This design comes from an exercise in tuning for small area on the open sky130 flow, not from production work.
Where RTL was checked, it was by simulation tests only, not by an equivalence proof against the original.
The series may have gaps, and a smaller design here may also do less where the tests do not look.
The RTL of runs 5 to 7 was laid out without a check of its function.

Fig. 1: run 1, clock network drawn from the DEF
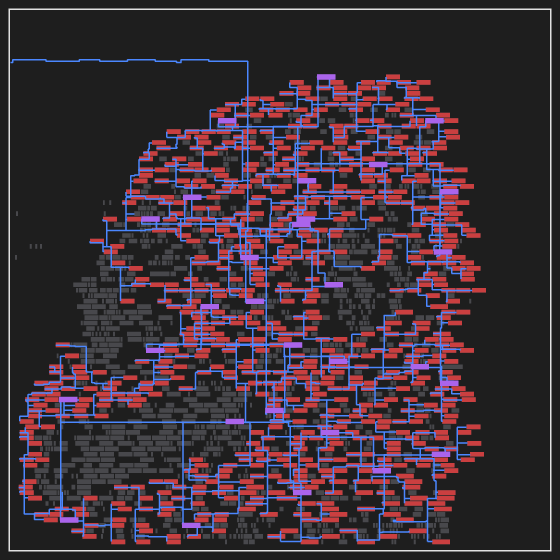
Fig. 2: run 1, pin map
Pins as bars across the die edge, other pins in grey.
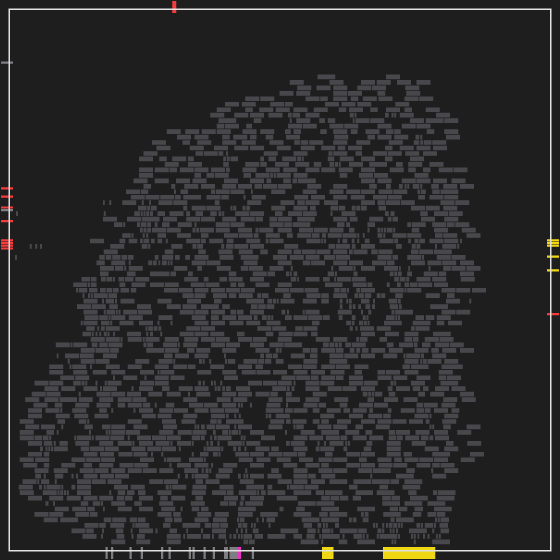
Fig. 3: run 1, routing congestion map
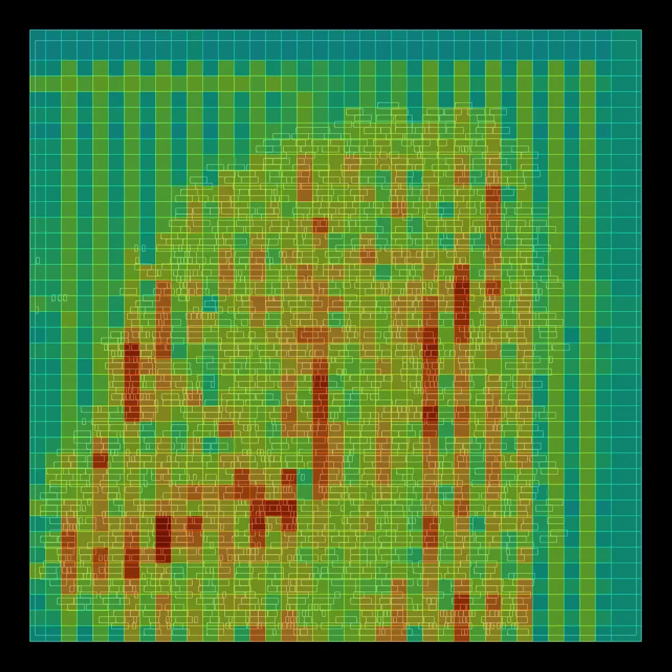
Fig. 4: run 1, nets reached from selected ports
The bar under the picture is 100 um long.
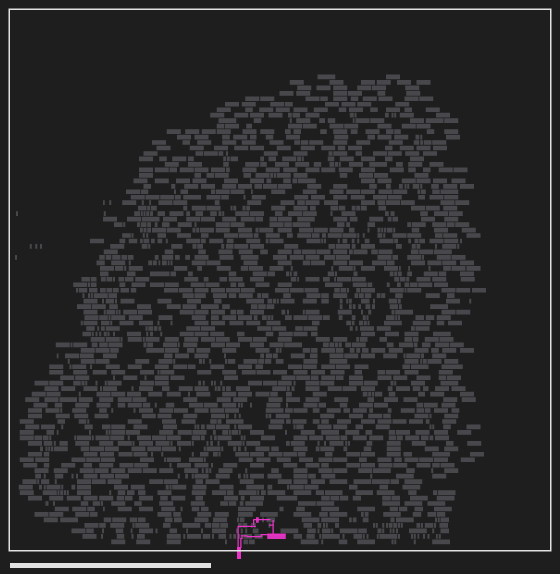
--- design/flow/flow/run.sh ---
#!/bin/bash
# Layout flow: the standard layout (standard.sh) with two changes:
#  - after the standard synthesis, fa_polarity.py picks the polarity of each
#    full adder so that fewer inverters sit between adders (the registers and
#    all other cells stay as synthesis made them);
#  - the port buffers are the smallest buffer cell.
# Each step's output goes to a log of its own here; the tools' own logs are
# under orfs/logs.
set -euo pipefail
export BUFFER_PORTS_ARGS="-buffer_cell sky130_fd_sc_hd__buf_1"
R=orfs/results/${FLOW_PLATFORM}/lsort_detect/base
bash standard.sh synth > flow_synth.log 2>&1
cp $R/1_2_yosys.v flow_yosys_standard.v
python3 flow/fa_polarity.py flow_yosys_standard.v $R/1_2_yosys.new.v > flow_fa_polarity.log 2>&1
# the edited netlist is newer than 1_synth.odb, so make rebuilds it from there
mv $R/1_2_yosys.new.v $R/1_2_yosys.v
bash standard.sh finish > flow_finish.log 2>&1
--- design/flow/flow/fa_polarity.py ---
#!/usr/bin/env python3
"""Removes inverters around full adders in a Yosys gate-level netlist.

Yosys's extract_fa gives each full adder the polarity it finds first, so
chains of adders often pass through inverters. A full adder is self-dual:
FA(~a, ~b, ~c) = (~sum, ~carry), so each adder may take either polarity.
This pass folds the netlist's inverters into signal polarities, chooses the
polarity of every adder by local search to need the fewest inverters, and
writes the netlist back with one inverter per signal that some sink needs
inverted. Registers and all other cells are left as they are.

usage: fa_polarity.py IN.v OUT.v
"""
import random
import re
import sys

INV = "sky130_fd_sc_hd__inv_1"
OUT_PINS = {"X", "Y", "Q", "Q_N", "SUM", "COUT", "HI", "LO"}


def parse(text):
    m = re.search(r"^\s*module\s+(\S+)\s*\((.*?)\);", text, re.S | re.M)
    head_end = m.end()
    body_end = text.rindex("endmodule")
    body = text[head_end:body_end]
    items = []
    cell_re = re.compile(
        r"\s*(\S+)\s+(\\\S+\s|\S+)\s*\(\s*((?:\.\w+\([^()]*\)\s*,?\s*)*)\);", re.S)
    stmts = re.findall(r"[^;]*;", body, re.S)
    for s in stmts:
        cm = cell_re.fullmatch(s)
        if cm and cm.group(1).startswith("sky130_"):
            pins = [[p, n.strip()] for p, n in re.findall(r"\.(\w+)\(([^()]*)\)", cm.group(3))]
            items.append(["cell", cm.group(1), cm.group(2).strip(), pins])
        else:
            items.append(["text", s])
    tail = body[sum(len(x) for x in stmts):]
    return text[:head_end], items, tail, text[body_end:]


def run(src, dst, iters=300000, seed=1):
    text = open(src).read()
    head, items, tail, end = parse(text)
    cells = [it for it in items if it[0] == "cell"]

    # nets that assigns or ports name keep their driver and value
    fixed_text = " ".join(it[1] for it in items
                          if it[0] == "text" and it[1].strip().startswith("assign")) + head
    names = set(re.findall(r"\\\S+|[A-Za-z_][\w$]*", fixed_text))

    def fixed(n):
        return n in names or n.split("[")[0] in names

    def is_inv(c):
        return re.fullmatch(r"sky130_fd_sc_hd__inv_\d+", c[1]) is not None

    def is_fa(c):
        return re.fullmatch(r"sky130_fd_sc_hd__fa_\d+", c[1]) is not None

    drv = {}
    for c in cells:
        for p, n in c[3]:
            if p in OUT_PINS:
                drv[n] = c
    # foldable inverters: those whose output net is not fixed
    fold = set()
    for c in cells:
        if is_inv(c) and not fixed(dict(c[3])["Y"]):
            fold.add(id(c))

    def base(n):
        pol = 0
        seen = 0
        while n in drv and id(drv[n]) in fold and seen < 100:
            n = dict(drv[n][3])["A"]
            pol ^= 1
            seen += 1
        return n, pol

    fas = [c for c in cells if is_fa(c)]
    fa_index = {id(c): i for i, c in enumerate(fas)}
    # requirements: signal -> list of (adder index or -1, polarity)
    req = {}
    for c in cells:
        if id(c) in fold:
            continue
        fi = fa_index.get(id(c), -1)
        for p, n in c[3]:
            if p in OUT_PINS:
                continue
            s, pol = base(n)
            req.setdefault(s, []).append((fi, pol))
    for c in cells:
        if id(c) in fold:
            continue
        for p, n in c[3]:
            if p in OUT_PINS and fixed(n):
                req.setdefault(n, []).append((-1, 0))
    src_fa = {}
    for c in fas:
        for p, n in c[3]:
            if p in ("SUM", "COUT"):
                src_fa[n] = fa_index[id(c)]
    sigs = list(req)
    sig_id = {s: i for i, s in enumerate(sigs)}
    touch = [[] for _ in fas]
    for s in sigs:
        if s in src_fa:
            touch[src_fa[s]].append(sig_id[s])
        for fi, _ in req[s]:
            if fi >= 0:
                touch[fi].append(sig_id[s])
    touch = [sorted(set(t)) for t in touch]
    x = [0] * len(fas)

    def cost(si):
        s = sigs[si]
        pi = x[src_fa[s]] if s in src_fa else 0
        for fi, pol in req[s]:
            if (pol ^ (x[fi] if fi >= 0 else 0)) != pi:
                return 1
        return 0

    cur = [cost(i) for i in range(len(sigs))]
    total0 = sum(cur)
    total = total0
    best = total
    best_x = list(x)
    rng = random.Random(seed)
    for it in range(iters if fas else 0):
        temp = max(0.05, 1.0 - it / (0.8 * iters))
        f = rng.randrange(len(fas))
        x[f] ^= 1
        new = [(si, cost(si)) for si in touch[f]]
        delta = sum(c for _, c in new) - sum(cur[si] for si in touch[f])
        if delta <= 0 or rng.random() < pow(2.718281828, -delta / temp):
            for si, c in new:
                cur[si] = c
            total += delta
            if total < best:
                best = total
                best_x = list(x)
        else:
            x[f] ^= 1
    x = best_x

    # rebuild: one inverter per signal that some sink needs inverted
    inv_net = {}
    new_cells = []
    for s in sigs:
        pi = x[src_fa[s]] if s in src_fa else 0
        if any((pol ^ (x[fi] if fi >= 0 else 0)) != pi for fi, pol in req[s]):
            m = f"fapol_n{len(inv_net)}"
            inv_net[s] = m
            new_cells.append(["cell", INV, f"fapol_i{len(inv_net)}", [["A", s], ["Y", m]]])
    for c in cells:
        if id(c) in fold:
            continue
        fi = fa_index.get(id(c), -1)
        for pn in c[3]:
            p, n = pn
            if p in OUT_PINS:
                continue
            s, pol = base(n)
            want = pol ^ (x[fi] if fi >= 0 else 0)
            pi = x[src_fa[s]] if s in src_fa else 0
            pn[1] = s if want == pi else inv_net[s]
    for c in cells:
        if id(c) in fold:
            c[1] = None
    out = [head]
    out.append("".join(f"\n  wire {w};" for w in sorted(inv_net.values())))
    esc = chr(92)
    for it in items + new_cells:
        if it[0] == "text":
            out.append(it[1])
        elif it[1] is not None:
            conns = ",\n".join(f"    .{p}({n}{' ' if n.startswith(esc) else ''})"
                               for p, n in it[3])
            name = it[2] + (" " if it[2].startswith(esc) else "")
            out.append(f"\n  {it[1]} {name} (\n{conns}\n  );")
    out.append(tail)
    out.append(end)
    open(dst, "w").write("".join(out))
    print(f"fa_polarity: {len(fas)} adders, {len(fold)} inverters folded, "
          f"{len(inv_net)} placed ({total0} before the search)")


if __name__ == "__main__":
    run(sys.argv[1], sys.argv[2])
--- design/flow/standard.sh ---
#!/bin/bash
# synth_recipe.tcl (not shown) runs the flow's synth.tcl, then flattens the netlist and writes it again
# the make line also repeats each setting of config.mk as NAME=value (left out here)
make -C /OpenROAD-flow-scripts/flow DESIGN_CONFIG=/design/flow/config.mk WORK_HOME=/design/flow/orfs CLKGATE_MAP_FILE= SYNTH_SCRIPT=/design/flow/synth_recipe.tcl "${@:-finish}"
--- design/flow/config.mk ---
export PLATFORM = sky130hd
export DESIGN_NAME = lsort_detect
export DESIGN_NICKNAME = lsort_detect
export VERILOG_FILES = /design/flow/design.v
export SDC_FILE = /design/flow/constraint.sdc
export NUM_CORES = 4
export LEC_CHECK = 0
export CAP_MARGIN = 20
export CORE_MARGIN = 2
export CORE_UTILIZATION = 35
export CTS_CLUSTER_DIAMETER = 100
export CTS_CLUSTER_SIZE = 30
export SLEW_MARGIN = 20
--- design/flow/constraint.sdc ---
create_clock -name core_clock -period 14.0 [get_ports {clk}]
set_input_delay 2.8000 -clock core_clock [delete_from_list [all_inputs] [get_ports {clk}]]
set_output_delay 2.8000 -clock core_clock [all_outputs]
set_load 0.01 [all_outputs]
--- design/flow/design.v ---
module lsd_filter (
    input  [11:0] x,
    input  [11:0] s1,
    input  [11:0] s2,
    output [11:0] d
);
  wire f0, f1, f2, f3, f4, f5, f6, f7;
  wire f8, f9, f10, f11, f12, f13, f14, f15;
  wire f16, f17, f18, f19, f20, f21, f22, f23;
  wire f24, f25, f26, f27, f28, f29, f30, f31;
  wire f32, f33, f34, f35, f36, f37, f38, f39;
  wire f40, f41, f42, f43, f44, f45, f46, f47;
  wire f48, f49, f50, f51, f52, f53, f54, f55;
  wire f56, f57, f58, f59, f60, f61, f62, f63;
  wire f64, f65, f66, f67, f68, f69, f70, f71;
  wire f72, f73, f74, f75, f76, f77, f78, f79;
  wire f80, f81, f82, f83, f84, f85, f86, f87;
  wire f88, f89, f90, f91, f92, f93, f94, f95;
  wire f96, f97, f98, f99, f100, f101, f102, f103;
  wire f104, f105, f106, f107, f108, f109, f110, f111;
  wire f112, f113, f114, f115, f116, f117, f118, f119;
  wire f120, f121, f122, f123, f124, f125, f126, f127;
  wire f128, f129, f130, f131, f132, f133, f134, f135;
  wire f136, f137, f138, f139, f140, f141, f142, f143;
  wire f144, f145, f146, f147, f148, f149, f150, f151;
  wire f152, f153, f154, f155, f156, f157, f158, f159;
  wire f160, f161, f162, f163, f164, f165, f166, f167;
  wire f168, f169, f170, f171, f172, f173, f174, f175;
  wire f176, f177, f178, f179, f180, f181, f182, f183;
  wire f184, f185, f186, f187, f188, f189, f190, f191;
  wire f192, f193, f194, f195, f196, f197, f198, f199;
  wire f200, f201, f202, f203, f204, f205, f206, f207;
  wire f208, f209, f210, f211, f212, f213, f214, f215;
  wire f216, f217;
  assign f0 = s1[1] ^ ~s2[0] ^ ~s2[1];
  assign f1 = (s1[1] & ~s2[0]) | (s1[1] & ~s2[1]) | (~s2[0] & ~s2[1]);
  assign f2 = s1[0] ^ s1[2] ^ ~s2[1];
  assign f3 = (s1[0] & s1[2]) | (s1[0] & ~s2[1]) | (s1[2] & ~s2[1]);
  assign f4 = s1[0] ^ s1[1] ^ s1[3];
  assign f5 = (s1[0] & s1[1]) | (s1[0] & s1[3]) | (s1[1] & s1[3]);
  assign f6 = s1[1] ^ s1[2] ^ s1[4];
  assign f7 = (s1[1] & s1[2]) | (s1[1] & s1[4]) | (s1[2] & s1[4]);
  assign f8 = s1[2] ^ s1[3] ^ s1[5];
  assign f9 = (s1[2] & s1[3]) | (s1[2] & s1[5]) | (s1[3] & s1[5]);
  assign f10 = s1[3] ^ s1[4] ^ s1[6];
  assign f11 = (s1[3] & s1[4]) | (s1[3] & s1[6]) | (s1[4] & s1[6]);
  assign f12 = ~s2[0] ^ ~s2[5] ^ ~s2[6];
  assign f13 = (~s2[0] & ~s2[5]) | (~s2[0] & ~s2[6]) | (~s2[5] & ~s2[6]);
  assign f14 = s1[0] ^ s1[4] ^ s1[5];
  assign f15 = (s1[0] & s1[4]) | (s1[0] & s1[5]) | (s1[4] & s1[5]);
  assign f16 = s1[7] ^ ~s2[0] ^ ~s2[1];
  assign f17 = (s1[7] & ~s2[0]) | (s1[7] & ~s2[1]) | (~s2[0] & ~s2[1]);
  assign f18 = ~(~s2[6] ^ ~s2[7]);
  assign f19 = ~s2[6] | ~s2[7];
  assign f20 = s1[1] ^ s1[5] ^ s1[6];
  assign f21 = (s1[1] & s1[5]) | (s1[1] & s1[6]) | (s1[5] & s1[6]);
  assign f22 = s1[8] ^ ~s2[1] ^ ~s2[2];
  assign f23 = (s1[8] & ~s2[1]) | (s1[8] & ~s2[2]) | (~s2[1] & ~s2[2]);
  assign f24 = s1[2] ^ s1[6] ^ s1[7];
  assign f25 = (s1[2] & s1[6]) | (s1[2] & s1[7]) | (s1[6] & s1[7]);
  assign f26 = s1[9] ^ ~s2[2] ^ ~s2[3];
  assign f27 = (s1[9] & ~s2[2]) | (s1[9] & ~s2[3]) | (~s2[2] & ~s2[3]);
  assign f28 = s1[0] ^ s1[3] ^ s1[7];
  assign f29 = (s1[0] & s1[3]) | (s1[0] & s1[7]) | (s1[3] & s1[7]);
  assign f30 = s1[8] ^ s1[10] ^ ~s2[3];
  assign f31 = (s1[8] & s1[10]) | (s1[8] & ~s2[3]) | (s1[10] & ~s2[3]);
  assign f32 = ~s2[4] ^ ~s2[9] ^ ~s2[10];
  assign f33 = (~s2[4] & ~s2[9]) | (~s2[4] & ~s2[10]) | (~s2[9] & ~s2[10]);
  assign f34 = s1[1] ^ s1[4] ^ s1[8];
  assign f35 = (s1[1] & s1[4]) | (s1[1] & s1[8]) | (s1[4] & s1[8]);
  assign f36 = s1[9] ^ ~s1[11] ^ ~s2[4];
  assign f37 = (s1[9] & ~s1[11]) | (s1[9] & ~s2[4]) | (~s1[11] & ~s2[4]);
  assign f38 = ~s2[5] ^ ~s2[10] ^ s2[11];
  assign f39 = (~s2[5] & ~s2[10]) | (~s2[5] & s2[11]) | (~s2[10] & s2[11]);
  assign f40 = s1[2] ^ s1[5] ^ s1[9];
  assign f41 = (s1[2] & s1[5]) | (s1[2] & s1[9]) | (s1[5] & s1[9]);
  assign f42 = s1[10] ^ ~s2[5] ^ ~s2[6];
  assign f43 = (s1[10] & ~s2[5]) | (s1[10] & ~s2[6]) | (~s2[5] & ~s2[6]);
  assign f44 = s1[3] ^ s1[6] ^ s1[10];
  assign f45 = (s1[3] & s1[6]) | (s1[3] & s1[10]) | (s1[6] & s1[10]);
  assign f46 = ~s1[11] ^ ~s2[6] ^ ~s2[7];
  assign f47 = (~s1[11] & ~s2[6]) | (~s1[11] & ~s2[7]) | (~s2[6] & ~s2[7]);
  assign f48 = s1[4] ^ s1[7] ^ ~s1[11];
  assign f49 = (s1[4] & s1[7]) | (s1[4] & ~s1[11]) | (s1[7] & ~s1[11]);
  assign f50 = s1[5] ^ s1[8] ^ ~s2[8];
  assign f51 = (s1[5] & s1[8]) | (s1[5] & ~s2[8]) | (s1[8] & ~s2[8]);
  assign f52 = s1[6] ^ s1[9] ^ ~s2[9];
  assign f53 = (s1[6] & s1[9]) | (s1[6] & ~s2[9]) | (s1[9] & ~s2[9]);
  assign f54 = s1[7] ^ s1[10] ^ ~s2[10];
  assign f55 = (s1[7] & s1[10]) | (s1[7] & ~s2[10]) | (s1[10] & ~s2[10]);
  assign f56 = s1[8] ^ ~s1[11] ^ s2[11];
  assign f57 = (s1[8] & ~s1[11]) | (s1[8] & s2[11]) | (~s1[11] & s2[11]);
  assign f58 = f1 ^ f2 ^ ~s2[2];
  assign f59 = (f1 & f2) | (f1 & ~s2[2]) | (f2 & ~s2[2]);
  assign f60 = f3 ^ f4 ^ ~s2[2];
  assign f61 = (f3 & f4) | (f3 & ~s2[2]) | (f4 & ~s2[2]);
  assign f62 = f5 ^ f6 ^ ~s2[3];
  assign f63 = (f5 & f6) | (f5 & ~s2[3]) | (f6 & ~s2[3]);
  assign f64 = f7 ^ f8 ^ ~s2[4];
  assign f65 = (f7 & f8) | (f7 & ~s2[4]) | (f8 & ~s2[4]);
  assign f66 = f9 ^ f10 ^ f12;
  assign f67 = (f9 & f10) | (f9 & f12) | (f10 & f12);
  assign f68 = f11 ^ f13 ^ f14;
  assign f69 = (f11 & f13) | (f11 & f14) | (f13 & f14);
  assign f70 = f15 ^ f17 ^ f19;
  assign f71 = (f15 & f17) | (f15 & f19) | (f17 & f19);
  assign f72 = f20 ^ f22 ^ ~s2[7];
  assign f73 = (f20 & f22) | (f20 & ~s2[7]) | (f22 & ~s2[7]);
  assign f74 = f21 ^ f23 ^ f24;
  assign f75 = (f21 & f23) | (f21 & f24) | (f23 & f24);
  assign f76 = f26 ^ ~s2[8] ^ ~s2[9];
  assign f77 = (f26 & ~s2[8]) | (f26 & ~s2[9]) | (~s2[8] & ~s2[9]);
  assign f78 = f25 ^ f27 ^ f28;
  assign f79 = (f25 & f27) | (f25 & f28) | (f27 & f28);
  assign f80 = f29 ^ f31 ^ f33;
  assign f81 = (f29 & f31) | (f29 & f33) | (f31 & f33);
  assign f82 = f34 ^ f36 ^ f38;
  assign f83 = (f34 & f36) | (f34 & f38) | (f36 & f38);
  assign f84 = f35 ^ f37 ^ f39;
  assign f85 = (f35 & f37) | (f35 & f39) | (f37 & f39);
  assign f86 = f40 ^ f42 ^ s2[11];
  assign f87 = (f40 & f42) | (f40 & s2[11]) | (f42 & s2[11]);
  assign f88 = f41 ^ f43 ^ f44;
  assign f89 = (f41 & f43) | (f41 & f44) | (f43 & f44);
  assign f90 = f45 ^ f47 ^ f48;
  assign f91 = (f45 & f47) | (f45 & f48) | (f47 & f48);
  assign f92 = f49 ^ f50 ^ ~s2[9];
  assign f93 = (f49 & f50) | (f49 & ~s2[9]) | (f50 & ~s2[9]);
  assign f94 = f51 ^ f52 ^ ~s2[10];
  assign f95 = (f51 & f52) | (f51 & ~s2[10]) | (f52 & ~s2[10]);
  assign f96 = f53 ^ f54 ^ s2[11];
  assign f97 = (f53 & f54) | (f53 & s2[11]) | (f54 & s2[11]);
  assign f98 = ~(f55 ^ f56);
  assign f99 = f55 | f56;
  assign f100 = f59 ^ f60 ^ ~s2[3];
  assign f101 = (f59 & f60) | (f59 & ~s2[3]) | (f60 & ~s2[3]);
  assign f102 = f61 ^ f62 ^ ~s2[4];
  assign f103 = (f61 & f62) | (f61 & ~s2[4]) | (f62 & ~s2[4]);
  assign f104 = f63 ^ f64 ^ ~s2[5];
  assign f105 = (f63 & f64) | (f63 & ~s2[5]) | (f64 & ~s2[5]);
  assign f106 = ~(f65 ^ f66);
  assign f107 = f65 | f66;
  assign f108 = f67 ^ f68 ^ f16;
  assign f109 = (f67 & f68) | (f67 & f16) | (f68 & f16);
  assign f110 = f69 ^ f70 ^ f72;
  assign f111 = (f69 & f70) | (f69 & f72) | (f70 & f72);
  assign f112 = f71 ^ f73 ^ f74;
  assign f113 = (f71 & f73) | (f71 & f74) | (f73 & f74);
  assign f114 = f75 ^ f77 ^ f78;
  assign f115 = (f75 & f77) | (f75 & f78) | (f77 & f78);
  assign f116 = f30 ^ f32 ^ x[0];
  assign f117 = (f30 & f32) | (f30 & x[0]) | (f32 & x[0]);
  assign f118 = f79 ^ f80 ^ f82;
  assign f119 = (f79 & f80) | (f79 & f82) | (f80 & f82);
  assign f120 = f81 ^ f83 ^ f84;
  assign f121 = (f81 & f83) | (f81 & f84) | (f83 & f84);
  assign f122 = f85 ^ f87 ^ f88;
  assign f123 = (f85 & f87) | (f85 & f88) | (f87 & f88);
  assign f124 = f89 ^ f90 ^ ~s2[7];
  assign f125 = (f89 & f90) | (f89 & ~s2[7]) | (f90 & ~s2[7]);
  assign f126 = f91 ^ f92 ^ x[5];
  assign f127 = (f91 & f92) | (f91 & x[5]) | (f92 & x[5]);
  assign f128 = f93 ^ f94 ^ x[6];
  assign f129 = (f93 & f94) | (f93 & x[6]) | (f94 & x[6]);
  assign f130 = f95 ^ f96 ^ x[7];
  assign f131 = (f95 & f96) | (f95 & x[7]) | (f96 & x[7]);
  assign f132 = f97 ^ f98 ^ x[8];
  assign f133 = (f97 & f98) | (f97 & x[8]) | (f98 & x[8]);
  assign f134 = f99 ^ f57 ^ s1[9];
  assign f135 = (f99 & f57) | (f99 & s1[9]) | (f57 & s1[9]);
  assign f136 = ~(s1[10] ^ x[10]);
  assign f137 = s1[10] | x[10];
  assign f138 = ~(~s1[11] ^ ~x[11]);
  assign f139 = ~s1[11] | ~x[11];
  assign f140 = f107 ^ f108 ^ f18;
  assign f141 = (f107 & f108) | (f107 & f18) | (f108 & f18);
  assign f142 = f109 ^ f110 ^ ~s2[8];
  assign f143 = (f109 & f110) | (f109 & ~s2[8]) | (f110 & ~s2[8]);
  assign f144 = f111 ^ f112 ^ f76;
  assign f145 = (f111 & f112) | (f111 & f76) | (f112 & f76);
  assign f146 = f113 ^ f114 ^ f116;
  assign f147 = (f113 & f114) | (f113 & f116) | (f114 & f116);
  assign f148 = f115 ^ f117 ^ f118;
  assign f149 = (f115 & f117) | (f115 & f118) | (f117 & f118);
  assign f150 = f119 ^ f120 ^ f86;
  assign f151 = (f119 & f120) | (f119 & f86) | (f120 & f86);
  assign f152 = f121 ^ f122 ^ f46;
  assign f153 = (f121 & f122) | (f121 & f46) | (f122 & f46);
  assign f154 = f123 ^ f124 ^ ~s2[8];
  assign f155 = (f123 & f124) | (f123 & ~s2[8]) | (f124 & ~s2[8]);
  assign f156 = ~(f125 ^ f126);
  assign f157 = f125 | f126;
  assign f158 = ~(f127 ^ f128);
  assign f159 = f127 | f128;
  assign f160 = f133 ^ f134 ^ x[9];
  assign f161 = (f133 & f134) | (f133 & x[9]) | (f134 & x[9]);
  assign f162 = f145 ^ f146 ^ x[11];
  assign f163 = (f145 & f146) | (f145 & x[11]) | (f146 & x[11]);
  assign f164 = f147 ^ f148 ^ x[1];
  assign f165 = (f147 & f148) | (f147 & x[1]) | (f148 & x[1]);
  assign f166 = f149 ^ f150 ^ x[2];
  assign f167 = (f149 & f150) | (f149 & x[2]) | (f150 & x[2]);
  assign f168 = f151 ^ f152 ^ x[3];
  assign f169 = (f151 & f152) | (f151 & x[3]) | (f152 & x[3]);
  assign f170 = f153 ^ f154 ^ x[4];
  assign f171 = (f153 & f154) | (f153 & x[4]) | (f154 & x[4]);
  assign f172 = f159 ^ f129 ^ f130;
  assign f173 = (f159 & f129) | (f159 & f130) | (f129 & f130);
  assign f174 = f161 ^ f135 ^ f136;
  assign f175 = (f161 & f135) | (f161 & f136) | (f135 & f136);
  assign f176 = f171 ^ f155 ^ f156;
  assign f177 = (f171 & f155) | (f171 & f156) | (f155 & f156);
  assign f178 = f173 ^ f131 ^ f132;
  assign f179 = (f173 & f131) | (f173 & f132) | (f131 & f132);
  assign f180 = f175 ^ f137 ^ f138;
  assign f181 = (f175 & f137) | (f175 & f138) | (f137 & f138);
  assign f182 = f177 ^ f157 ^ f158;
  assign f183 = (f177 & f157) | (f177 & f158) | (f157 & f158);
  assign f184 = (s1[0] & ~s2[0]) | (s1[0] & ~x[11]) | (~s2[0] & ~x[11]);
  assign f185 = (f0 & 1'b1) | (f0 & f184) | (1'b1 & f184);
  assign f186 = f58 & f185;
  assign f187 = f100 & f186;
  assign f188 = (f101 & f102) | (f101 & f187) | (f102 & f187);
  assign f189 = (f103 & f104) | (f103 & f188) | (f104 & f188);
  assign f190 = (f105 & f106) | (f105 & f189) | (f106 & f189);
  assign f191 = f140 & f190;
  assign f192 = (f141 & f142) | (f141 & f191) | (f142 & f191);
  assign f193 = (f143 & f144) | (f143 & f192) | (f144 & f192);
  assign f194 = f162 ^ f193;
  assign f195 = f162 & f193;
  assign f196 = f163 ^ f164 ^ f195;
  assign f197 = (f163 & f164) | (f163 & f195) | (f164 & f195);
  assign f198 = f165 ^ f166 ^ f197;
  assign f199 = (f165 & f166) | (f165 & f197) | (f166 & f197);
  assign f200 = f167 ^ f168 ^ f199;
  assign f201 = (f167 & f168) | (f167 & f199) | (f168 & f199);
  assign f202 = f169 ^ f170 ^ f201;
  assign f203 = (f169 & f170) | (f169 & f201) | (f170 & f201);
  assign f204 = f176 ^ f203;
  assign f205 = f176 & f203;
  assign f206 = f182 ^ f205;
  assign f207 = f182 & f205;
  assign f208 = f183 ^ f172 ^ f207;
  assign f209 = (f183 & f172) | (f183 & f207) | (f172 & f207);
  assign f210 = f178 ^ f209;
  assign f211 = f178 & f209;
  assign f212 = f179 ^ f160 ^ f211;
  assign f213 = (f179 & f160) | (f179 & f211) | (f160 & f211);
  assign f214 = f174 ^ f213;
  assign f215 = f174 & f213;
  assign f216 = f180 ^ f215;
  assign f217 = f180 & f215;
  assign d = {f216, f214, f212, f210, f208, f206, f204, f202, f200, f198, f196, f194};
endmodule
module lsd_mag (
    input  [11:0] d,
    input  [11:0] s2,
    output [11:0] y,
    output [10:0] u
);
  wire m0, m1, m2, m3, m4, m5, m6, m7;
  wire m8, m9, m10, m11, m12, m13, m14, m15;
  wire m16, m17, m18, m19, m20, m21, m22, m23;
  wire m24, m25, m26, m27, m28, m29, m30, m31;
  wire m32, m33, m34, m35, m36, m37, m38, m39;
  wire m40, m41, m42, m43, m44, m45, m46, m47;
  wire m48, m49, m50, m51, m52, m53, m54, m55;
  wire m56, m57, m58, m59, m60, m61, m62, m63;
  wire m64, m65, m66, m67, m68, m69, m70, m71;
  wire m72, m73, m74, m75, m76, m77, m78, m79;
  wire m80, m81, m82, m83, m84, m85, m86, m87;
  wire m88, m89, m90, m91, m92, m93, m94, m95;
  wire m96, m97, m98, m99, m100, m101, m102, m103;
  wire m104, m105, m106, m107, m108, m109, m110, m111;
  wire m112, m113, m114, m115, m116, m117, m118, m119;
  wire m120, m121, m122, m123, m124, m125, m126, m127;
  wire m128, m129, m130, m131, m132, m133, m134, m135;
  wire m136, m137, m138, m139, m140, m141, m142, m143;
  wire m144, m145, m146;
  assign m0 = ~(d[0] ^ ~s2[0]);
  assign m1 = d[0] | ~s2[0];
  assign m2 = m1 ^ d[1] ^ ~s2[1];
  assign m3 = (m1 & d[1]) | (m1 & ~s2[1]) | (d[1] & ~s2[1]);
  assign m4 = m3 ^ d[2] ^ ~s2[2];
  assign m5 = (m3 & d[2]) | (m3 & ~s2[2]) | (d[2] & ~s2[2]);
  assign m6 = m5 ^ d[3] ^ ~s2[3];
  assign m7 = (m5 & d[3]) | (m5 & ~s2[3]) | (d[3] & ~s2[3]);
  assign m8 = m7 ^ d[4] ^ ~s2[4];
  assign m9 = (m7 & d[4]) | (m7 & ~s2[4]) | (d[4] & ~s2[4]);
  assign m10 = m9 ^ d[5] ^ ~s2[5];
  assign m11 = (m9 & d[5]) | (m9 & ~s2[5]) | (d[5] & ~s2[5]);
  assign m12 = m11 ^ d[6] ^ ~s2[6];
  assign m13 = (m11 & d[6]) | (m11 & ~s2[6]) | (d[6] & ~s2[6]);
  assign m14 = m13 ^ d[7] ^ ~s2[7];
  assign m15 = (m13 & d[7]) | (m13 & ~s2[7]) | (d[7] & ~s2[7]);
  assign m16 = m15 ^ d[8] ^ ~s2[8];
  assign m17 = (m15 & d[8]) | (m15 & ~s2[8]) | (d[8] & ~s2[8]);
  assign m18 = m17 ^ d[9] ^ ~s2[9];
  assign m19 = (m17 & d[9]) | (m17 & ~s2[9]) | (d[9] & ~s2[9]);
  assign m20 = m19 ^ d[10] ^ ~s2[10];
  assign m21 = (m19 & d[10]) | (m19 & ~s2[10]) | (d[10] & ~s2[10]);
  assign m22 = m21 ^ ~d[11] ^ s2[11];
  assign m23 = (m21 & ~d[11]) | (m21 & s2[11]) | (~d[11] & s2[11]);
  assign m24 = m23 ^ 1'b1;
  assign m25 = m23 & 1'b1;
  assign m26 = ~m0 ^ m4 ^ ~m12;
  assign m27 = (~m0 & m4) | (~m0 & ~m12) | (m4 & ~m12);
  assign m28 = ~m2 ^ m6 ^ ~m14;
  assign m29 = (~m2 & m6) | (~m2 & ~m14) | (m6 & ~m14);
  assign m30 = m0 ^ ~m4 ^ m8;
  assign m31 = (m0 & ~m4) | (m0 & m8) | (~m4 & m8);
  assign m32 = m2 ^ ~m6 ^ m10;
  assign m33 = (m2 & ~m6) | (m2 & m10) | (~m6 & m10);
  assign m34 = m4 ^ ~m8 ^ m12;
  assign m35 = (m4 & ~m8) | (m4 & m12) | (~m8 & m12);
  assign m36 = m6 ^ ~m10 ^ m14;
  assign m37 = (m6 & ~m10) | (m6 & m14) | (~m10 & m14);
  assign m38 = m8 ^ ~m12 ^ m16;
  assign m39 = (m8 & ~m12) | (m8 & m16) | (~m12 & m16);
  assign m40 = m10 ^ ~m14 ^ m18;
  assign m41 = (m10 & ~m14) | (m10 & m18) | (~m14 & m18);
  assign m42 = m12 ^ ~m16 ^ m20;
  assign m43 = (m12 & ~m16) | (m12 & m20) | (~m16 & m20);
  assign m44 = m14 ^ ~m18 ^ m22;
  assign m45 = (m14 & ~m18) | (m14 & m22) | (~m18 & m22);
  assign m46 = m16 ^ ~m20 ^ ~m24;
  assign m47 = (m16 & ~m20) | (m16 & ~m24) | (~m20 & ~m24);
  assign m48 = ~(m18 ^ ~m22);
  assign m49 = m18 | ~m22;
  assign m50 = m29 ^ m30 ^ ~m16;
  assign m51 = (m29 & m30) | (m29 & ~m16) | (m30 & ~m16);
  assign m52 = m31 ^ m32 ^ ~m18;
  assign m53 = (m31 & m32) | (m31 & ~m18) | (m32 & ~m18);
  assign m54 = m33 ^ m34 ^ ~m20;
  assign m55 = (m33 & m34) | (m33 & ~m20) | (m34 & ~m20);
  assign m56 = m35 ^ m36 ^ ~m22;
  assign m57 = (m35 & m36) | (m35 & ~m22) | (m36 & ~m22);
  assign m58 = m37 ^ m38 ^ m24;
  assign m59 = (m37 & m38) | (m37 & m24) | (m38 & m24);
  assign m60 = ~(m39 ^ m40);
  assign m61 = m39 | m40;
  assign m62 = ~(m41 ^ m42);
  assign m63 = m41 | m42;
  assign m64 = ~(m43 ^ m44);
  assign m65 = m43 | m44;
  assign m66 = m49 ^ m20 ^ m24;
  assign m67 = (m49 & m20) | (m49 & m24) | (m20 & m24);
  assign m68 = ~(m57 ^ m58);
  assign m69 = m57 | m58;
  assign m70 = m65 ^ m45 ^ m46;
  assign m71 = (m65 & m45) | (m65 & m46) | (m45 & m46);
  assign m72 = ~(m67 ^ m22);
  assign m73 = m67 | m22;
  assign m74 = m69 ^ m59 ^ m60;
  assign m75 = (m69 & m59) | (m69 & m60) | (m59 & m60);
  assign m76 = m71 ^ m47 ^ m48;
  assign m77 = (m71 & m47) | (m71 & m48) | (m47 & m48);
  assign m78 = m75 ^ m61 ^ m62;
  assign m79 = (m75 & m61) | (m75 & m62) | (m61 & m62);
  assign m80 = m79 ^ m63 ^ m64;
  assign m81 = (m79 & m63) | (m79 & m64) | (m63 & m64);
  assign m82 = ~m0 & 1'b1;
  assign m83 = ~m2 & m82;
  assign m84 = ~m4 & m83;
  assign m85 = ~m6 & m84;
  assign m86 = (m0 & ~m8) | (m0 & m85) | (~m8 & m85);
  assign m87 = (m2 & ~m10) | (m2 & m86) | (~m10 & m86);
  assign m88 = (m26 & 1'b1) | (m26 & m87) | (1'b1 & m87);
  assign m89 = (m27 & m28) | (m27 & m88) | (m28 & m88);
  assign m90 = m50 & m89;
  assign m91 = m51 ^ m52 ^ m90;
  assign m92 = (m51 & m52) | (m51 & m90) | (m52 & m90);
  assign m93 = m53 ^ m54 ^ m92;
  assign m94 = (m53 & m54) | (m53 & m92) | (m54 & m92);
  assign m95 = m55 ^ m56 ^ m94;
  assign m96 = (m55 & m56) | (m55 & m94) | (m56 & m94);
  assign m97 = m68 ^ m96;
  assign m98 = m68 & m96;
  assign m99 = m74 ^ m98;
  assign m100 = m74 & m98;
  assign m101 = m78 ^ m100;
  assign m102 = m78 & m100;
  assign m103 = m80 ^ m102;
  assign m104 = m80 & m102;
  assign m105 = m81 ^ m70 ^ m104;
  assign m106 = (m81 & m70) | (m81 & m104) | (m70 & m104);
  assign m107 = m76 ^ m106;
  assign m108 = m76 & m106;
  assign m109 = m77 ^ m66 ^ m108;
  assign m110 = (m77 & m66) | (m77 & m108) | (m66 & m108);
  assign m111 = m72 ^ m110;
  assign m112 = m72 & m110;
  assign m113 = m73 ^ ~m24 ^ m112;
  assign m114 = (m73 & ~m24) | (m73 & m112) | (~m24 & m112);
  assign m115 = m91 ^ m113;
  assign m116 = m115 ^ m113;
  assign m117 = m115 & m113;
  assign m118 = m93 ^ m113;
  assign m119 = m118 ^ m117;
  assign m120 = m118 & m117;
  assign m121 = m95 ^ m113;
  assign m122 = m121 ^ m120;
  assign m123 = m121 & m120;
  assign m124 = m97 ^ m113;
  assign m125 = m124 ^ m123;
  assign m126 = m124 & m123;
  assign m127 = m99 ^ m113;
  assign m128 = m127 ^ m126;
  assign m129 = m127 & m126;
  assign m130 = m101 ^ m113;
  assign m131 = m130 ^ m129;
  assign m132 = m130 & m129;
  assign m133 = m103 ^ m113;
  assign m134 = m133 ^ m132;
  assign m135 = m133 & m132;
  assign m136 = m105 ^ m113;
  assign m137 = m136 ^ m135;
  assign m138 = m136 & m135;
  assign m139 = m107 ^ m113;
  assign m140 = m139 ^ m138;
  assign m141 = m139 & m138;
  assign m142 = m109 ^ m113;
  assign m143 = m142 ^ m141;
  assign m144 = m142 & m141;
  assign m145 = m111 ^ m113;
  assign m146 = m145 ^ m144;
  assign u = {m146, m143, m140, m137, m134, m131, m128, m125, m122, m119, m116};
  assign y = {m113, m111, m109, m107, m105, m103, m101, m99, m97, m95, m93, m91};
endmodule
module lsd_pop (
    input  [22:0] z,
    output [4:0] cnt
);
  wire p0, p1, p2, p3, p4, p5, p6, p7;
  wire p8, p9, p10, p11, p12, p13, p14, p15;
  wire p16, p17, p18, p19, p20, p21, p22, p23;
  wire p24, p25, p26, p27, p28, p29, p30, p31;
  wire p32, p33, p34, p35, p36, p37, p38, p39;
  wire p40, p41, p42, p43;
  assign p0 = z[0] ^ z[1] ^ z[2];
  assign p1 = (z[0] & z[1]) | (z[0] & z[2]) | (z[1] & z[2]);
  assign p2 = z[3] ^ z[4] ^ z[5];
  assign p3 = (z[3] & z[4]) | (z[3] & z[5]) | (z[4] & z[5]);
  assign p4 = z[6] ^ z[7] ^ z[8];
  assign p5 = (z[6] & z[7]) | (z[6] & z[8]) | (z[7] & z[8]);
  assign p6 = z[9] ^ z[10] ^ z[11];
  assign p7 = (z[9] & z[10]) | (z[9] & z[11]) | (z[10] & z[11]);
  assign p8 = z[12] ^ z[13] ^ z[14];
  assign p9 = (z[12] & z[13]) | (z[12] & z[14]) | (z[13] & z[14]);
  assign p10 = z[15] ^ z[16] ^ z[17];
  assign p11 = (z[15] & z[16]) | (z[15] & z[17]) | (z[16] & z[17]);
  assign p12 = z[18] ^ z[19] ^ z[20];
  assign p13 = (z[18] & z[19]) | (z[18] & z[20]) | (z[19] & z[20]);
  assign p14 = ~(z[21] ^ z[22]);
  assign p15 = z[21] | z[22];
  assign p16 = p0 ^ p2 ^ p4;
  assign p17 = (p0 & p2) | (p0 & p4) | (p2 & p4);
  assign p18 = p6 ^ p8 ^ p10;
  assign p19 = (p6 & p8) | (p6 & p10) | (p8 & p10);
  assign p20 = p1 ^ p3 ^ p5;
  assign p21 = (p1 & p3) | (p1 & p5) | (p3 & p5);
  assign p22 = p7 ^ p9 ^ p11;
  assign p23 = (p7 & p9) | (p7 & p11) | (p9 & p11);
  assign p24 = ~(p13 ^ p15);
  assign p25 = p13 | p15;
  assign p26 = p16 ^ p18 ^ p12;
  assign p27 = (p16 & p18) | (p16 & p12) | (p18 & p12);
  assign p28 = p17 ^ p19 ^ p20;
  assign p29 = (p17 & p19) | (p17 & p20) | (p19 & p20);
  assign p30 = p21 ^ p23 ^ p25;
  assign p31 = (p21 & p23) | (p21 & p25) | (p23 & p25);
  assign p32 = p27 ^ p28 ^ p22;
  assign p33 = (p27 & p28) | (p27 & p22) | (p28 & p22);
  assign p34 = p33 ^ p29 ^ p30;
  assign p35 = (p33 & p29) | (p33 & p30) | (p29 & p30);
  assign p36 = p26 ^ p14;
  assign p37 = p26 & p14;
  assign p38 = p32 ^ p24 ^ p37;
  assign p39 = (p32 & p24) | (p32 & p37) | (p24 & p37);
  assign p40 = p34 ^ p39;
  assign p41 = p34 & p39;
  assign p42 = p35 ^ p31 ^ p41;
  assign p43 = (p35 & p31) | (p35 & p41) | (p31 & p41);
  assign cnt = {p43, p42, p40, p38, p36};
endmodule
`timescale 1ns / 1ps
module lsort_detect (
    input               clk,
    input               rst_n,
    input               in_valid,
    input        [ 1:0] in_channel,
    input        [11:0] in_data,
    output logic        out_valid,
    output logic [ 1:0] out_channel,
    output logic [10:0] out_data,
    output logic        out_spike,
    output logic [38:0] out_time
);
  localparam int NW = 23;   
  logic [1:0] ph;
  always_ff @(posedge clk or negedge rst_n)
    if (!rst_n) ph <= 2'd0;
    else ph <= ph + 2'd1;
  logic [1:0] dly;
  logic [3:1] ev;
  logic [11:0] ed1, ed2, ed3;
  assign dly = in_channel - ph;
  always_ff @(posedge clk or negedge rst_n)
    if (!rst_n) ev <= '0;
    else begin
      ev[1] <= in_valid && dly == 2'd3;
      ev[2] <= ev[1] || (in_valid && dly == 2'd2);
      ev[3] <= ev[2] || (in_valid && dly == 2'd1);
    end
  always_ff @(posedge clk) begin
    ed1 <= in_data;
    ed2 <= (in_valid && dly == 2'd2) ? in_data : ed1;
    ed3 <= (in_valid && dly == 2'd1) ? in_data : ed2;
  end
  logic pv;
  logic [11:0] x;
  assign pv = ev[3] || (in_valid && dly == 2'd0);
  assign x  = ev[3] ? ed3 : in_data;
  logic [23:0] flt0, flt1, flt2, flt3;   
  logic seen3;
  always_ff @(posedge clk or negedge rst_n)
    if (!rst_n) seen3 <= 1'b0;
    else if (pv && ph == 2'd3) seen3 <= 1'b1;
  logic [11:0] s1, s2, d;
  assign s1 = seen3 ? flt3[23:12] : 12'd0;
  assign s2 = seen3 ? flt3[11:0] : 12'd0;
  lsd_filter u_filter (
      .x (x),
      .s1(s1),
      .s2(s2),
      .d (d)
  );
  logic v1;
  logic [11:0] s2o;
  always_ff @(posedge clk or negedge rst_n)
    if (!rst_n) v1 <= 1'b0;
    else v1 <= pv;
  always_ff @(posedge clk) begin
    flt0 <= pv ? {d, s1} : flt3;
    flt1 <= flt0;
    flt2 <= flt1;
    flt3 <= flt2;
    s2o  <= s2;
  end
  logic [10:0] u;
  lsd_mag u_mag (
      .d (flt0[23:12]),
      .s2(s2o),
      .y (),
      .u (u)
  );
  logic v2;
  logic [10:0] u2;
  always_ff @(posedge clk or negedge rst_n)
    if (!rst_n) v2 <= 1'b0;
    else v2 <= v1;
  always_ff @(posedge clk) u2 <= u;
  logic [5:0] g;   
  assign g = (u2[10:6] != 0) ? 6'd63 : (u2[5:0] == 0) ? 6'd0 : u2[5:0] - 6'd1;
  logic [NW-1:0][5:0] win0, win1, win2, win3;
  always_ff @(posedge clk) begin
    win0 <= win3;
    win1 <= v2 ? {win0[NW-2:0], g} : win0;
    win2 <= win1;
    win3 <= win2;
  end
  logic [NW-1:0] old_ok;
  always_comb
    for (int j = 0; j < NW; j++) old_ok[j] = (out_time[38:5] != 0) || (5'(j) < out_time[4:0]);
  logic [5:0] q;
  logic [NW-1:0] lt;
  logic [4:0] nlt;
  assign q = u2[10:5] - {5'd0, u2[4:0] == 5'd0};
  always_comb
    for (int j = 0; j < NW; j++) begin
      logic c;
      c = 1'b0;
      for (int b = 0; b < 6; b++) c = (~win0[j][b] & q[b]) | ((~win0[j][b] | q[b]) & c);
      lt[j] = old_ok[j] && c;
    end
  lsd_pop u_pop (
      .z  (lt),
      .cnt(nlt)   
  );
  assign out_valid = v2;
  assign out_data  = u2;
  assign out_spike = (u2 != 11'd0) && nlt[4];
  assign out_channel = ph + 2'd2;
  logic [38:0] tcarry;
  always_comb begin
    tcarry[0] = v2 && ph == 2'd1;
    for (int b = 1; b < 39; b++) tcarry[b] = tcarry[b-1] & out_time[b-1];
  end
  always_ff @(posedge clk or negedge rst_n)
    if (!rst_n) out_time <= '0;
    else out_time <= out_time ^ tcarry;
endmodule
==> impl_metrics.toml, run 1 <==
[placed_design]
gp_congestion = 0.778
dp_cells = 2693
hpwl_mm = 29.8
pre_cts_ws_ns = 2.40

[global_route]
grt_antenna_before_repair = 0
grt_start_max_net_pins = 77
grt_pass1_vias = 12900
grt_pass1_wl_mm = 70.3
overflow = 0

[worst_setup_path]
worstPathRequired_ns = 14.49
critPathLaunchType = "register"
worstPathArrival_ns = 12.05
path_class = "register to register"
slowest_stage = "fa_1"
cp-end-kind = "register"
slowest_delay_ns = 0.57
cpMostUsedCell = "fa_1"
r2r.worst_path.cells = 45
crit_fanout = 12
r2r_slack_ns = 2.44

[clocking]
root_buffer = "clkbuf_16"
htreeDepth = 1
cts.sinks = 754
cts_buffer_depth = 3
cts_tree = "built"
post_cts_resized = 0
cts-hold-fix-buffers = 0
path_clk_slew_ns = 0.11
cts-buffers-inserted = 29
cts_setup_buffers = 0

[timing]
period_needed_ns = 11.56
setup_viol = 0
worstMarginPinSlew_ns = 1.07
final_hold_viol_count = 0
slew_headroom_pct = 28.9
tns_ns = 0
slew_viol_final = 0
period_share_pct = 82.6
setup_slack_ns = 2.44
fmax_mhz = 86.5
rsz0062_at_grt = "no"

[worst_hold_path]
hp-class = "register to register"
hold_depth = 0

[finish]
nets = 2035
layout_common_cells = "dfxtp_1 (707), mux2_2 (179), fa_1 (143)"
diodes = 0
final_common_cell = "dfxtp_1"
layout-area-overhead-vs-synth_pct = 8.87
finalNonFillerCells = 2733
drive_above_1_share_pct = 13.4

[routing]
dr.pass1.iters = 5
drt_iter0_markers = 642
vias = 12200
via_per_inst = 4.47
ant_nets = 0
drc = 0
wl_mm = 42.5

[synthesis]
syn_inst = 1735
synthesis.nets = 1977
syn_area_mm2 = 0.0245
yosys_warnings = 1
postSynthAreaPerCell_um2 = 14.1

[floorplanning]
die_area_mm2 = 0.0721
row_count = 96
start_util_pct = 35.5
coreArea_mm2 = 0.0689
io_pins = 71

[flow_run]
drv_cap = 0

[status]
status = "complete, no violations"
About Fig. 1:
Key: blue = clock wires [length 6850 um]; purple = cells driving clock nets [count 29]; red = flip-flops [count 754]
There are 30 routed clock nets.
Fin Clk Skew: 0.0383 ns
Skew-Pair Late Insertion Delay: 0.62 ns

About Fig. 2:
Key: yellow = out_time [pins 39, direction output, edge 34 bottom, 5 right]; red = out_data [pins 11, direction output, edge 8 left, 2 top, 1 right]; magenta = out_channel [pins 2, direction output, edge bottom]
buffers added on ports: 70
Die X: 269 um

About Fig. 3:
Total GRT Usage: 12.2%
GR Util met1: 16.8%
GRT Max-Usage Layer: met2
Routed wire per std cell: 15.6 um

About Fig. 4:
Key: magenta = out_channel [bits 2, direction output, edge bottom, end cells 2, buffers 2, wire 70.7 um]

## run 1: worst max-delay path, delay by kind of cell, from the launching register on
kind / cells / cell delay, ns
xor+xnor: 4 / 0.59
fa+ha+maj: 32 / 9.74
buf+inv: 9 / 0.76
flops: 1 / 0.35
## run 1: flip-flops by register name, summed over array words and instances, names as in the netlist, 39 cells and up
name / flops
win3: 138
win2: 138
out_time: 39
win0: 138
win1: 138
## run 1: routing by layer
metal | share of wire [%] | up-vias | GRT usage [%]
met1 | 48 | 6145 | 16.8
met3 | 3.1 | 59 | 1.70
met2 | 46 | 131 | 20.2
li1 | - | 5876 | -
met5 | 0 | - | 0
met4 | 2.3 | 0 | 3.32
## run 1: final timing paths
check                      startpoint  endpoint
setup reg to reg             flt0[12]    u2[10]
max in group asynchronous       rst_n        v2
hold / removal                win1[5]   win2[5]
setup / recovery             flt0[12]    u2[10]
hold reg to reg               win1[5]   win2[5]
min in group asynchronous       rst_n     ev[1]
## run 1: layout make-up
class / count / area [um^2]
inverter: 109 / 409
fill: 6513 / 42300
sequential: 754 / 15300
clock inverter: 5 / 68.8
timing repair buffer: 81 / 347
tap: 931 / 1160
multi-input combinational: 818 / 8600
clock buffer: 35 / 748
## run 1: metrics by stage
| step | instance area, um^2 | utilization (%) | hold WS [ns] |
|---|---|---|---|
| 2_1_floorplan | 24500 | - | 0.310 |
| 3_3_place_gp | 25800 | 37.5 | 0.310 |
| 3_5_place_dp | 25800 | 37.5 | 0.312 |
| 4_1_cts | 26700 | 38.7 | 0.310 |
| 5_1_grt | 26700 | 38.7 | 0.332 |
| 6_report | 26700 | 38.7 | 0.316 |
Fig. 5: run 1, sequential cells grouped by signal name
The bar under the picture is 100 um long. Other sequential cells in the stronger grey, the rest of the logic in the fainter grey.
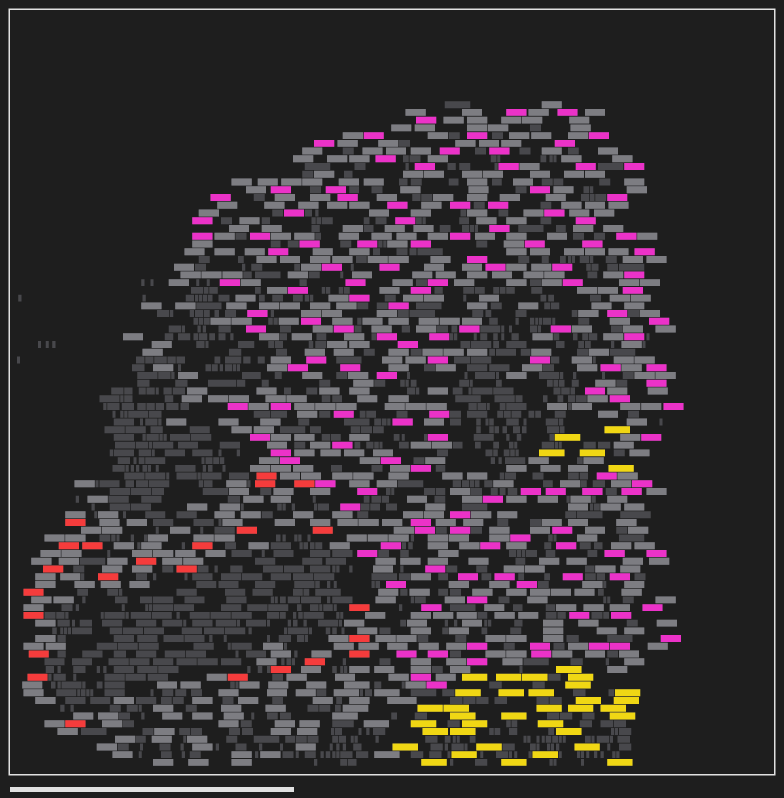

--- run 2 (diff from run 1) ---
--- a/design/flow/config.mk
+++ b/design/flow/config.mk
@@ -8,5 +8,5 @@
 export CAP_MARGIN = 20
 export CORE_MARGIN = 2
-export CORE_UTILIZATION = 35
+export CORE_UTILIZATION = 45
 export CTS_CLUSTER_DIAMETER = 100
 export CTS_CLUSTER_SIZE = 30
Fig. 6: run 2, sequential cells grouped by signal name
The bar under the picture is 50 um long. Other sequential cells in the stronger grey, the rest of the logic in the fainter grey.
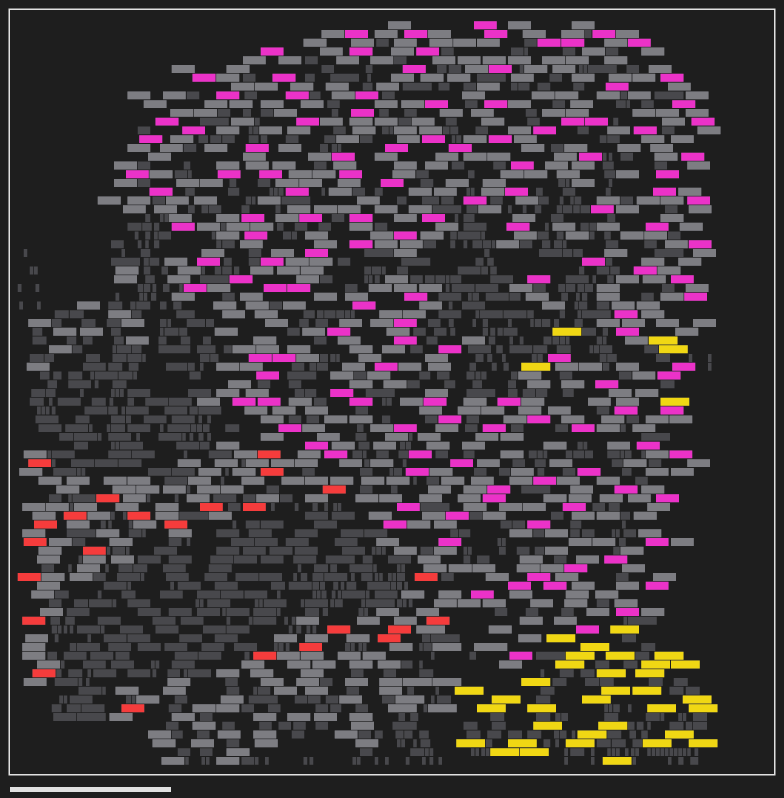
Key: magenta = win3 [sequential cells 138]; red = flt2 [sequential cells 24]; yellow = out_time [sequential cells 39]
Another 553 sequential cells are not coloured.

Fig. 7: run 2, nets reached from selected ports
The bar under the picture is 50 um long.
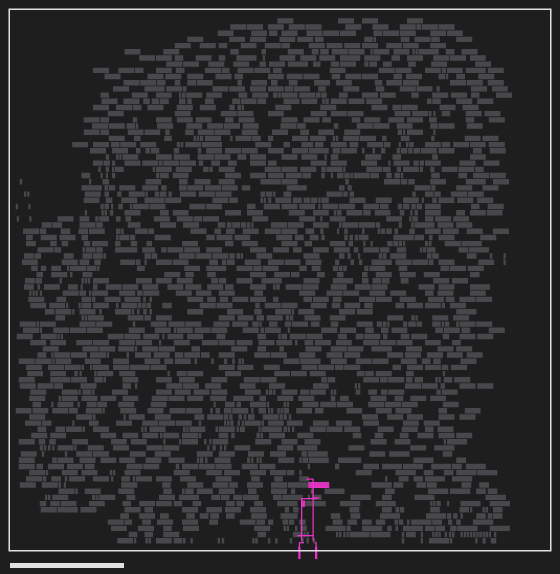
Key: magenta = out_channel [bits 2, direction output, edge bottom, end cells 2, buffers 2, wire 81.5 um]
# IOs: 71

Fig. 8: run 2, pin map
Pins as bars across the die edge, other pins in grey.
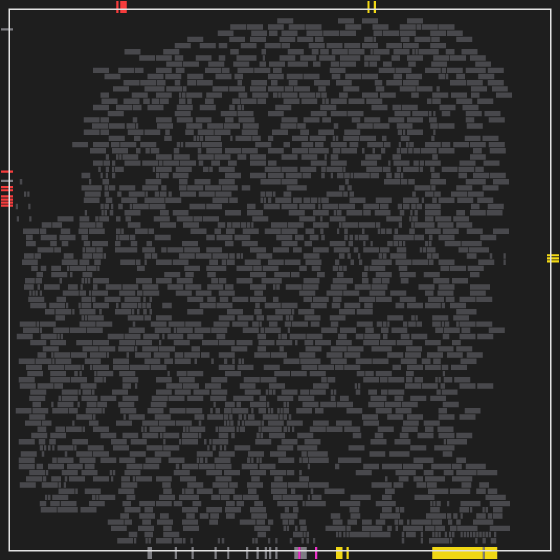
Key: red = out_data [pins 11, direction output, edge 7 left, 4 top]; magenta = out_channel [pins 2, direction output, edge bottom]; yellow = out_time [pins 39, direction output, edge 34 bottom, 3 right, 2 top]

==> impl_metrics.toml, run 2 <==
[global_route]
grt_use_met3_pct = 2.31
track_usage_pct = 15.6
overflow = 0
grt_pass1_vias = 12700
grt_util_met2_pct = 25.2
grt_antenna_before_repair = 0
grt_start_max_net_pins = 67
grt_pass1_wl_mm = 69.8
busiest_layer = "met2"

[worst_setup_path]
cpMostUsedCell = "fa_1"
crit_fanout = 12
slowest_stage = "fa_1"
worstPathArrival_ns = 12.00
path_class = "register to register"
critPathLaunchType = "register"
worstPathRequired_ns = 14.54
cp-end-kind = "register"
slowest_delay_ns = 0.57

[floorplanning]
row_count = 85
die_w_um = 237
start_util_pct = 45.5
die_area_mm2 = 0.0563
coreArea_mm2 = 0.0538

[routing]
drt_iter0_markers = 584
drc = 0
wl_mm = 42.7
vias = 12200
wl_per_cell_um = 17.1
ant_nets = 0
dr.pass1.iters = 5
via_per_inst = 4.88

[timing]
slew_headroom_pct = 35.5
rsz0062_at_grt = "no"
tns_ns = 0
final_hold_viol_count = 0
worstMarginPinSlew_ns = 0.968
setup_viol = 0
period_share_pct = 81.9
period_needed_ns = 11.47
fmax_mhz = 87.2
slew_viol_final = 0
skew_ns = 0.0200

[synthesis]
yosys_warnings = 1
syn_area_mm2 = 0.0245
synthesis.nets = 1977
postSynthAreaPerCell_um2 = 14.1
syn_inst = 1735

[clocking]
insertion_delay_ns = 0.61
cts-hold-fix-buffers = 0
cts_setup_buffers = 0
cts-buffers-inserted = 29
cts_tree = "built"
root_buffer = "clkbuf_16"
cts_buffer_depth = 3
post_cts_resized = 0

[finish]
diodes = 0
drive_above_1_share_pct = 13.4
layout-area-overhead-vs-synth_pct = 7.65
fill_cells = 4702
nets = 2039
final_common_cell = "dfxtp_1"
final_core_util_pct = 49.0
layout_common_cells = "dfxtp_1 (707), mux2_2 (179), fa_1 (143)"

[worst_hold_path]
hp-class = "register to register"

[flow_run]
drv_cap = 0

[placed_design]
gp_congestion = 0.801
hpwl_mm = 29.5
io_buffers = 70

[status]
status = "complete, no violations"
## run 2: worst max-delay path, delay by kind of cell, from the launching register on
family     cells  cell delay [ns]
fa+ha+maj     32             9.68
flops          1             0.34
buf+inv        9             0.75
xor+xnor       4             0.62
## run 2: stage by stage
step           cells  hold slack [ns]  worst slack (ns)  cell area, um^2
2_1_floorplan   1735            0.310              2.67            24500
3_3_place_gp    2460            0.310              2.68            25600
3_5_place_dp    2461            0.312              2.45            25600
4_1_cts         2498            0.330              2.41            26400
5_1_grt         2499            0.333              1.94            26400
6_report        2499            0.329              2.53            26400
## run 2: path summary, 6_finish.rpt
check                              start            to  slack (ns)  depth (start not counted)
worst max-delay path            flt0[12]        u2[10]        2.53                         45
worst min-delay path             win3[3]       win0[3]        0.33                          0
worst min register to register   win3[3]       win0[3]        0.33                          0
min in group asynchronous          rst_n  out_time[14]        2.28                          2
worst max register to register  flt0[12]        u2[10]        2.53                         45
max in group asynchronous          rst_n            v2       11.23                          2
## run 2: layout make-up
type	instances	area [um^2]	share of cell area, %
Clock buffer	34	744	2.82
Clock inverter	3	40.0	0.152
Sequential cell	754	15300	58.1
Timing Repair Buffer	85	384	1.46
Inverter	109	409	1.55
Multi-Input combinational cell	818	8590	32.6
Tap cell	696	871	3.30
## run 2: metal layers
metal | wire [um] | vias up
met5 | 0 | -
met4 | 606 | 0
met3 | 1530 | 36
met2 | 19600 | 125
met1 | 20900 | 6149
li1 | - | 5890
Fig. 9: run 2, routing congestion map
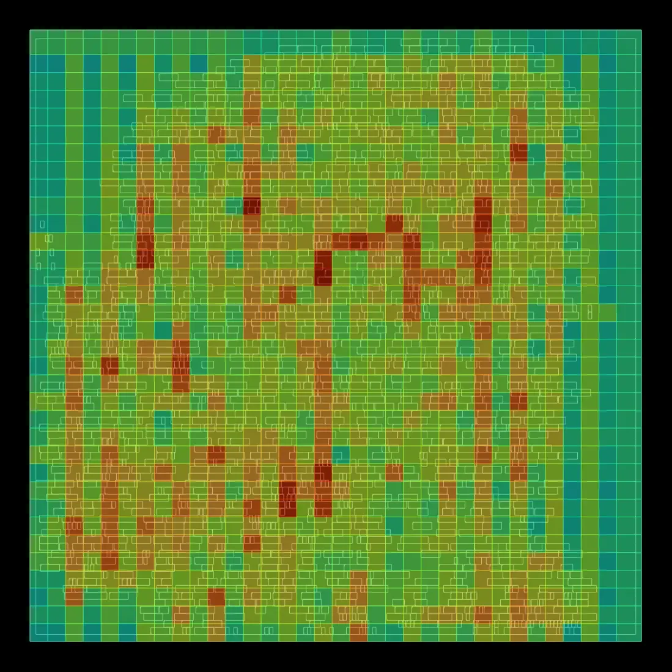

--- run 3 (diff from run 2) ---
--- a/design/flow/config.mk
+++ b/design/flow/config.mk
@@ -8,5 +8,5 @@
 export CAP_MARGIN = 20
 export CORE_MARGIN = 2
-export CORE_UTILIZATION = 45
+export CORE_UTILIZATION = 40
 export CTS_CLUSTER_DIAMETER = 100
 export CTS_CLUSTER_SIZE = 30
Fig. 10: run 3, routing congestion map
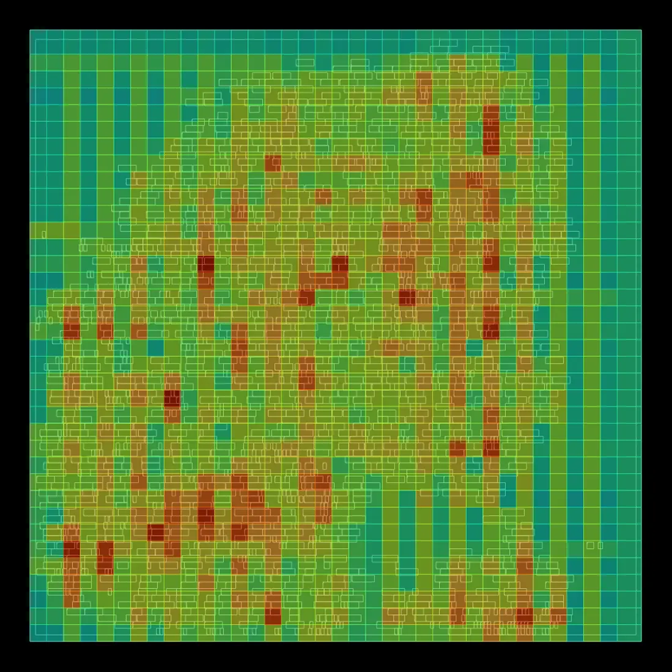
Routed wire per std cell: 16.4 um
met2 Usage GRT: 22.2%

Fig. 11: run 3, nets reached from selected ports
The bar under the picture is 100 um long.
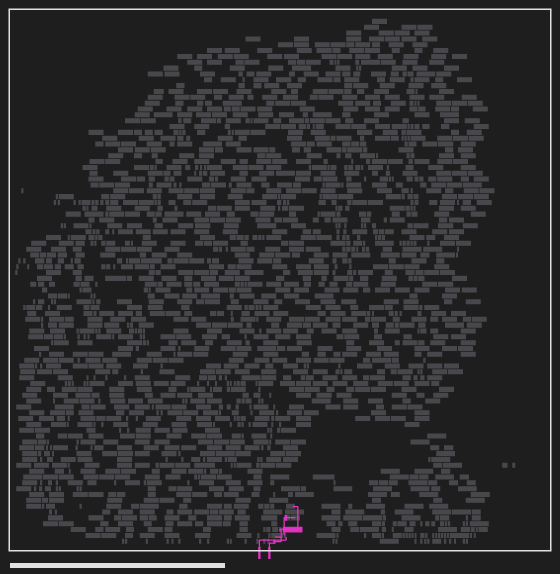
Key: magenta = out_channel [bits 2, direction output, edge bottom, end cells 2, buffers 2, wire 72.6 um]

Fig. 12: run 3, clock network drawn from the DEF
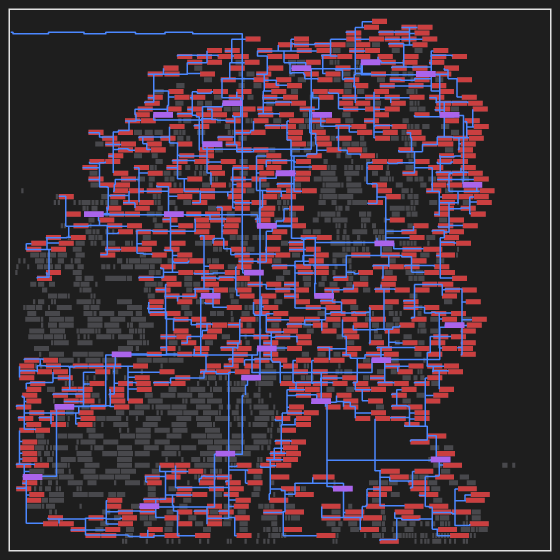
Key: blue = clock wires [length 6960 um]; purple = cells driving clock nets [count 29]; red = flip-flops [count 754]
There are 30 routed clock nets.
Skew-Pair Late Insertion Delay: 0.61 ns

==> impl_metrics.toml, run 3 <==
[global_route]
grt_start_max_net_pins = 56
track_usage_pct = 13.8
overflow = 0
grt_pass1_vias = 13000
grt_antenna_before_repair = 0
grt_pass1_wl_mm = 70.3

[floorplanning]
dieHeight_um = 251
row_count = 90
die_area_mm2 = 0.0632
start_util_pct = 40.5
io_pins = 71
die_w_um = 251
coreArea_mm2 = 0.0605

[timing]
period_share_pct = 81.4
rsz0062_at_grt = "no"
final_hold_viol_count = 0
slew_headroom_pct = 41.2
slew_viol_final = 0
fmax_mhz = 87.8
tns_ns = 0
setup_slack_ns = 2.61
period_needed_ns = 11.39
skew_ns = 0.0216
setup_viol = 0
worstMarginPinSlew_ns = 0.857

[routing]
via_per_inst = 4.78
dr.pass1.iters = 5
drc = 0
ant_nets = 0
vias = 12400
wl_mm = 42.3
drt_iter0_markers = 583

[worst_setup_path]
worstPathRequired_ns = 14.50
crit_fanout = 12
r2r-start = "flt0[12]"
path_class = "register to register"
slowest_stage = "fa_1"
crit_path_start = "flt0[12]"
slowest_delay_ns = 0.57
crit_family = "adder cells"
cp-end-kind = "register"
critPathLaunchType = "register"
path_buf_inv = 9
cpMostUsedCell = "fa_1"
worstPathArrival_ns = 11.90

[flow_run]
drv_cap = 0

[clocking]
cts.sinks = 754
cts-buffers-inserted = 29
path_clk_slew_ns = 0.11
cts_buffer_depth = 3
cts_tree = "built"
post_cts_resized = 0
root_buffer = "clkbuf_16"
htreeDepth = 1
cts_setup_buffers = 0
cts-hold-fix-buffers = 0

[synthesis]
postSynthAreaPerCell_um2 = 14.1
syn_area_mm2 = 0.0245
synthesis.nets = 1977
syn_inst = 1735
yosys_warnings = 1

[status]
status = "complete, no violations"

[finish]
diodes = 0
drive_above_1_share_pct = 13.5
layout_common_cells = "dfxtp_1 (707), mux2_2 (179), fa_1 (143)"
layout-area-overhead-vs-synth_pct = 8.21
final_core_util_pct = 43.8
nets = 2038
finalNonFillerCells = 2584
final_common_cell = "dfxtp_1"

[worst_hold_path]
holdCritStartpoint = "flt1[10]"
hp-class = "register to register"

[placed_design]
dp_cells = 2546
pre_cts_ws_ns = 2.53
hpwl_mm = 29.6
gp_congestion = 0.794
io_buffers = 70
-- run 3: area by class of cell --
type,count,area [um^2]
clock inverter,3,37.5
clock buffer,34,754
sequential,754,15300
timing repair buffer,84,389
tap,782,978
fill,5423,34000
multi-input combinational,818,8600
inverter,109,409
-- run 3: worst reg2reg max path, delay by kind of cell, from the launching register on --
family                     cells  cell delay (ns)
xor gates and xnor gates       4             0.59
buffers and inverters          9             0.76
DFF                            1             0.34
adders and majority gates     32             9.59
-- run 3: worst paths after layout --
path | endpoint | slack [ns] | cells past startpoint
worst max-delay path | u2[10] | 2.61 | 45
worst min-delay path | flt2[10] | 0.31 | 0
worst max register to register | u2[10] | 2.61 | 45
worst min register to register | flt2[10] | 0.31 | 0
max in group asynchronous | v2 | 11.25 | 2
min in group asynchronous | out_time[9] | 2.28 | 2
-- run 3: metal layers --
layer	GRT usage, %	vias up	wire length (um)
met1	19.7	6292	20800
met5	0	-	0
met3	1.97	58	1360
li1	-	5871	-
met4	3.33	0	823
met2	22.2	133	19300
-- run 3: stage by stage --
stage / area [um^2] / hold WS (ns)
after floorplan: 24500 / 0.310
after global placement: 25700 / 0.310
final: 26500 / 0.312
after detailed placement: 25700 / 0.312
after global routing: 26500 / 0.308
after CTS: 26500 / 0.312
--- run 4 (diff from run 3) ---
--- a/design/flow/config.mk
+++ b/design/flow/config.mk
@@ -6,8 +6,8 @@
 export NUM_CORES = 4
 export LEC_CHECK = 0
-export CAP_MARGIN = 20
+export CAP_MARGIN = 5
 export CORE_MARGIN = 2
 export CORE_UTILIZATION = 40
 export CTS_CLUSTER_DIAMETER = 100
 export CTS_CLUSTER_SIZE = 30
-export SLEW_MARGIN = 20
+export SLEW_MARGIN = 5
Fig. 13: run 4, pin map
Pins as bars across the die edge, other pins in grey.
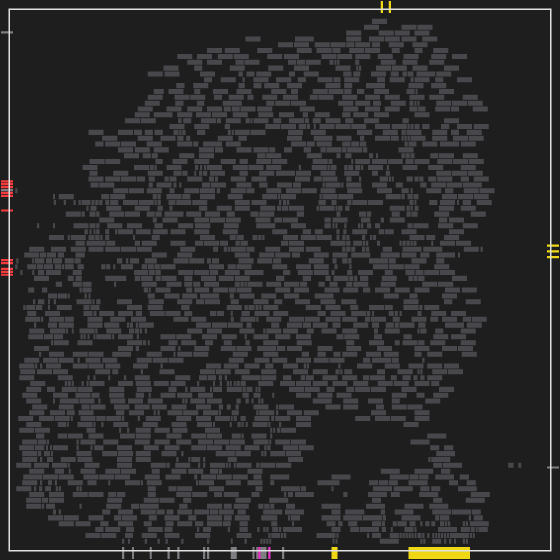
Key: yellow = out_time [pins 39, direction output, edge 34 bottom, 3 right, 2 top]; magenta = out_channel [pins 2, direction output, edge bottom]; red = out_data [pins 11, direction output, edge left]

Fig. 14: run 4, clock network drawn from the DEF
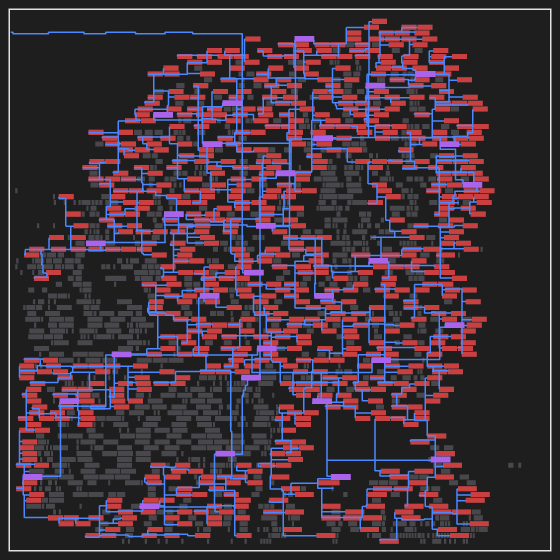
Key: blue = clock wires [length 6980 um]; red = flip-flops [count 754]; purple = cells driving clock nets [count 29]
There are 30 routed clock nets.
Fin Clk Skew: 0.0235 ns

==> impl_metrics.toml, run 4 <==
[placed_design]
gp_congestion = 0.794
hpwl_mm = 29.6
io_buffers = 70
pre_cts_ws_ns = 2.50

[clocking]
root_buffer = "clkbuf_16"
path_clk_slew_ns = 0.11
cts-buffers-inserted = 29
cts_buffer_depth = 3
cts-hold-fix-buffers = 0
post_cts_resized = 0
cts_setup_buffers = 0
insertion_delay_ns = 0.61
htreeDepth = 1
cts_tree = "built"
cts.sinks = 754

[worst_setup_path]
crit_path_start = "flt0[12]"
crit_family = "adder cells"
critPathLaunchType = "register"
path_class = "register to register"
slowest_delay_ns = 0.56
crit_fanout = 12
cp-end-kind = "register"
r2r-start = "flt0[12]"
worstPathRequired_ns = 14.50
worstPathArrival_ns = 11.91
cpMostUsedCell = "fa_1"
slowest_stage = "fa_1"
path_buf_inv = 9

[finish]
regArea_mm2 = 0.0153
diodes = 0
final_common_cell = "dfxtp_1"
layout_common_cells = "dfxtp_1 (707), mux2_2 (179), fa_1 (143)"
fill_cells = 5426
multi_input_area_mm2 = 0.00859
drive_above_1_share_pct = 13.4
layout-area-overhead-vs-synth_pct = 8.03
nets = 2037

[floorplanning]
coreArea_mm2 = 0.0605
io_pins = 71
start_util_pct = 40.5
die_w_um = 251
dieHeight_um = 251
row_count = 90
die_area_mm2 = 0.0632

[timing]
period_share_pct = 81.5
tns_ns = 0
holdWs_ns = 0.312
setup_viol = 0
slew_headroom_pct = 21.7
worstMarginPinSlew_ns = 1.17
slew_viol_final = 0
fmax_mhz = 87.7
rsz0062_at_grt = "no"
period_needed_ns = 11.41
final_hold_viol_count = 0
setup_slack_ns = 2.59

[routing]
drt_iter0_markers = 501
wl_per_cell_um = 16.4
dr.pass1.iters = 7
via_per_inst = 4.77
drc = 0
ant_nets = 0
wl_mm = 42.4
vias = 12300

[worst_hold_path]
hp-class = "register to register"
holdCritStartpoint = "flt0[10]"

[global_route]
grt_start_max_net_pins = 56
grt_pass1_vias = 13100
overflow = 0
grt_antenna_before_repair = 0
track_usage_pct = 13.8
grt_pass1_wl_mm = 70.3

[flow_run]
drv_cap = 0

[synthesis]
synthesis.nets = 1977
syn_area_mm2 = 0.0245
yosys_warnings = 1
syn_inst = 1735
postSynthAreaPerCell_um2 = 14.1

[status]
status = "complete, no violations"
Fig. 15: run 4, nets reached from selected ports
The bar under the picture is 100 um long.
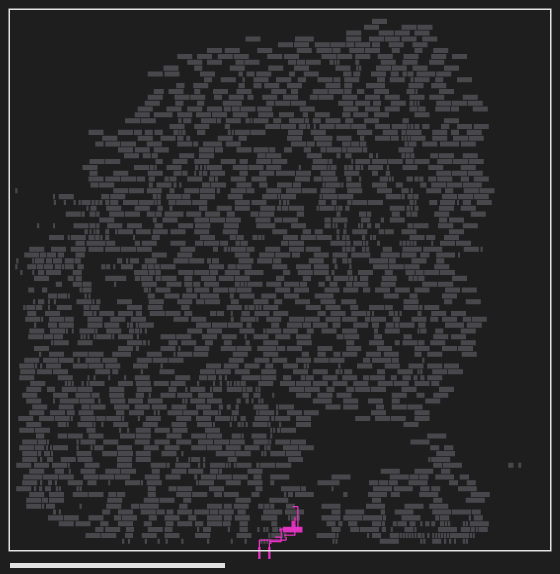
Key: magenta = out_channel [bits 2, direction output, edge bottom, end cells 2, buffers 2, wire 73.3 um]

[run 4: layout make-up]
class | instances | share of cell area [%]
Tap cell | 782 | 3.70
Timing Repair Buffer | 83 | 1.37
Clock inverter | 3 | 0.142
Multi-Input combinational cell | 818 | 32.5
Clock buffer | 34 | 2.85
Sequential cell | 754 | 57.9
Inverter | 109 | 1.55
[run 4: through the flow]
stage | cell area, um^2 | utilization [%] | std cells
after floorplan | 24500 | - | 1735
after global placement | 25700 | 42.5 | 2546
after detailed placement | 25700 | 42.5 | 2546
after CTS | 26500 | 43.8 | 2583
after global routing | 26500 | 43.8 | 2583
final | 26500 | 43.8 | 2583
[run 4: final timing paths]
| kind | endpoint | slack, ns | cells after the start |
|---|---|---|---|
| setup / recovery | u2[10] | 2.59 | 45 |
| hold / removal | flt1[10] | 0.31 | 0 |
| setup reg to reg | u2[10] | 2.59 | 45 |
| hold reg to reg | flt1[10] | 0.31 | 0 |
| max in group asynchronous | v2 | 11.24 | 2 |
| min in group asynchronous | out_time[9] | 2.28 | 2 |
[run 4: worst register-to-register path: cells and delay by family (launching register included)]
family	cells	cell delay, ns
buffers and inverters	9	0.76
DFF	1	0.34
xor gates and xnor gates	4	0.59
adders and majority gates	32	9.63
[run 4: routing by layer]
| metal | global-route usage [%] | wire length (um) |
|---|---|---|
| met1 | 19.6 | 21000 |
| met5 | 0 | 0 |
| met2 | 22.1 | 19200 |
| met3 | 2.17 | 1420 |
| met4 | 3.42 | 849 |
Fig. 16: run 4, sequential cells grouped by signal name
The bar under the picture is 100 um long. Other sequential cells in the stronger grey, the rest of the logic in the fainter grey.
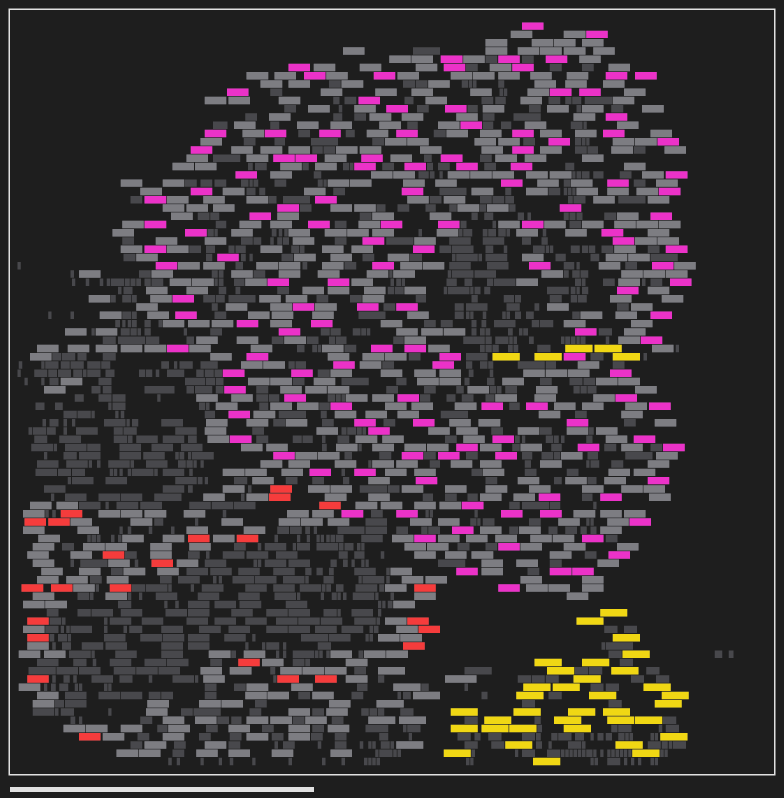

--- run 5 (changed files replaced; the others as in run 4) ---
removed: design/flow/flow/run.sh
removed: design/flow/flow/fa_polarity.py
removed: design/flow/standard.sh
==> design/flow/design.v <==
`timescale 1ns / 1ps
module lsort_detect (
    input               clk,
    input               rst_n,
    input               in_valid,
    input        [ 1:0] in_channel,
    input        [11:0] in_data,
    output logic        out_valid,
    output logic [ 1:0] out_channel,
    output logic [10:0] out_data,
    output logic        out_spike,
    output logic [37:0] out_time
);
  localparam int NS = 24;   
  logic [1:0] ph;
  always_ff @(posedge clk or negedge rst_n)
    if (!rst_n) ph <= 2'd0;
    else ph <= ph + 2'd1;
  logic [3:1] dv;
  logic [1:0] dc[1:3];
  logic [11:0] dd[1:3];
  always_ff @(posedge clk or negedge rst_n)
    if (!rst_n) dv <= '0;
    else dv <= {dv[2:1], in_valid};
  always_ff @(posedge clk) begin
    dc[1] <= in_channel;
    dd[1] <= in_data;
    dc[2] <= dc[1];
    dd[2] <= dd[1];
    dc[3] <= dc[2];
    dd[3] <= dd[2];
  end
  logic pv;
  logic [11:0] x;
  always_comb begin
    pv = 1'b0;
    x  = in_data;
    if (in_valid && in_channel == ph) begin
      pv = 1'b1;
      x  = in_data;
    end else if (dv[1] && dc[1] == ph) begin
      pv = 1'b1;
      x  = dd[1];
    end else if (dv[2] && dc[2] == ph) begin
      pv = 1'b1;
      x  = dd[2];
    end else if (dv[3] && dc[3] == ph) begin
      pv = 1'b1;
      x  = dd[3];
    end
  end
  logic [23:0] flt0, flt1, flt2, flt3;   
  logic [NS-1:0][5:0] win0, win1, win2, win3;
  logic [4:0] fill;
  always_ff @(posedge clk or negedge rst_n)
    if (!rst_n) fill <= '0;
    else if (pv && ph == 2'd3 && fill != 5'd24) fill <= fill + 5'd1;
  logic first;
  logic signed [11:0] s1, s2, d, y;
  logic signed [21:0] w;
  logic signed [12:0] t;
  logic signed [21:0] r;
  logic [10:0] u;
  logic [5:0] g;
  assign first = (fill == 5'd0);
  assign s1 = first ? 12'sd0 : flt3[23:12];
  assign s2 = first ? 12'sd0 : flt3[11:0];
  always_comb begin
    w = $signed({x, {10{x[11]}}}) + 22'sd1165 * s1 - 22'sd195 * s2;
    d = w[21:10];
    t = $signed({d[11], d}) - $signed({s2[11], s2});
    r = 22'sd414 * t;
    y = r[21:10];
    u = y[11] ? (~y[10:0] + 11'd1) : y[10:0];
    g = (u[10:6] != 0) ? 6'd63 : (u[5:0] == 0) ? 6'd0 : u[5:0] - 6'd1;
  end
  always_ff @(posedge clk) begin
    flt0 <= pv ? {d, s1} : flt3;
    flt1 <= flt0;
    flt2 <= flt1;
    flt3 <= flt2;
    win0[0] <= pv ? g : win3[0];
    for (int j = 1; j < NS; j++) win0[j] <= pv ? win3[j-1] : win3[j];
    win1 <= win0;
    win2 <= win1;
    win3 <= win2;
  end
  logic v1;
  logic [10:0] u1;
  always_ff @(posedge clk or negedge rst_n)
    if (!rst_n) v1 <= 1'b0;
    else v1 <= pv;
  always_ff @(posedge clk) u1 <= u;
  logic is3;
  logic [NS-1:0] valid_slot;
  assign is3 = (ph == 2'd0);   
  always_comb
    for (int j = 0; j < NS; j++) valid_slot[j] = (5'(j) + {4'd0, is3}) <= fill;
  logic [NS-1:0] c1;
  logic [3:0] k1;
  logic [2:0] mh;
  always_comb begin
    logic [NS-1:0] c, z;
    logic [4:0] cnt;
    logic [3:0] k;
    c = valid_slot;
    k = 4'd12;
    for (int b = 5; b >= 3; b--) begin
      cnt = '0;
      for (int j = 0; j < NS; j++) begin
        z[j] = c[j] & ~win0[j][b];
        cnt = cnt + 5'(z[j]);
      end
      if (cnt > 5'(k)) begin
        mh[b-3] = 1'b0;
        c = z;
      end else begin
        mh[b-3] = 1'b1;
        k = k - 4'(cnt);
        c = c & ~z;
      end
    end
    c1 = c;
    k1 = k;
  end
  logic v2;
  logic [10:0] u2;
  logic [NS-1:0] c2;
  logic [3:0] k2;
  logic [2:0] mh2;
  always_ff @(posedge clk or negedge rst_n)
    if (!rst_n) v2 <= 1'b0;
    else v2 <= v1;
  always_ff @(posedge clk) begin
    u2  <= u1;
    c2  <= c1;
    k2  <= k1;
    mh2 <= mh;
  end
  logic [2:0] ml;
  always_comb begin
    logic [NS-1:0] c, z;
    logic [4:0] cnt;
    logic [3:0] k;
    c = c2;
    k = k2;
    for (int b = 2; b >= 0; b--) begin
      cnt = '0;
      for (int j = 0; j < NS; j++) begin
        z[j] = c[j] & ~win1[j][b];
        cnt = cnt + 5'(z[j]);
      end
      if (cnt > 5'(k)) begin
        ml[b] = 1'b0;
        c = z;
      end else begin
        ml[b] = 1'b1;
        k = k - 4'(cnt);
        c = c & ~z;
      end
    end
  end
  logic [6:0] thr;   
  assign thr = {1'b0, mh2, ml} + 7'd1;
  assign out_valid = v2;
  assign out_data  = u2;
  assign out_spike = {1'b0, u2} > {thr, 5'd0};
  always_ff @(posedge clk or negedge rst_n)
    if (!rst_n) {out_time, out_channel} <= '0;
    else if (v2) {out_time, out_channel} <= {out_time, out_channel} + 40'd1;
endmodule
==> design/flow/run.sh <==
#!/bin/bash
# synth_recipe.tcl (not shown) runs the flow's synth.tcl, then flattens the netlist and writes it again
# the make line also repeats each setting of config.mk as NAME=value (left out here)
make -C /OpenROAD-flow-scripts/flow DESIGN_CONFIG=/design/flow/config.mk WORK_HOME=/design/flow/orfs CLKGATE_MAP_FILE= SYNTH_SCRIPT=/design/flow/synth_recipe.tcl finish
==> design/flow/config.mk <==
export PLATFORM = sky130hd
export DESIGN_NAME = lsort_detect
export DESIGN_NICKNAME = lsort_detect
export VERILOG_FILES = /design/flow/design.v
export SDC_FILE = /design/flow/constraint.sdc
export NUM_CORES = 4
export LEC_CHECK = 0
export CAP_MARGIN = 20
export CORE_MARGIN = 2
export CORE_UTILIZATION = 40
export SLEW_MARGIN = 20
Fig. 17: run 5, sequential cells grouped by signal name
The bar under the picture is 100 um long. Other sequential cells in the stronger grey, the rest of the logic in the fainter grey.
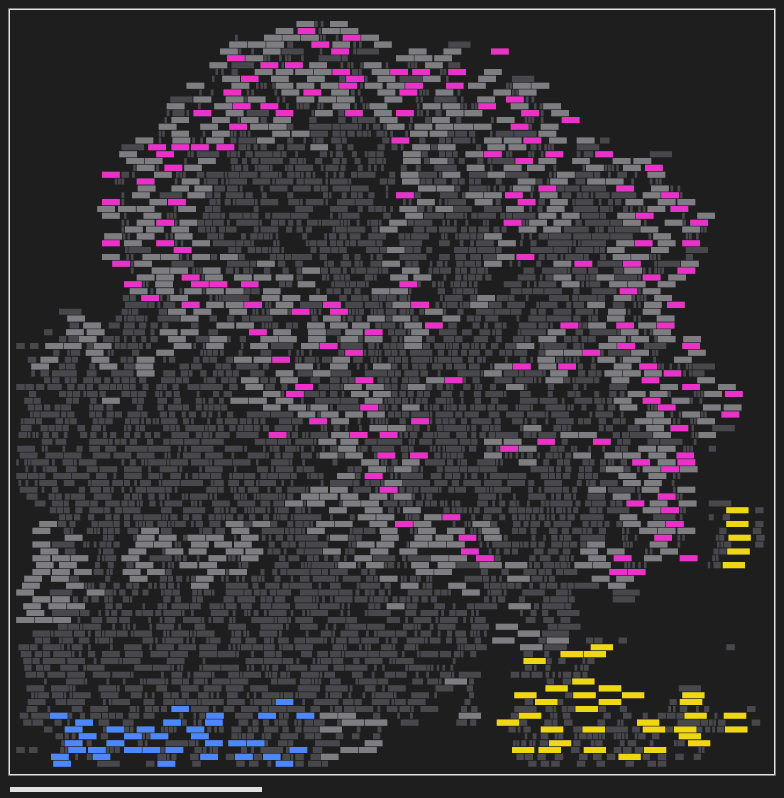
Key: blue = dd [sequential cells 36, where lower left]; magenta = win3 [sequential cells 144]; yellow = out_time [sequential cells 38, where lower right]
Another 601 sequential cells are not coloured.
Seq/total area: 35.7%
Layout Utilization: 52.7%

Fig. 18: run 5, routing congestion map
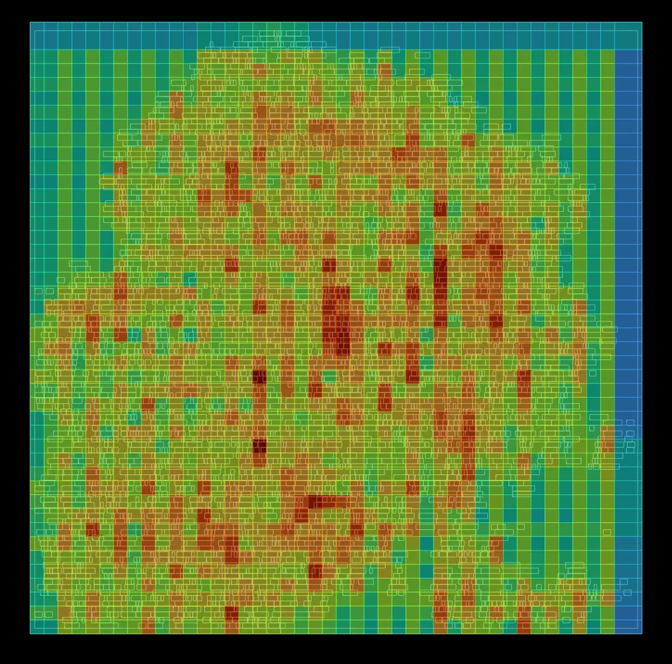
met3 Track Usage GR: 2.21%
Routed wire per std cell: 15.1 um
met2 Usage GRT: 28.6%

Fig. 19: run 5, nets reached from selected ports
The bar under the picture is 100 um long.
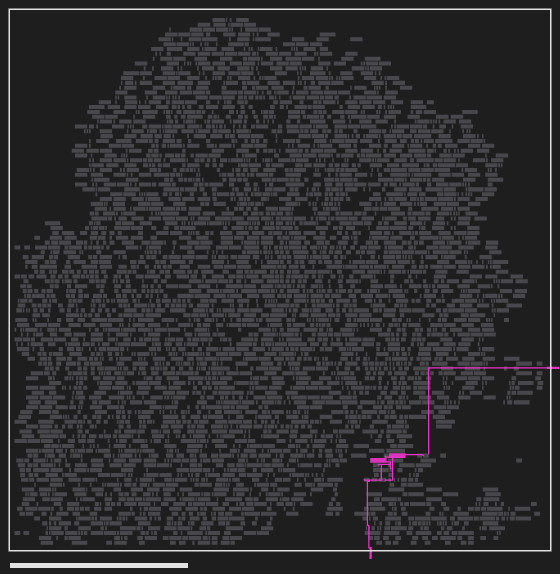
Key: magenta = out_channel [bits 2, direction output, edge 1 right, 1 bottom, end cells 2, buffers 2, wire 231 um]

==> impl_metrics.toml, run 5 <==
[worst_setup_path]
crit_fanout = 8
cpMostUsedCell = "fa_1"
worstPathArrival_ns = 17.07
worstPathRequired_ns = 11.20
slowest_stage = "fa_2"
critPathLaunchType = "register"
r2r-start = "ph[0]"
path_class = "register to primary output"
r2r.worst_path.cells = 68
r2r-end = "c2[4]"
cp-end-kind = "primary output"
r2r_slack_ns = -2.89
slowest_delay_ns = 0.57

[synthesis]
syn_area_mm2 = 0.0359
synth_top_area_share_pct = 42.8
ys_top_cells_by_count = "dfxtp_1 (767), nand2_1 (559), inv_1 (468), ha_1 (278), fa_1 (271)"
ys_top_cells_by_area = "dfxtp_1 (43%), fa_1 (15%), ha_1 (9.7%)"
yosys_warnings = 3
yosys.area.top_type = "dfxtp_1"
ys_types = 66
postSynthAreaPerCell_um2 = 10.6
ys.flop_type = "dfxtp_1"
ys_ff_latch = 819
async_reset_ff_share_pct = 6.35
synth_edf_count = 0
yosysSeqAreaShare_pct = 46.4
synth.most_common_cell = "dfxtp_1"
syn_inst = 3379
synthesis.nets = 3945

[finish]
drive_above_1_share_pct = 24.6
final_area_mm2 = 0.0467
layout_common_cells = "dfxtp_1 (766), nand2_1 (556), buf_4 (502)"
final_common_cell = "dfxtp_1"
layout-area-overhead-vs-synth_pct = 30.2
nets = 4566
finalNonFillerCells = 5231

[clocking]
insertion_delay_ns = 0.67
cts_tree = "built"
htreeDepth = 3
cts-hold-fix-buffers = 0
root_buffer = "clkbuf_16"
cts_buffer_depth = 3
cts-buffers-inserted = 83
path_clk_slew_ns = 0.07
cts.sinks = 819

[timing]
tns_ns = -87.31
setup_viol = 35
period_share_pct = 142
slew_viol_final = 0
rsz0062_at_grt = "yes"
setup_slack_ns = -5.87
slew_headroom_pct = 36.7
fmax_mhz = 50.3
skew_ns = 0.0600
final_hold_viol_count = 0
worstMarginPinSlew_ns = 0.949
period_needed_ns = 19.87

[global_route]
grt_start_max_net_pins = 165
busiest_layer = "met2"
grt_pass1_vias = 24600
use_met1_pct = 25.7
overflow = 0
grt_antenna_before_repair = 1
grt_pass1_wl_mm = 130
track_usage_pct = 17.9

[worst_hold_path]
hp-class = "register to register"
holdCritStartpoint = "flt0[16]"
hold_depth = 0
worstHoldEndpoint = "flt1[16]"

[routing]
wl_mm = 78.9
via_per_inst = 4.51
vias = 23600
dr.pass1.iters = 5
drc = 0
drt_iter0_markers = 1050
ant_nets = 0

[flow_run]
drv_cap = 0

[placed_design]
place_area_mm2 = 0.0415
hpwl_mm = 58.0
gp_congestion = 0.835
dp_cells = 4968
io_buffers = 69

[floorplanning]
io_pins = 70
dieHeight_um = 303
row_count = 109
die_area_mm2 = 0.0921
start_util_pct = 40.5
coreArea_mm2 = 0.0886
die_w_um = 303

[status]
status = "complete, but fails checks"
violatedChecks = "negative setup slack"

[pwr]
run 5: layout make-up:
class                   instances  area, um^2
fillers                      7826       42000
multi-input cells            2017       18900
flip-flops and latches        819       16700
repair buffers                610        5030
clock buffers                 108        2340
inverters                     469        1780
well taps                    1165        1460
clock inverters                42         547
diodes                          1        2.50
run 5: kinds of logic after synthesis:
logic type,after synthesis,synth area share [%]
AOI/OAI and AO/OA,242,4.34
xor gates and xnor gates,252,6.15
adders and majority gates,549,24.8
buffers and inverters,543,5.72
DFF,819,46.4
muxes,18,0.530
and+or+nand+nor,956,12.0
run 5: metrics by stage:
step / hold WS (ns) / setup slack, ns
after floorplan: 0.310 / -4.46
after CTS: 0.282 / -6.02
after detailed placement: 0.312 / -5.80
final: 0.286 / -5.87
after global routing: 0.293 / -6.71
after global placement: 0.310 / -5.65
run 5: worst max path at each step:
stage / from / endpoint / depth (start not counted)
3_5_place_dp: c2[0] / out_spike / 65
6_report: c2[5] / out_spike / 67
3_3_place_gp: c2[0] / out_spike / 65
2_1_floorplan: c2[17] / out_spike / 65
4_1_cts: c2[7] / out_spike / 67
5_1_grt: c2[5] / out_spike / 67
run 5: timing repair:
item | CTS | global route
gates cloned | 2 | 0
buffers inserted | 103 | 24
endpoints found under the setup margin | 46 | 46
gates resized for setup | 166 | 132
hold endpoints to repair | 0 | 0
pin swaps | 125 | 128
run 5: routing by layer:
metal  share of wire (%)  vias to the layer above
li1                    -                    11800
met1                  50                    11500
met2                  45                      277
met3                 3.3                       95
met4                 1.9                        0
met5                   0                        -
run 5: worst max-delay path: cells and delay by family (launching register included):
kind / cells / cell delay [ns]
fa+ha+maj: 26 / 10.68
simple gates: 14 / 2.16
compound gates: 12 / 1.80
buf+inv: 12 / 1.06
xor+xnor: 3 / 0.40
flops: 1 / 0.31
--- run 6: outline of the changes from run 5 ---
design/flow/design.v: 171 -> 562 lines; modules unchanged: 0
  conditional_relay: new, 43 lines
  bram_sdp: new, 47 lines
  bram_filter: new, 32 lines
  bram_median: new, 45 lines
  insert_index: new, 26 lines
  digital_filter: new, 107 lines
  median_detector: new, 163 lines
  lsort_detect: edited, 170 -> 55 lines
==> module bram_sdp as of run 6 <==
module bram_sdp #(
    parameter int WIDTH = 24,
    parameter int DEPTH = 4,
    parameter int AW = 2,
    parameter logic [WIDTH-1:0] INIT = '0
) (
    input                    rst_n,
    input        [   AW-1:0] addra,
    input                    clka,
    input        [WIDTH-1:0] dina,
    input                    ena,
    input                    wea,
    input        [   AW-1:0] addrb,
    input                    clkb,
    output logic [WIDTH-1:0] doutb,
    input                    enb,
    input                    regceb
);
  logic [DEPTH-1:0][WIDTH-1:0] mem;
  logic [WIDTH-1:0] latch_q;
  genvar i;
  generate
    for (i = 0; i < DEPTH; i++) begin : gen_word
      always @(posedge clka or negedge rst_n) begin
        if (~rst_n) begin
          mem[i] <= INIT;
        end else if (ena & wea & (addra == i)) begin
          mem[i] <= dina;
        end
      end
    end
  endgenerate
  always @(posedge clkb or negedge rst_n) begin
    if (~rst_n) begin
      latch_q <= '0;
    end else if (enb) begin
      latch_q <= mem[addrb];
    end
  end
  always @(posedge clkb or negedge rst_n) begin
    if (~rst_n) begin
      doutb <= '0;
    end else if (regceb) begin
      doutb <= latch_q;
    end
  end
endmodule
==> module median_detector as of run 6 <==
module median_detector (
    input clk,
    input rst_n,
    input  conf_pkg::channel_t s_axis_a_tchannel,
    input  conf_pkg::udata_t   s_axis_a_tdata,
    input            s_axis_a_tvalid,
    input  logic     s_axis_a_tlast,
    output conf_pkg::time_t    m_axis_b_time,
    output conf_pkg::channel_t m_axis_b_tchannel,
    output conf_pkg::udata_t   m_axis_b_tdata,
    output           m_axis_b_tvalid,
    output logic     m_axis_b_tlast
);
  genvar i;
  conf_pkg::channel_t bram_read_channel;
  conf_pkg::window_t bram_read_counter[conf_pkg::WINDOW_LENGTH-1];
  logic [conf_pkg::WINDOW_LENGTH-2:0][conf_pkg::DATA_WIDTH-2:0] bram_read_data;
  logic bram_ena;
  conf_pkg::channel_t bram_write_channel;
  conf_pkg::window_t bram_write_counter[conf_pkg::WINDOW_LENGTH-1];
  conf_pkg::udata_t bram_write_data[conf_pkg::WINDOW_LENGTH-1];
  logic bram_wea;
  logic bram_ceb;
  logic [(conf_pkg::WINDOW_LENGTH-1)*($clog2(conf_pkg::WINDOW_LENGTH-1)+conf_pkg::DATA_WIDTH-1)-1:0] bram_dout;
  logic [(conf_pkg::WINDOW_LENGTH-1)*($clog2(conf_pkg::WINDOW_LENGTH-1)+conf_pkg::DATA_WIDTH-1)-1:0] bram_din;
  conf_pkg::window_t tmp_counter[conf_pkg::WINDOW_LENGTH-2];
  conf_pkg::udata_t  tmp_data[conf_pkg::WINDOW_LENGTH-2];
  logic unsigned [conf_pkg::DATA_WIDTH-1+5-1:0] com[2];
  logic vld_relay;
  generate
    for (i = 0; i < conf_pkg::WINDOW_LENGTH - 1; i++) begin : gen_bram
      assign bram_read_counter[i] = bram_dout[(($clog2(conf_pkg::WINDOW_LENGTH-1)+conf_pkg::DATA_WIDTH-1)*i+conf_pkg::DATA_WIDTH-1)+:$clog2(conf_pkg::WINDOW_LENGTH-1)];
      assign bram_read_data[i] = bram_dout[(($clog2(conf_pkg::WINDOW_LENGTH-1)+conf_pkg::DATA_WIDTH-1)*i)+:(conf_pkg::DATA_WIDTH-1)];
      assign bram_din[(($clog2(conf_pkg::WINDOW_LENGTH-1)+conf_pkg::DATA_WIDTH-1)*i+conf_pkg::DATA_WIDTH-1)+:$clog2(conf_pkg::WINDOW_LENGTH-1)] = bram_write_counter[i];
      assign bram_din[(($clog2(conf_pkg::WINDOW_LENGTH-1)+conf_pkg::DATA_WIDTH-1)*i)+:(conf_pkg::DATA_WIDTH-1)] = bram_write_data[i];
    end
  endgenerate
  bram_median u_bram_median (
      .rst_n(rst_n),
      .addra(bram_write_channel),
      .clka (clk),
      .dina (bram_din),
      .ena  (bram_wea),
      .wea  (bram_wea),
      .addrb(bram_read_channel),
      .clkb (clk),
      .doutb(bram_dout),
      .enb  (bram_ena),
      .regceb(bram_ceb)
  );
  conf_pkg::window_t index_in;
  conf_pkg::window_t index_out;
  conf_pkg::window_t index_insert;
  conf_pkg::window_t reduced_counter[conf_pkg::WINDOW_LENGTH-1];
  assign bram_read_channel = s_axis_a_tchannel;   
  assign bram_ena = s_axis_a_tvalid;
  assign m_axis_b_tchannel = bram_write_channel;   
     conditional_relay #(
      .CYCLE(2),
      .WIDTH($clog2(conf_pkg::CHANNEL_COUNT))
  ) u_conditional_relay_channel (
      .clk(clk),
      .rst_n(rst_n),
      .in(s_axis_a_tchannel),
      .valid(1'b1),
      .out(bram_write_channel)
  );   
  conditional_relay #(
      .CYCLE(2),
      .WIDTH(conf_pkg::DATA_WIDTH)
  ) u_conditional_relay_data (
      .clk(clk),
      .rst_n(rst_n),
      .in(s_axis_a_tdata),
      .valid(1'b1),
      .out(m_axis_b_tdata)
  );   
  conditional_relay #(
      .CYCLE(1),
      .WIDTH(1)
  ) u_conditional_relay_ceb (
      .clk(clk),
      .rst_n(rst_n),
      .in(s_axis_a_tvalid),
      .valid(1'b1),
      .out(bram_ceb)
  );   
  conditional_relay #(
      .CYCLE(1),
      .WIDTH(1)
  ) u_conditional_relay_wea (
      .clk(clk),
      .rst_n(rst_n),
      .in(bram_ceb),
      .valid(1'b1),
      .out(bram_wea)
  );   
  conditional_relay #(
      .CYCLE(2),
      .WIDTH(1)
  ) u_conditional_relay_last (
      .clk(clk),
      .rst_n(rst_n),
      .in(s_axis_a_tlast),
      .valid(1'b1),
      .out(m_axis_b_tlast)
  );   
    conditional_relay #(
      .CYCLE(2),
      .WIDTH(1)
    ) u_conditional_relay_vld (
      .clk(clk),
      .rst_n(rst_n),
      .in(s_axis_a_tvalid),
      .valid(1'b1),
      .out(vld_relay)
  );   
  insert_index u_insert_index (
      .buffer(bram_read_data),
      .data  (m_axis_b_tdata),
      .index (index_in)
  );   
  generate
    for (i = 0; i < conf_pkg::WINDOW_LENGTH - 1; i++) begin : gen_reduced_counter
      assign reduced_counter[i] = bram_read_counter[i] - 1;   
    end
  endgenerate
  always_comb begin
    index_out = 0;
    for (int j = conf_pkg::WINDOW_LENGTH - 2; j >= 0; j = j - 1) begin
      if (reduced_counter[j] == {$clog2(conf_pkg::WINDOW_LENGTH - 1) {1'b0}}) begin
        index_out = j;   
      end
    end
  end
  assign index_insert = index_in - (index_out < index_in);   
  generate
    for (i = 0; i < conf_pkg::WINDOW_LENGTH - 2; i++) begin : gen_tmp
      assign tmp_counter[i] = reduced_counter[i + (i >= index_out)];
      assign tmp_data[i] = bram_read_data[i + (i >= index_out)];
    end
  endgenerate
  generate
    for (i = 0; i < conf_pkg::WINDOW_LENGTH - 1; i++) begin : gen_writer
      assign bram_write_counter[i] = (index_insert == i) ? (conf_pkg::WINDOW_LENGTH-1) : tmp_counter[i - (i > index_insert)];
      assign bram_write_data[i] = (index_insert == i) ? m_axis_b_tdata : tmp_data[i - (i > index_insert)];
    end
  endgenerate
  assign com[0] = {5'b0, m_axis_b_tdata};
  assign com[1] = {bram_write_data[(conf_pkg::WINDOW_LENGTH-1)/2], 5'b0};
  assign m_axis_b_tvalid = (com[0] > com[1]) & (com[0] > 32);
  always @(posedge clk or negedge rst_n) begin
    if (~rst_n) begin
      m_axis_b_time <= 0;
    end else begin
      if ((m_axis_b_tchannel == conf_pkg::CHANNEL_COUNT - 1) & vld_relay) begin
        m_axis_b_time <= m_axis_b_time + 1'b1;
      end else begin
        m_axis_b_time <= m_axis_b_time;
      end
    end
  end
endmodule
Fig. 20: run 6, nets reached from selected ports
The bar under the picture is 200 um long.
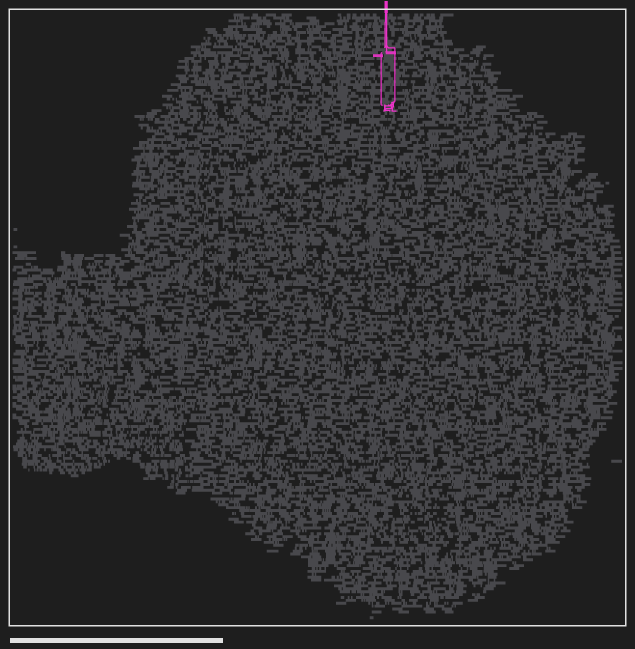
Key: magenta = out_channel [bits 2, direction output, edge top, end cells 2, buffers 2, wire 248 um]

Fig. 21: run 6, routing congestion map
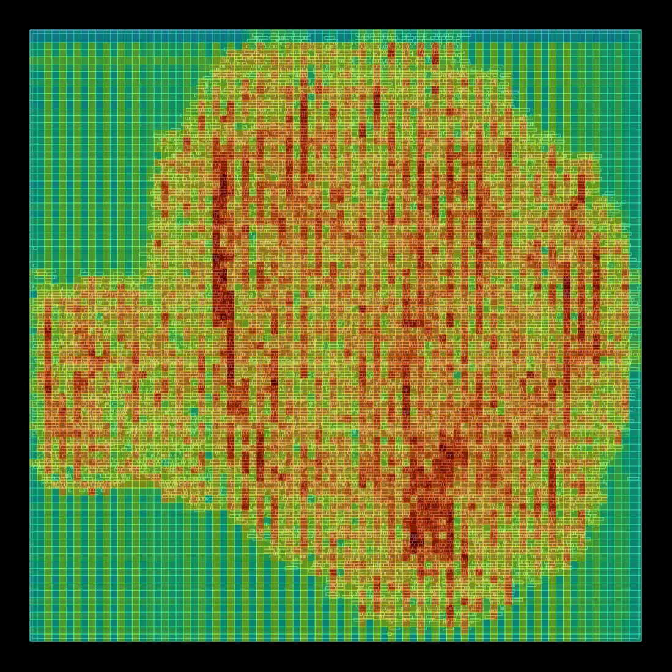
met3 Track Usage GR: 2.57%
Total GRT Usage: 22.2%

Fig. 22: run 6, pin map
Pins as bars across the die edge, other pins in grey.
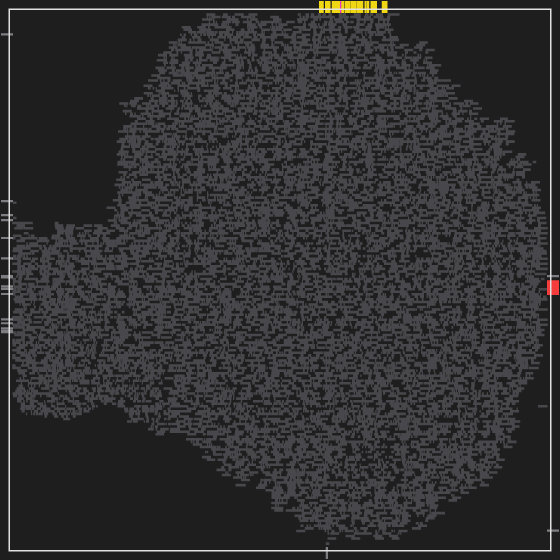
Key: yellow = out_time [pins 39, direction output, edge top]; red = out_data [pins 11, direction output, edge right]; magenta = out_channel [pins 2, direction output, edge top]
All pins by edge: 41 top, 16 left, 13 right, 1 bottom.
Die Ht: 577 um
Die X: 577 um

==> impl_metrics.toml, run 6 <==
[status]
status = "complete, no violations"

[routing]
vias = 91900
drt_iter0_markers = 7020
wl_per_cell_um = 22.2
ant_nets = 0
dr.pass1.iters = 8
drc = 0
via_per_inst = 5.50
wl_mm = 371

[global_route]
grt_start_max_net_pins = 199
busiest_layer = "met2"
overflow = 0
use_met1_pct = 31.2
grt_antenna_before_repair = 7
grt_pass1_vias = 92900
grt_util_met2_pct = 35.9
grt_pass1_wl_mm = 579

[clocking]
cts_setup_buffers = 0
cts_buffer_depth = 4
cts.sinks = 2545
cts_tree = "built"
cts-buffers-inserted = 290
root_buffer = "clkbuf_16"
path_clk_slew_ns = 0.06
htreeDepth = 5
insertion_delay_ns = 0.92

[worst_setup_path]
cp-end-kind = "primary output"
worstPathArrival_ns = 10.68
slowest_delay_ns = 0.91
r2r.worst_path.cells = 47
crit_fanout = 24
cpMostUsedCell = "ha_1"
worstPathRequired_ns = 11.20
slowest_stage = "dfrtp_4"
critPathLaunchType = "register"
path_class = "register to primary output"

[placed_design]
io_buffers = 70
place_area_mm2 = 0.137
pre_cts_ws_ns = 1.04
gp_congestion = 0.897
dp_cells = 16200
hpwl_mm = 247

[synthesis]
async_reset_ff_share_pct = 100
syn_inst = 12300
syn_area_mm2 = 0.131
postSynthAreaPerCell_um2 = 10.7
yosysSeqAreaShare_pct = 49.7
synth.most_common_cell = "nand2_1"
ys_types = 104
synth_edf_count = 0
synth_top_area_share_pct = 25.4
ys_ff_latch = 2545
ys_top_cells_by_count = "nand2_1 (2175), o21ai_0 (1960), dfrtp_1 (1273), dfstp_2 (1272), inv_1 (738)"
ys_top_cells_by_area = "dfstp_2 (25%), dfrtp_1 (24%), o21ai_0 (7.5%)"
synthesis.nets = 13100
yosys_warnings = 25
yosys.area.top_type = "dfstp_2"
ys.flop_type = "dfrtp_1"

[flow_run]
drv_cap = 0

[timing]
setup_slack_ns = 0.525
rsz0062_at_grt = "no"
slew_headroom_pct = 21.9
worstMarginPinSlew_ns = 1.16
fmax_mhz = 74.2
period_needed_ns = 13.48
period_share_pct = 96.3
final_hold_viol_count = 0
tns_ns = 0
setup_viol = 0
slew_viol_final = 0
skew_ns = 0.0777

[finish]
nets = 12900
finalNonFillerCells = 16700
layout_common_cells = "nand2_1 (2175), o21ai_0 (1957), dfstp_2 (1272)"
final_common_cell = "nand2_1"
regMostFlops = "u_median_detector.u_bram_median.u_ram.mem"
largestRegisters = "u_median_detector.u_bram_median.u_ram.mem: 1536 flops, u_median_detector.u_bram_median.u_ram.doutb: 384 flops, u_median_detector.u_bram_median.u_ram.latch_q: 384 flops"
layout-area-overhead-vs-synth_pct = 11.4
drive_above_1_share_pct = 24.6
final_area_mm2 = 0.146
largest_register_ffs = 1536

[floorplanning]
coreArea_mm2 = 0.327
row_count = 210
die_area_mm2 = 0.333
start_util_pct = 40.2
io_pins = 71

[worst_hold_path]
hp-class = "register to register"
hold_depth = 0
-- run 6: metal layers --
| layer | vias up | routed length (um) | part of all wire, % |
|---|---|---|---|
| li1 | 42400 | - | - |
| met1 | 46400 | 167000 | 45 |
| met2 | 2422 | 174000 | 47 |
| met3 | 632 | 17900 | 4.8 |
| met4 | 4 | 12100 | 3.3 |
| met5 | - | 27 | 0.0073 |
-- run 6: logic make-up after synthesis --
group / count (synthesis) / share of synthesized area, %
and+or+nand+nor: 3097 / 9.76
AOI/OAI and AO/OA: 3038 / 13.2
DFF: 2545 / 49.7
buffers and inverters: 1512 / 4.36
muxes: 1192 / 13.5
adders and majority gates: 764 / 8.43
xor gates and xnor gates: 168 / 1.12
-- run 6: worst paths after layout --
path | start | slack (ns) | endpoint
min reg2reg | register | 0.34 | register
max | register | 0.52 | out_spike
max reg2reg | u_digital_filter.u_bram_filter.u_ram.doutb[13] | 1.24 | register
min | register | 0.34 | register
max in group asynchronous | rst_n | 9.20 | u_median_detector.u_bram_median.u_ram.doutb[44]
min in group asynchronous | rst_n | 1.89 | u_median_detector.u_bram_median.u_ram.doutb[155]
-- run 6: metrics by stage --
stage	hold WS, ns	utilization (%)
after floorplan	0.331	-
after global placement	0.332	41.8
after detailed placement	0.335	41.8
after CTS	0.347	44.8
after global routing	0.354	44.8
final	0.345	44.8
-- run 6: layout make-up --
| type | instances | area [um^2] |
|---|---|---|
| fill | 30700 | 181000 |
| sequential | 2545 | 65300 |
| multi-input combinational | 8259 | 60800 |
| clock buffer | 450 | 8540 |
| tap | 4346 | 5440 |
| inverter | 742 | 2790 |
| timing repair buffer | 276 | 2540 |
| clock inverter | 83 | 1050 |
| antenna | 3 | 7.51 |
-- run 6: critical path: cells and delay by family, from the launching register on --
family	cells	cell delay [ns]
adders and majority gates	5	1.68
AOI/OAI and AO/OA	14	2.94
DFF	1	0.91
and+or+nand+nor	9	1.93
buffers and inverters	6	2.28
-- run 6: timing repair --
item,CTS,global route
endpoints found under the setup margin,0,1
hold buffers,0,0
endpoints found under the hold margin,0,0
resized for setup,0,1
Fig. 23: run 6, clock network drawn from the DEF
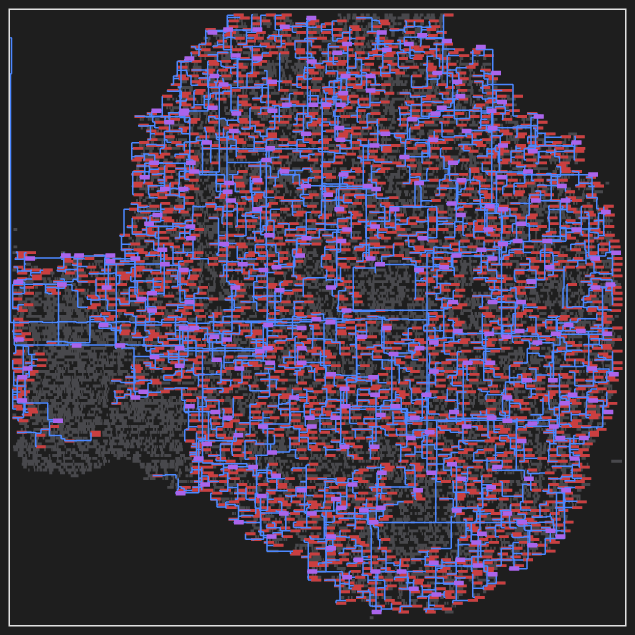

## Run 7: large edit since run 6, in outline
design/flow/design.v: 562 -> 684 lines; modules unchanged: 0
  lsd_filter: new, 254 lines
  lsd_mag: new, 173 lines
  lsd_radix: new, 93 lines
  lsort_detect: edited, 55 -> 163 lines
  removed: conditional_relay, bram_sdp, bram_filter, bram_median, insert_index, digital_filter, median_detector
Fig. 24: run 7, clock network drawn from the DEF
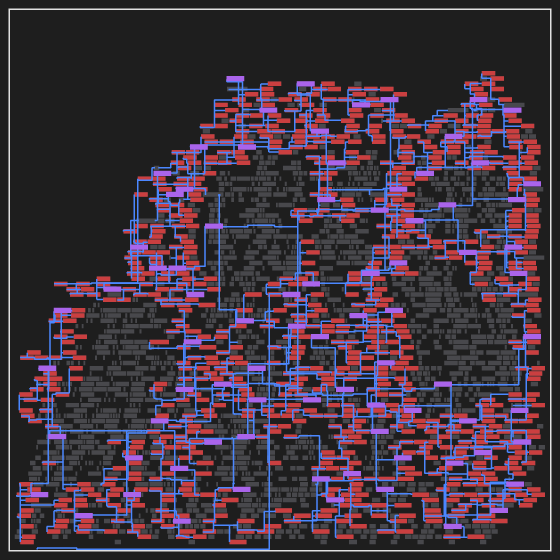
Key: purple = cells driving clock nets [count 81]; red = flip-flops [count 833]; blue = clock wires [length 8890 um]
Position of the flops: widely spread.

Fig. 25: run 7, nets reached from selected ports
The bar under the picture is 100 um long.
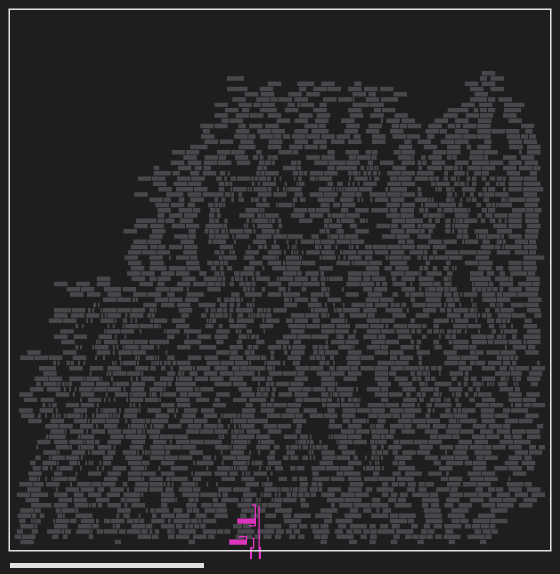
Key: magenta = out_channel [bits 2, direction output, edge bottom, end cells 2, buffers 2, wire 53.2 um]

Fig. 26: run 7, routing congestion map
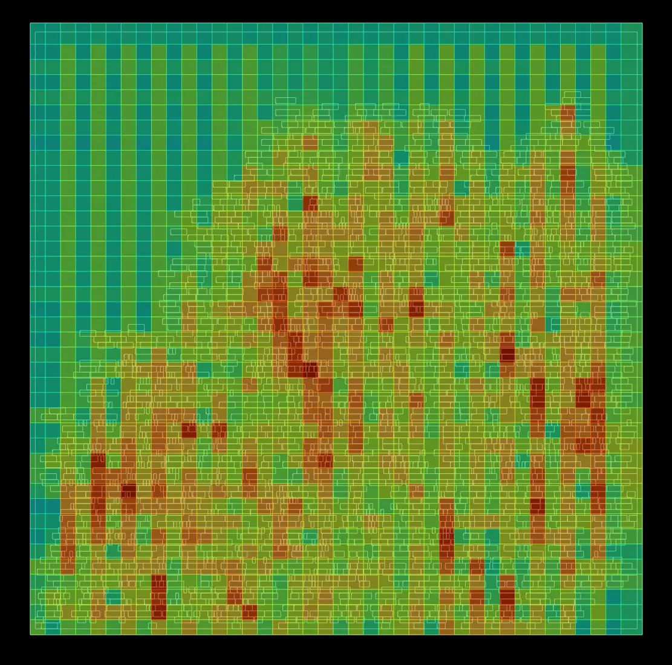
Routed wire per std cell: 15.9 um
met2 Usage GRT: 25.4%
Total GRT Usage: 14.8%
Layout Utilization: 48.3%

==> impl_metrics.toml, run 7 <==
[worst_setup_path]
worstPathArrival_ns = 11.75
path_class = "register to primary output"
slowest_delay_ns = 0.59
crit_family = "adder cells"
path_buf_inv = 9
critPathLaunchType = "register"
cpMostUsedCell = "fa_2"
slowest_stage = "fa_2"
cp-end-kind = "primary output"
crit_fanout = 6
r2r_slack_ns = 0.44
worstPathRequired_ns = 11.20

[placed_design]
place_area_mm2 = 0.0327
io_buffers = 69
gp_congestion = 0.830
dp_cells = 3362
pre_cts_ws_ns = -0.789
hpwl_mm = 42.0

[timing]
setup_viol = 1
slew_viol_final = 0
fmax_mhz = 68.7
skew_ns = 0.0402
slew_headroom_pct = 36.5
period_share_pct = 104
final_hold_viol_count = 0
setup_slack_ns = -0.549
holdWs_ns = 0.314
period_needed_ns = 14.55
rsz0062_at_grt = "yes"
worstMarginPinSlew_ns = 0.953

[status]
status = "complete, but fails checks"
violatedChecks = "negative setup slack"

[floorplanning]
die_w_um = 279
dieHeight_um = 279
start_util_pct = 40.5
io_pins = 70
coreArea_mm2 = 0.0746
die_area_mm2 = 0.0777
row_count = 100

[synthesis]
syn_area_mm2 = 0.0302
ys_top_cells_by_area = "dfxtp_1 (52%), fa_1 (17%), mux2_2 (5.7%)"
synth.most_common_cell = "dfxtp_1"
synth_top_area_share_pct = 51.6
ys_ff_latch = 833
ys.flop_type = "dfxtp_1"
syn_inst = 2279
yosys.area.top_type = "dfxtp_1"
synthesis.nets = 2644
synth_edf_count = 0
yosys_warnings = 1
ys_top_cells_by_count = "dfxtp_1 (779), inv_1 (257), fa_1 (255), mux2_2 (154), nor2_1 (101)"
ys_types = 53
yosysSeqAreaShare_pct = 56.1
async_reset_ff_share_pct = 6.48
postSynthAreaPerCell_um2 = 13.3

[routing]
vias = 15600
drc = 0
drt_iter0_markers = 531
dr.pass1.iters = 6
wl_mm = 56.1
via_per_inst = 4.41
ant_nets = 0

[clocking]
cts_buffer_depth = 3
cts_tree = "built"
htreeDepth = 3
cts-buffers-inserted = 81
path_clk_slew_ns = 0.06
root_buffer = "clkbuf_16"
insertion_delay_ns = 0.63
cts.sinks = 833

[finish]
fill_cells = 6552
drive_above_1_share_pct = 21.1
final_common_cell = "dfxtp_1"
finalNonFillerCells = 3528
final_area_mm2 = 0.0360
diodes = 0
nets = 2858
layout_common_cells = "dfxtp_1 (776), inv_1 (249), fa_1 (236)"
layout-area-overhead-vs-synth_pct = 19.3

[worst_hold_path]
hp-class = "register to register"

[global_route]
grt_pass1_wl_mm = 91.1
grt_start_max_net_pins = 73
grt_antenna_before_repair = 0
grt_pass1_vias = 17300
overflow = 0

[flow_run]
drv_cap = 0
==> run 7: path summary, 6_finish.rpt <==
kind	startpoint	end	depth (start not counted)
max	cand_q[11]	out_spike	45
min	win2[118]	win3[118]	0
max reg2reg	fill[1]	cand_q[0]	47
min reg2reg	win2[118]	win3[118]	0
max in group asynchronous	rst_n	v1	2
min in group asynchronous	rst_n	dv[1]	2
==> run 7: stage by stage <==
step / setup TNS (ns) / utilization, %
6_report: -0.549 / 48.3
5_1_grt: -0.926 / 48.3
4_1_cts: -0.798 / 47.9
3_5_place_dp: -0.823 / 43.8
3_3_place_gp: -0.617 / 43.8
2_1_floorplan: 0 / -
==> run 7: final cells by class <==
cell class                      instances  area (um^2)  share of cell area (%)
Sequential cell                       833        17000                    47.1
Multi-Input combinational cell       1129        12300                    34.0
Clock buffer                          105         2310                    6.42
Timing Repair Buffer                  189         1680                    4.67
Tap cell                              969         1210                    3.36
Inverter                              259          972                    2.70
Clock inverter                         44          644                    1.79
==> run 7: timing repair <==
action                                  4_1_cts  5_1_grt
hold buffers                                  0        0
pin swaps                                    29       57
cloned                                        0        1
buffers inserted                              4       12
hold endpoints to repair                      0        0
gates resized for setup                      35       56
endpoints found under the setup margin        5       36
==> run 7: cell families (layout without fill, tap and decap cells) <==
family / after synthesis / in the layout / share of synthesized area [%]
compound gates: 94 / 94 / 1.97
xor+xnor: 157 / 157 / 4.65
fa+ha+maj: 350 / 350 / 20.8
buf+inv: 317 / 597 / 4.18
flops: 833 / 833 / 56.1
mux: 171 / 171 / 6.40
simple gates: 357 / 357 / 5.89
==> run 7: per-layer routing <==
metal,GRT usage [%],wire length [um]
met1,18.9,25300
met2,25.4,27700
met3,2.61,1570
met4,4.95,1500
met5,0,0

==> gallery <==
Pin map.
Pins as bars across the die edge, other pins in grey.
shot_01.png
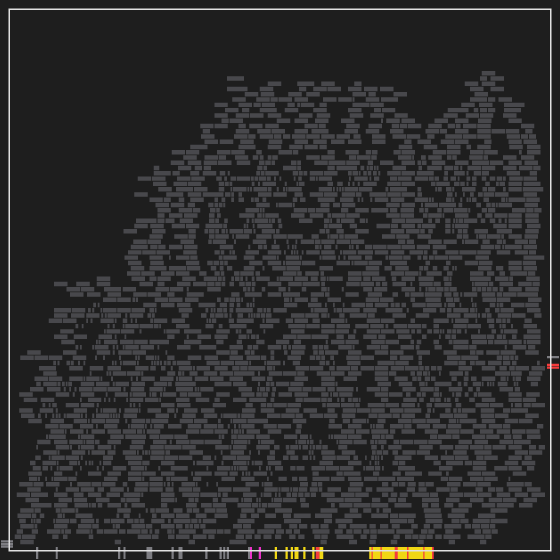
shot_02.png
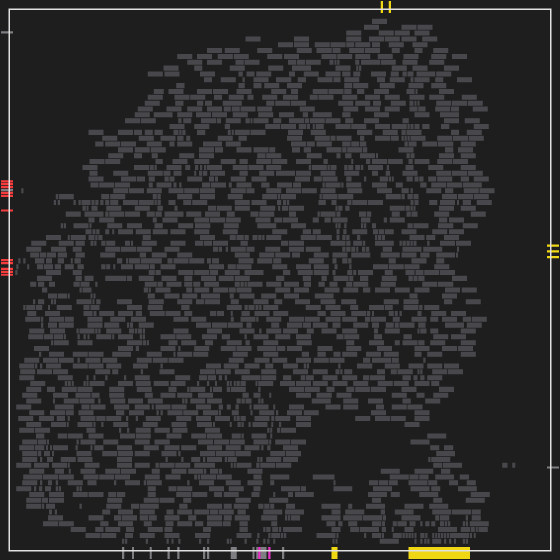
shot_01.png: run 7
shot_02.png: run 3

afterwards: timing with drivers on the ports:
How much do the figures lean on ideal ports? The routed layouts below were timed once more, with nothing changed but the port constraints.
Step 1, drivers: a clkbuf_16 drives clk and a buf_2 each remaining input, both assumed.
Step 2 adds t to the input delays and takes it off the output delays; t is the mean of the earliest and latest rising clock arrival at the registers after step 1. Input paths then give back, and output paths get back, about the clock's delay inside the block.
Slacks: ideal ports / drivers / drivers and shift; pairs: ideal ports / drivers.
run	t (ns)	slack for setup (ns)	worst setup path at the end
run 1	0.663	2.442 / 2.442 / 2.442	register to register
run 2	0.657	2.533 / 2.533 / 2.533	register to register
run 3	0.653	2.606 / 2.606 / 2.606	register to register
run 4	0.653	2.595 / 2.595 / 2.595	register to register
run 5	0.706	-5.875 / -5.937 / -5.232	register to output
run 6	0.979	0.525 / 0.427 / 1.240	register to register
run 7	0.663	-0.549 / -0.607 / 0.056	register to output
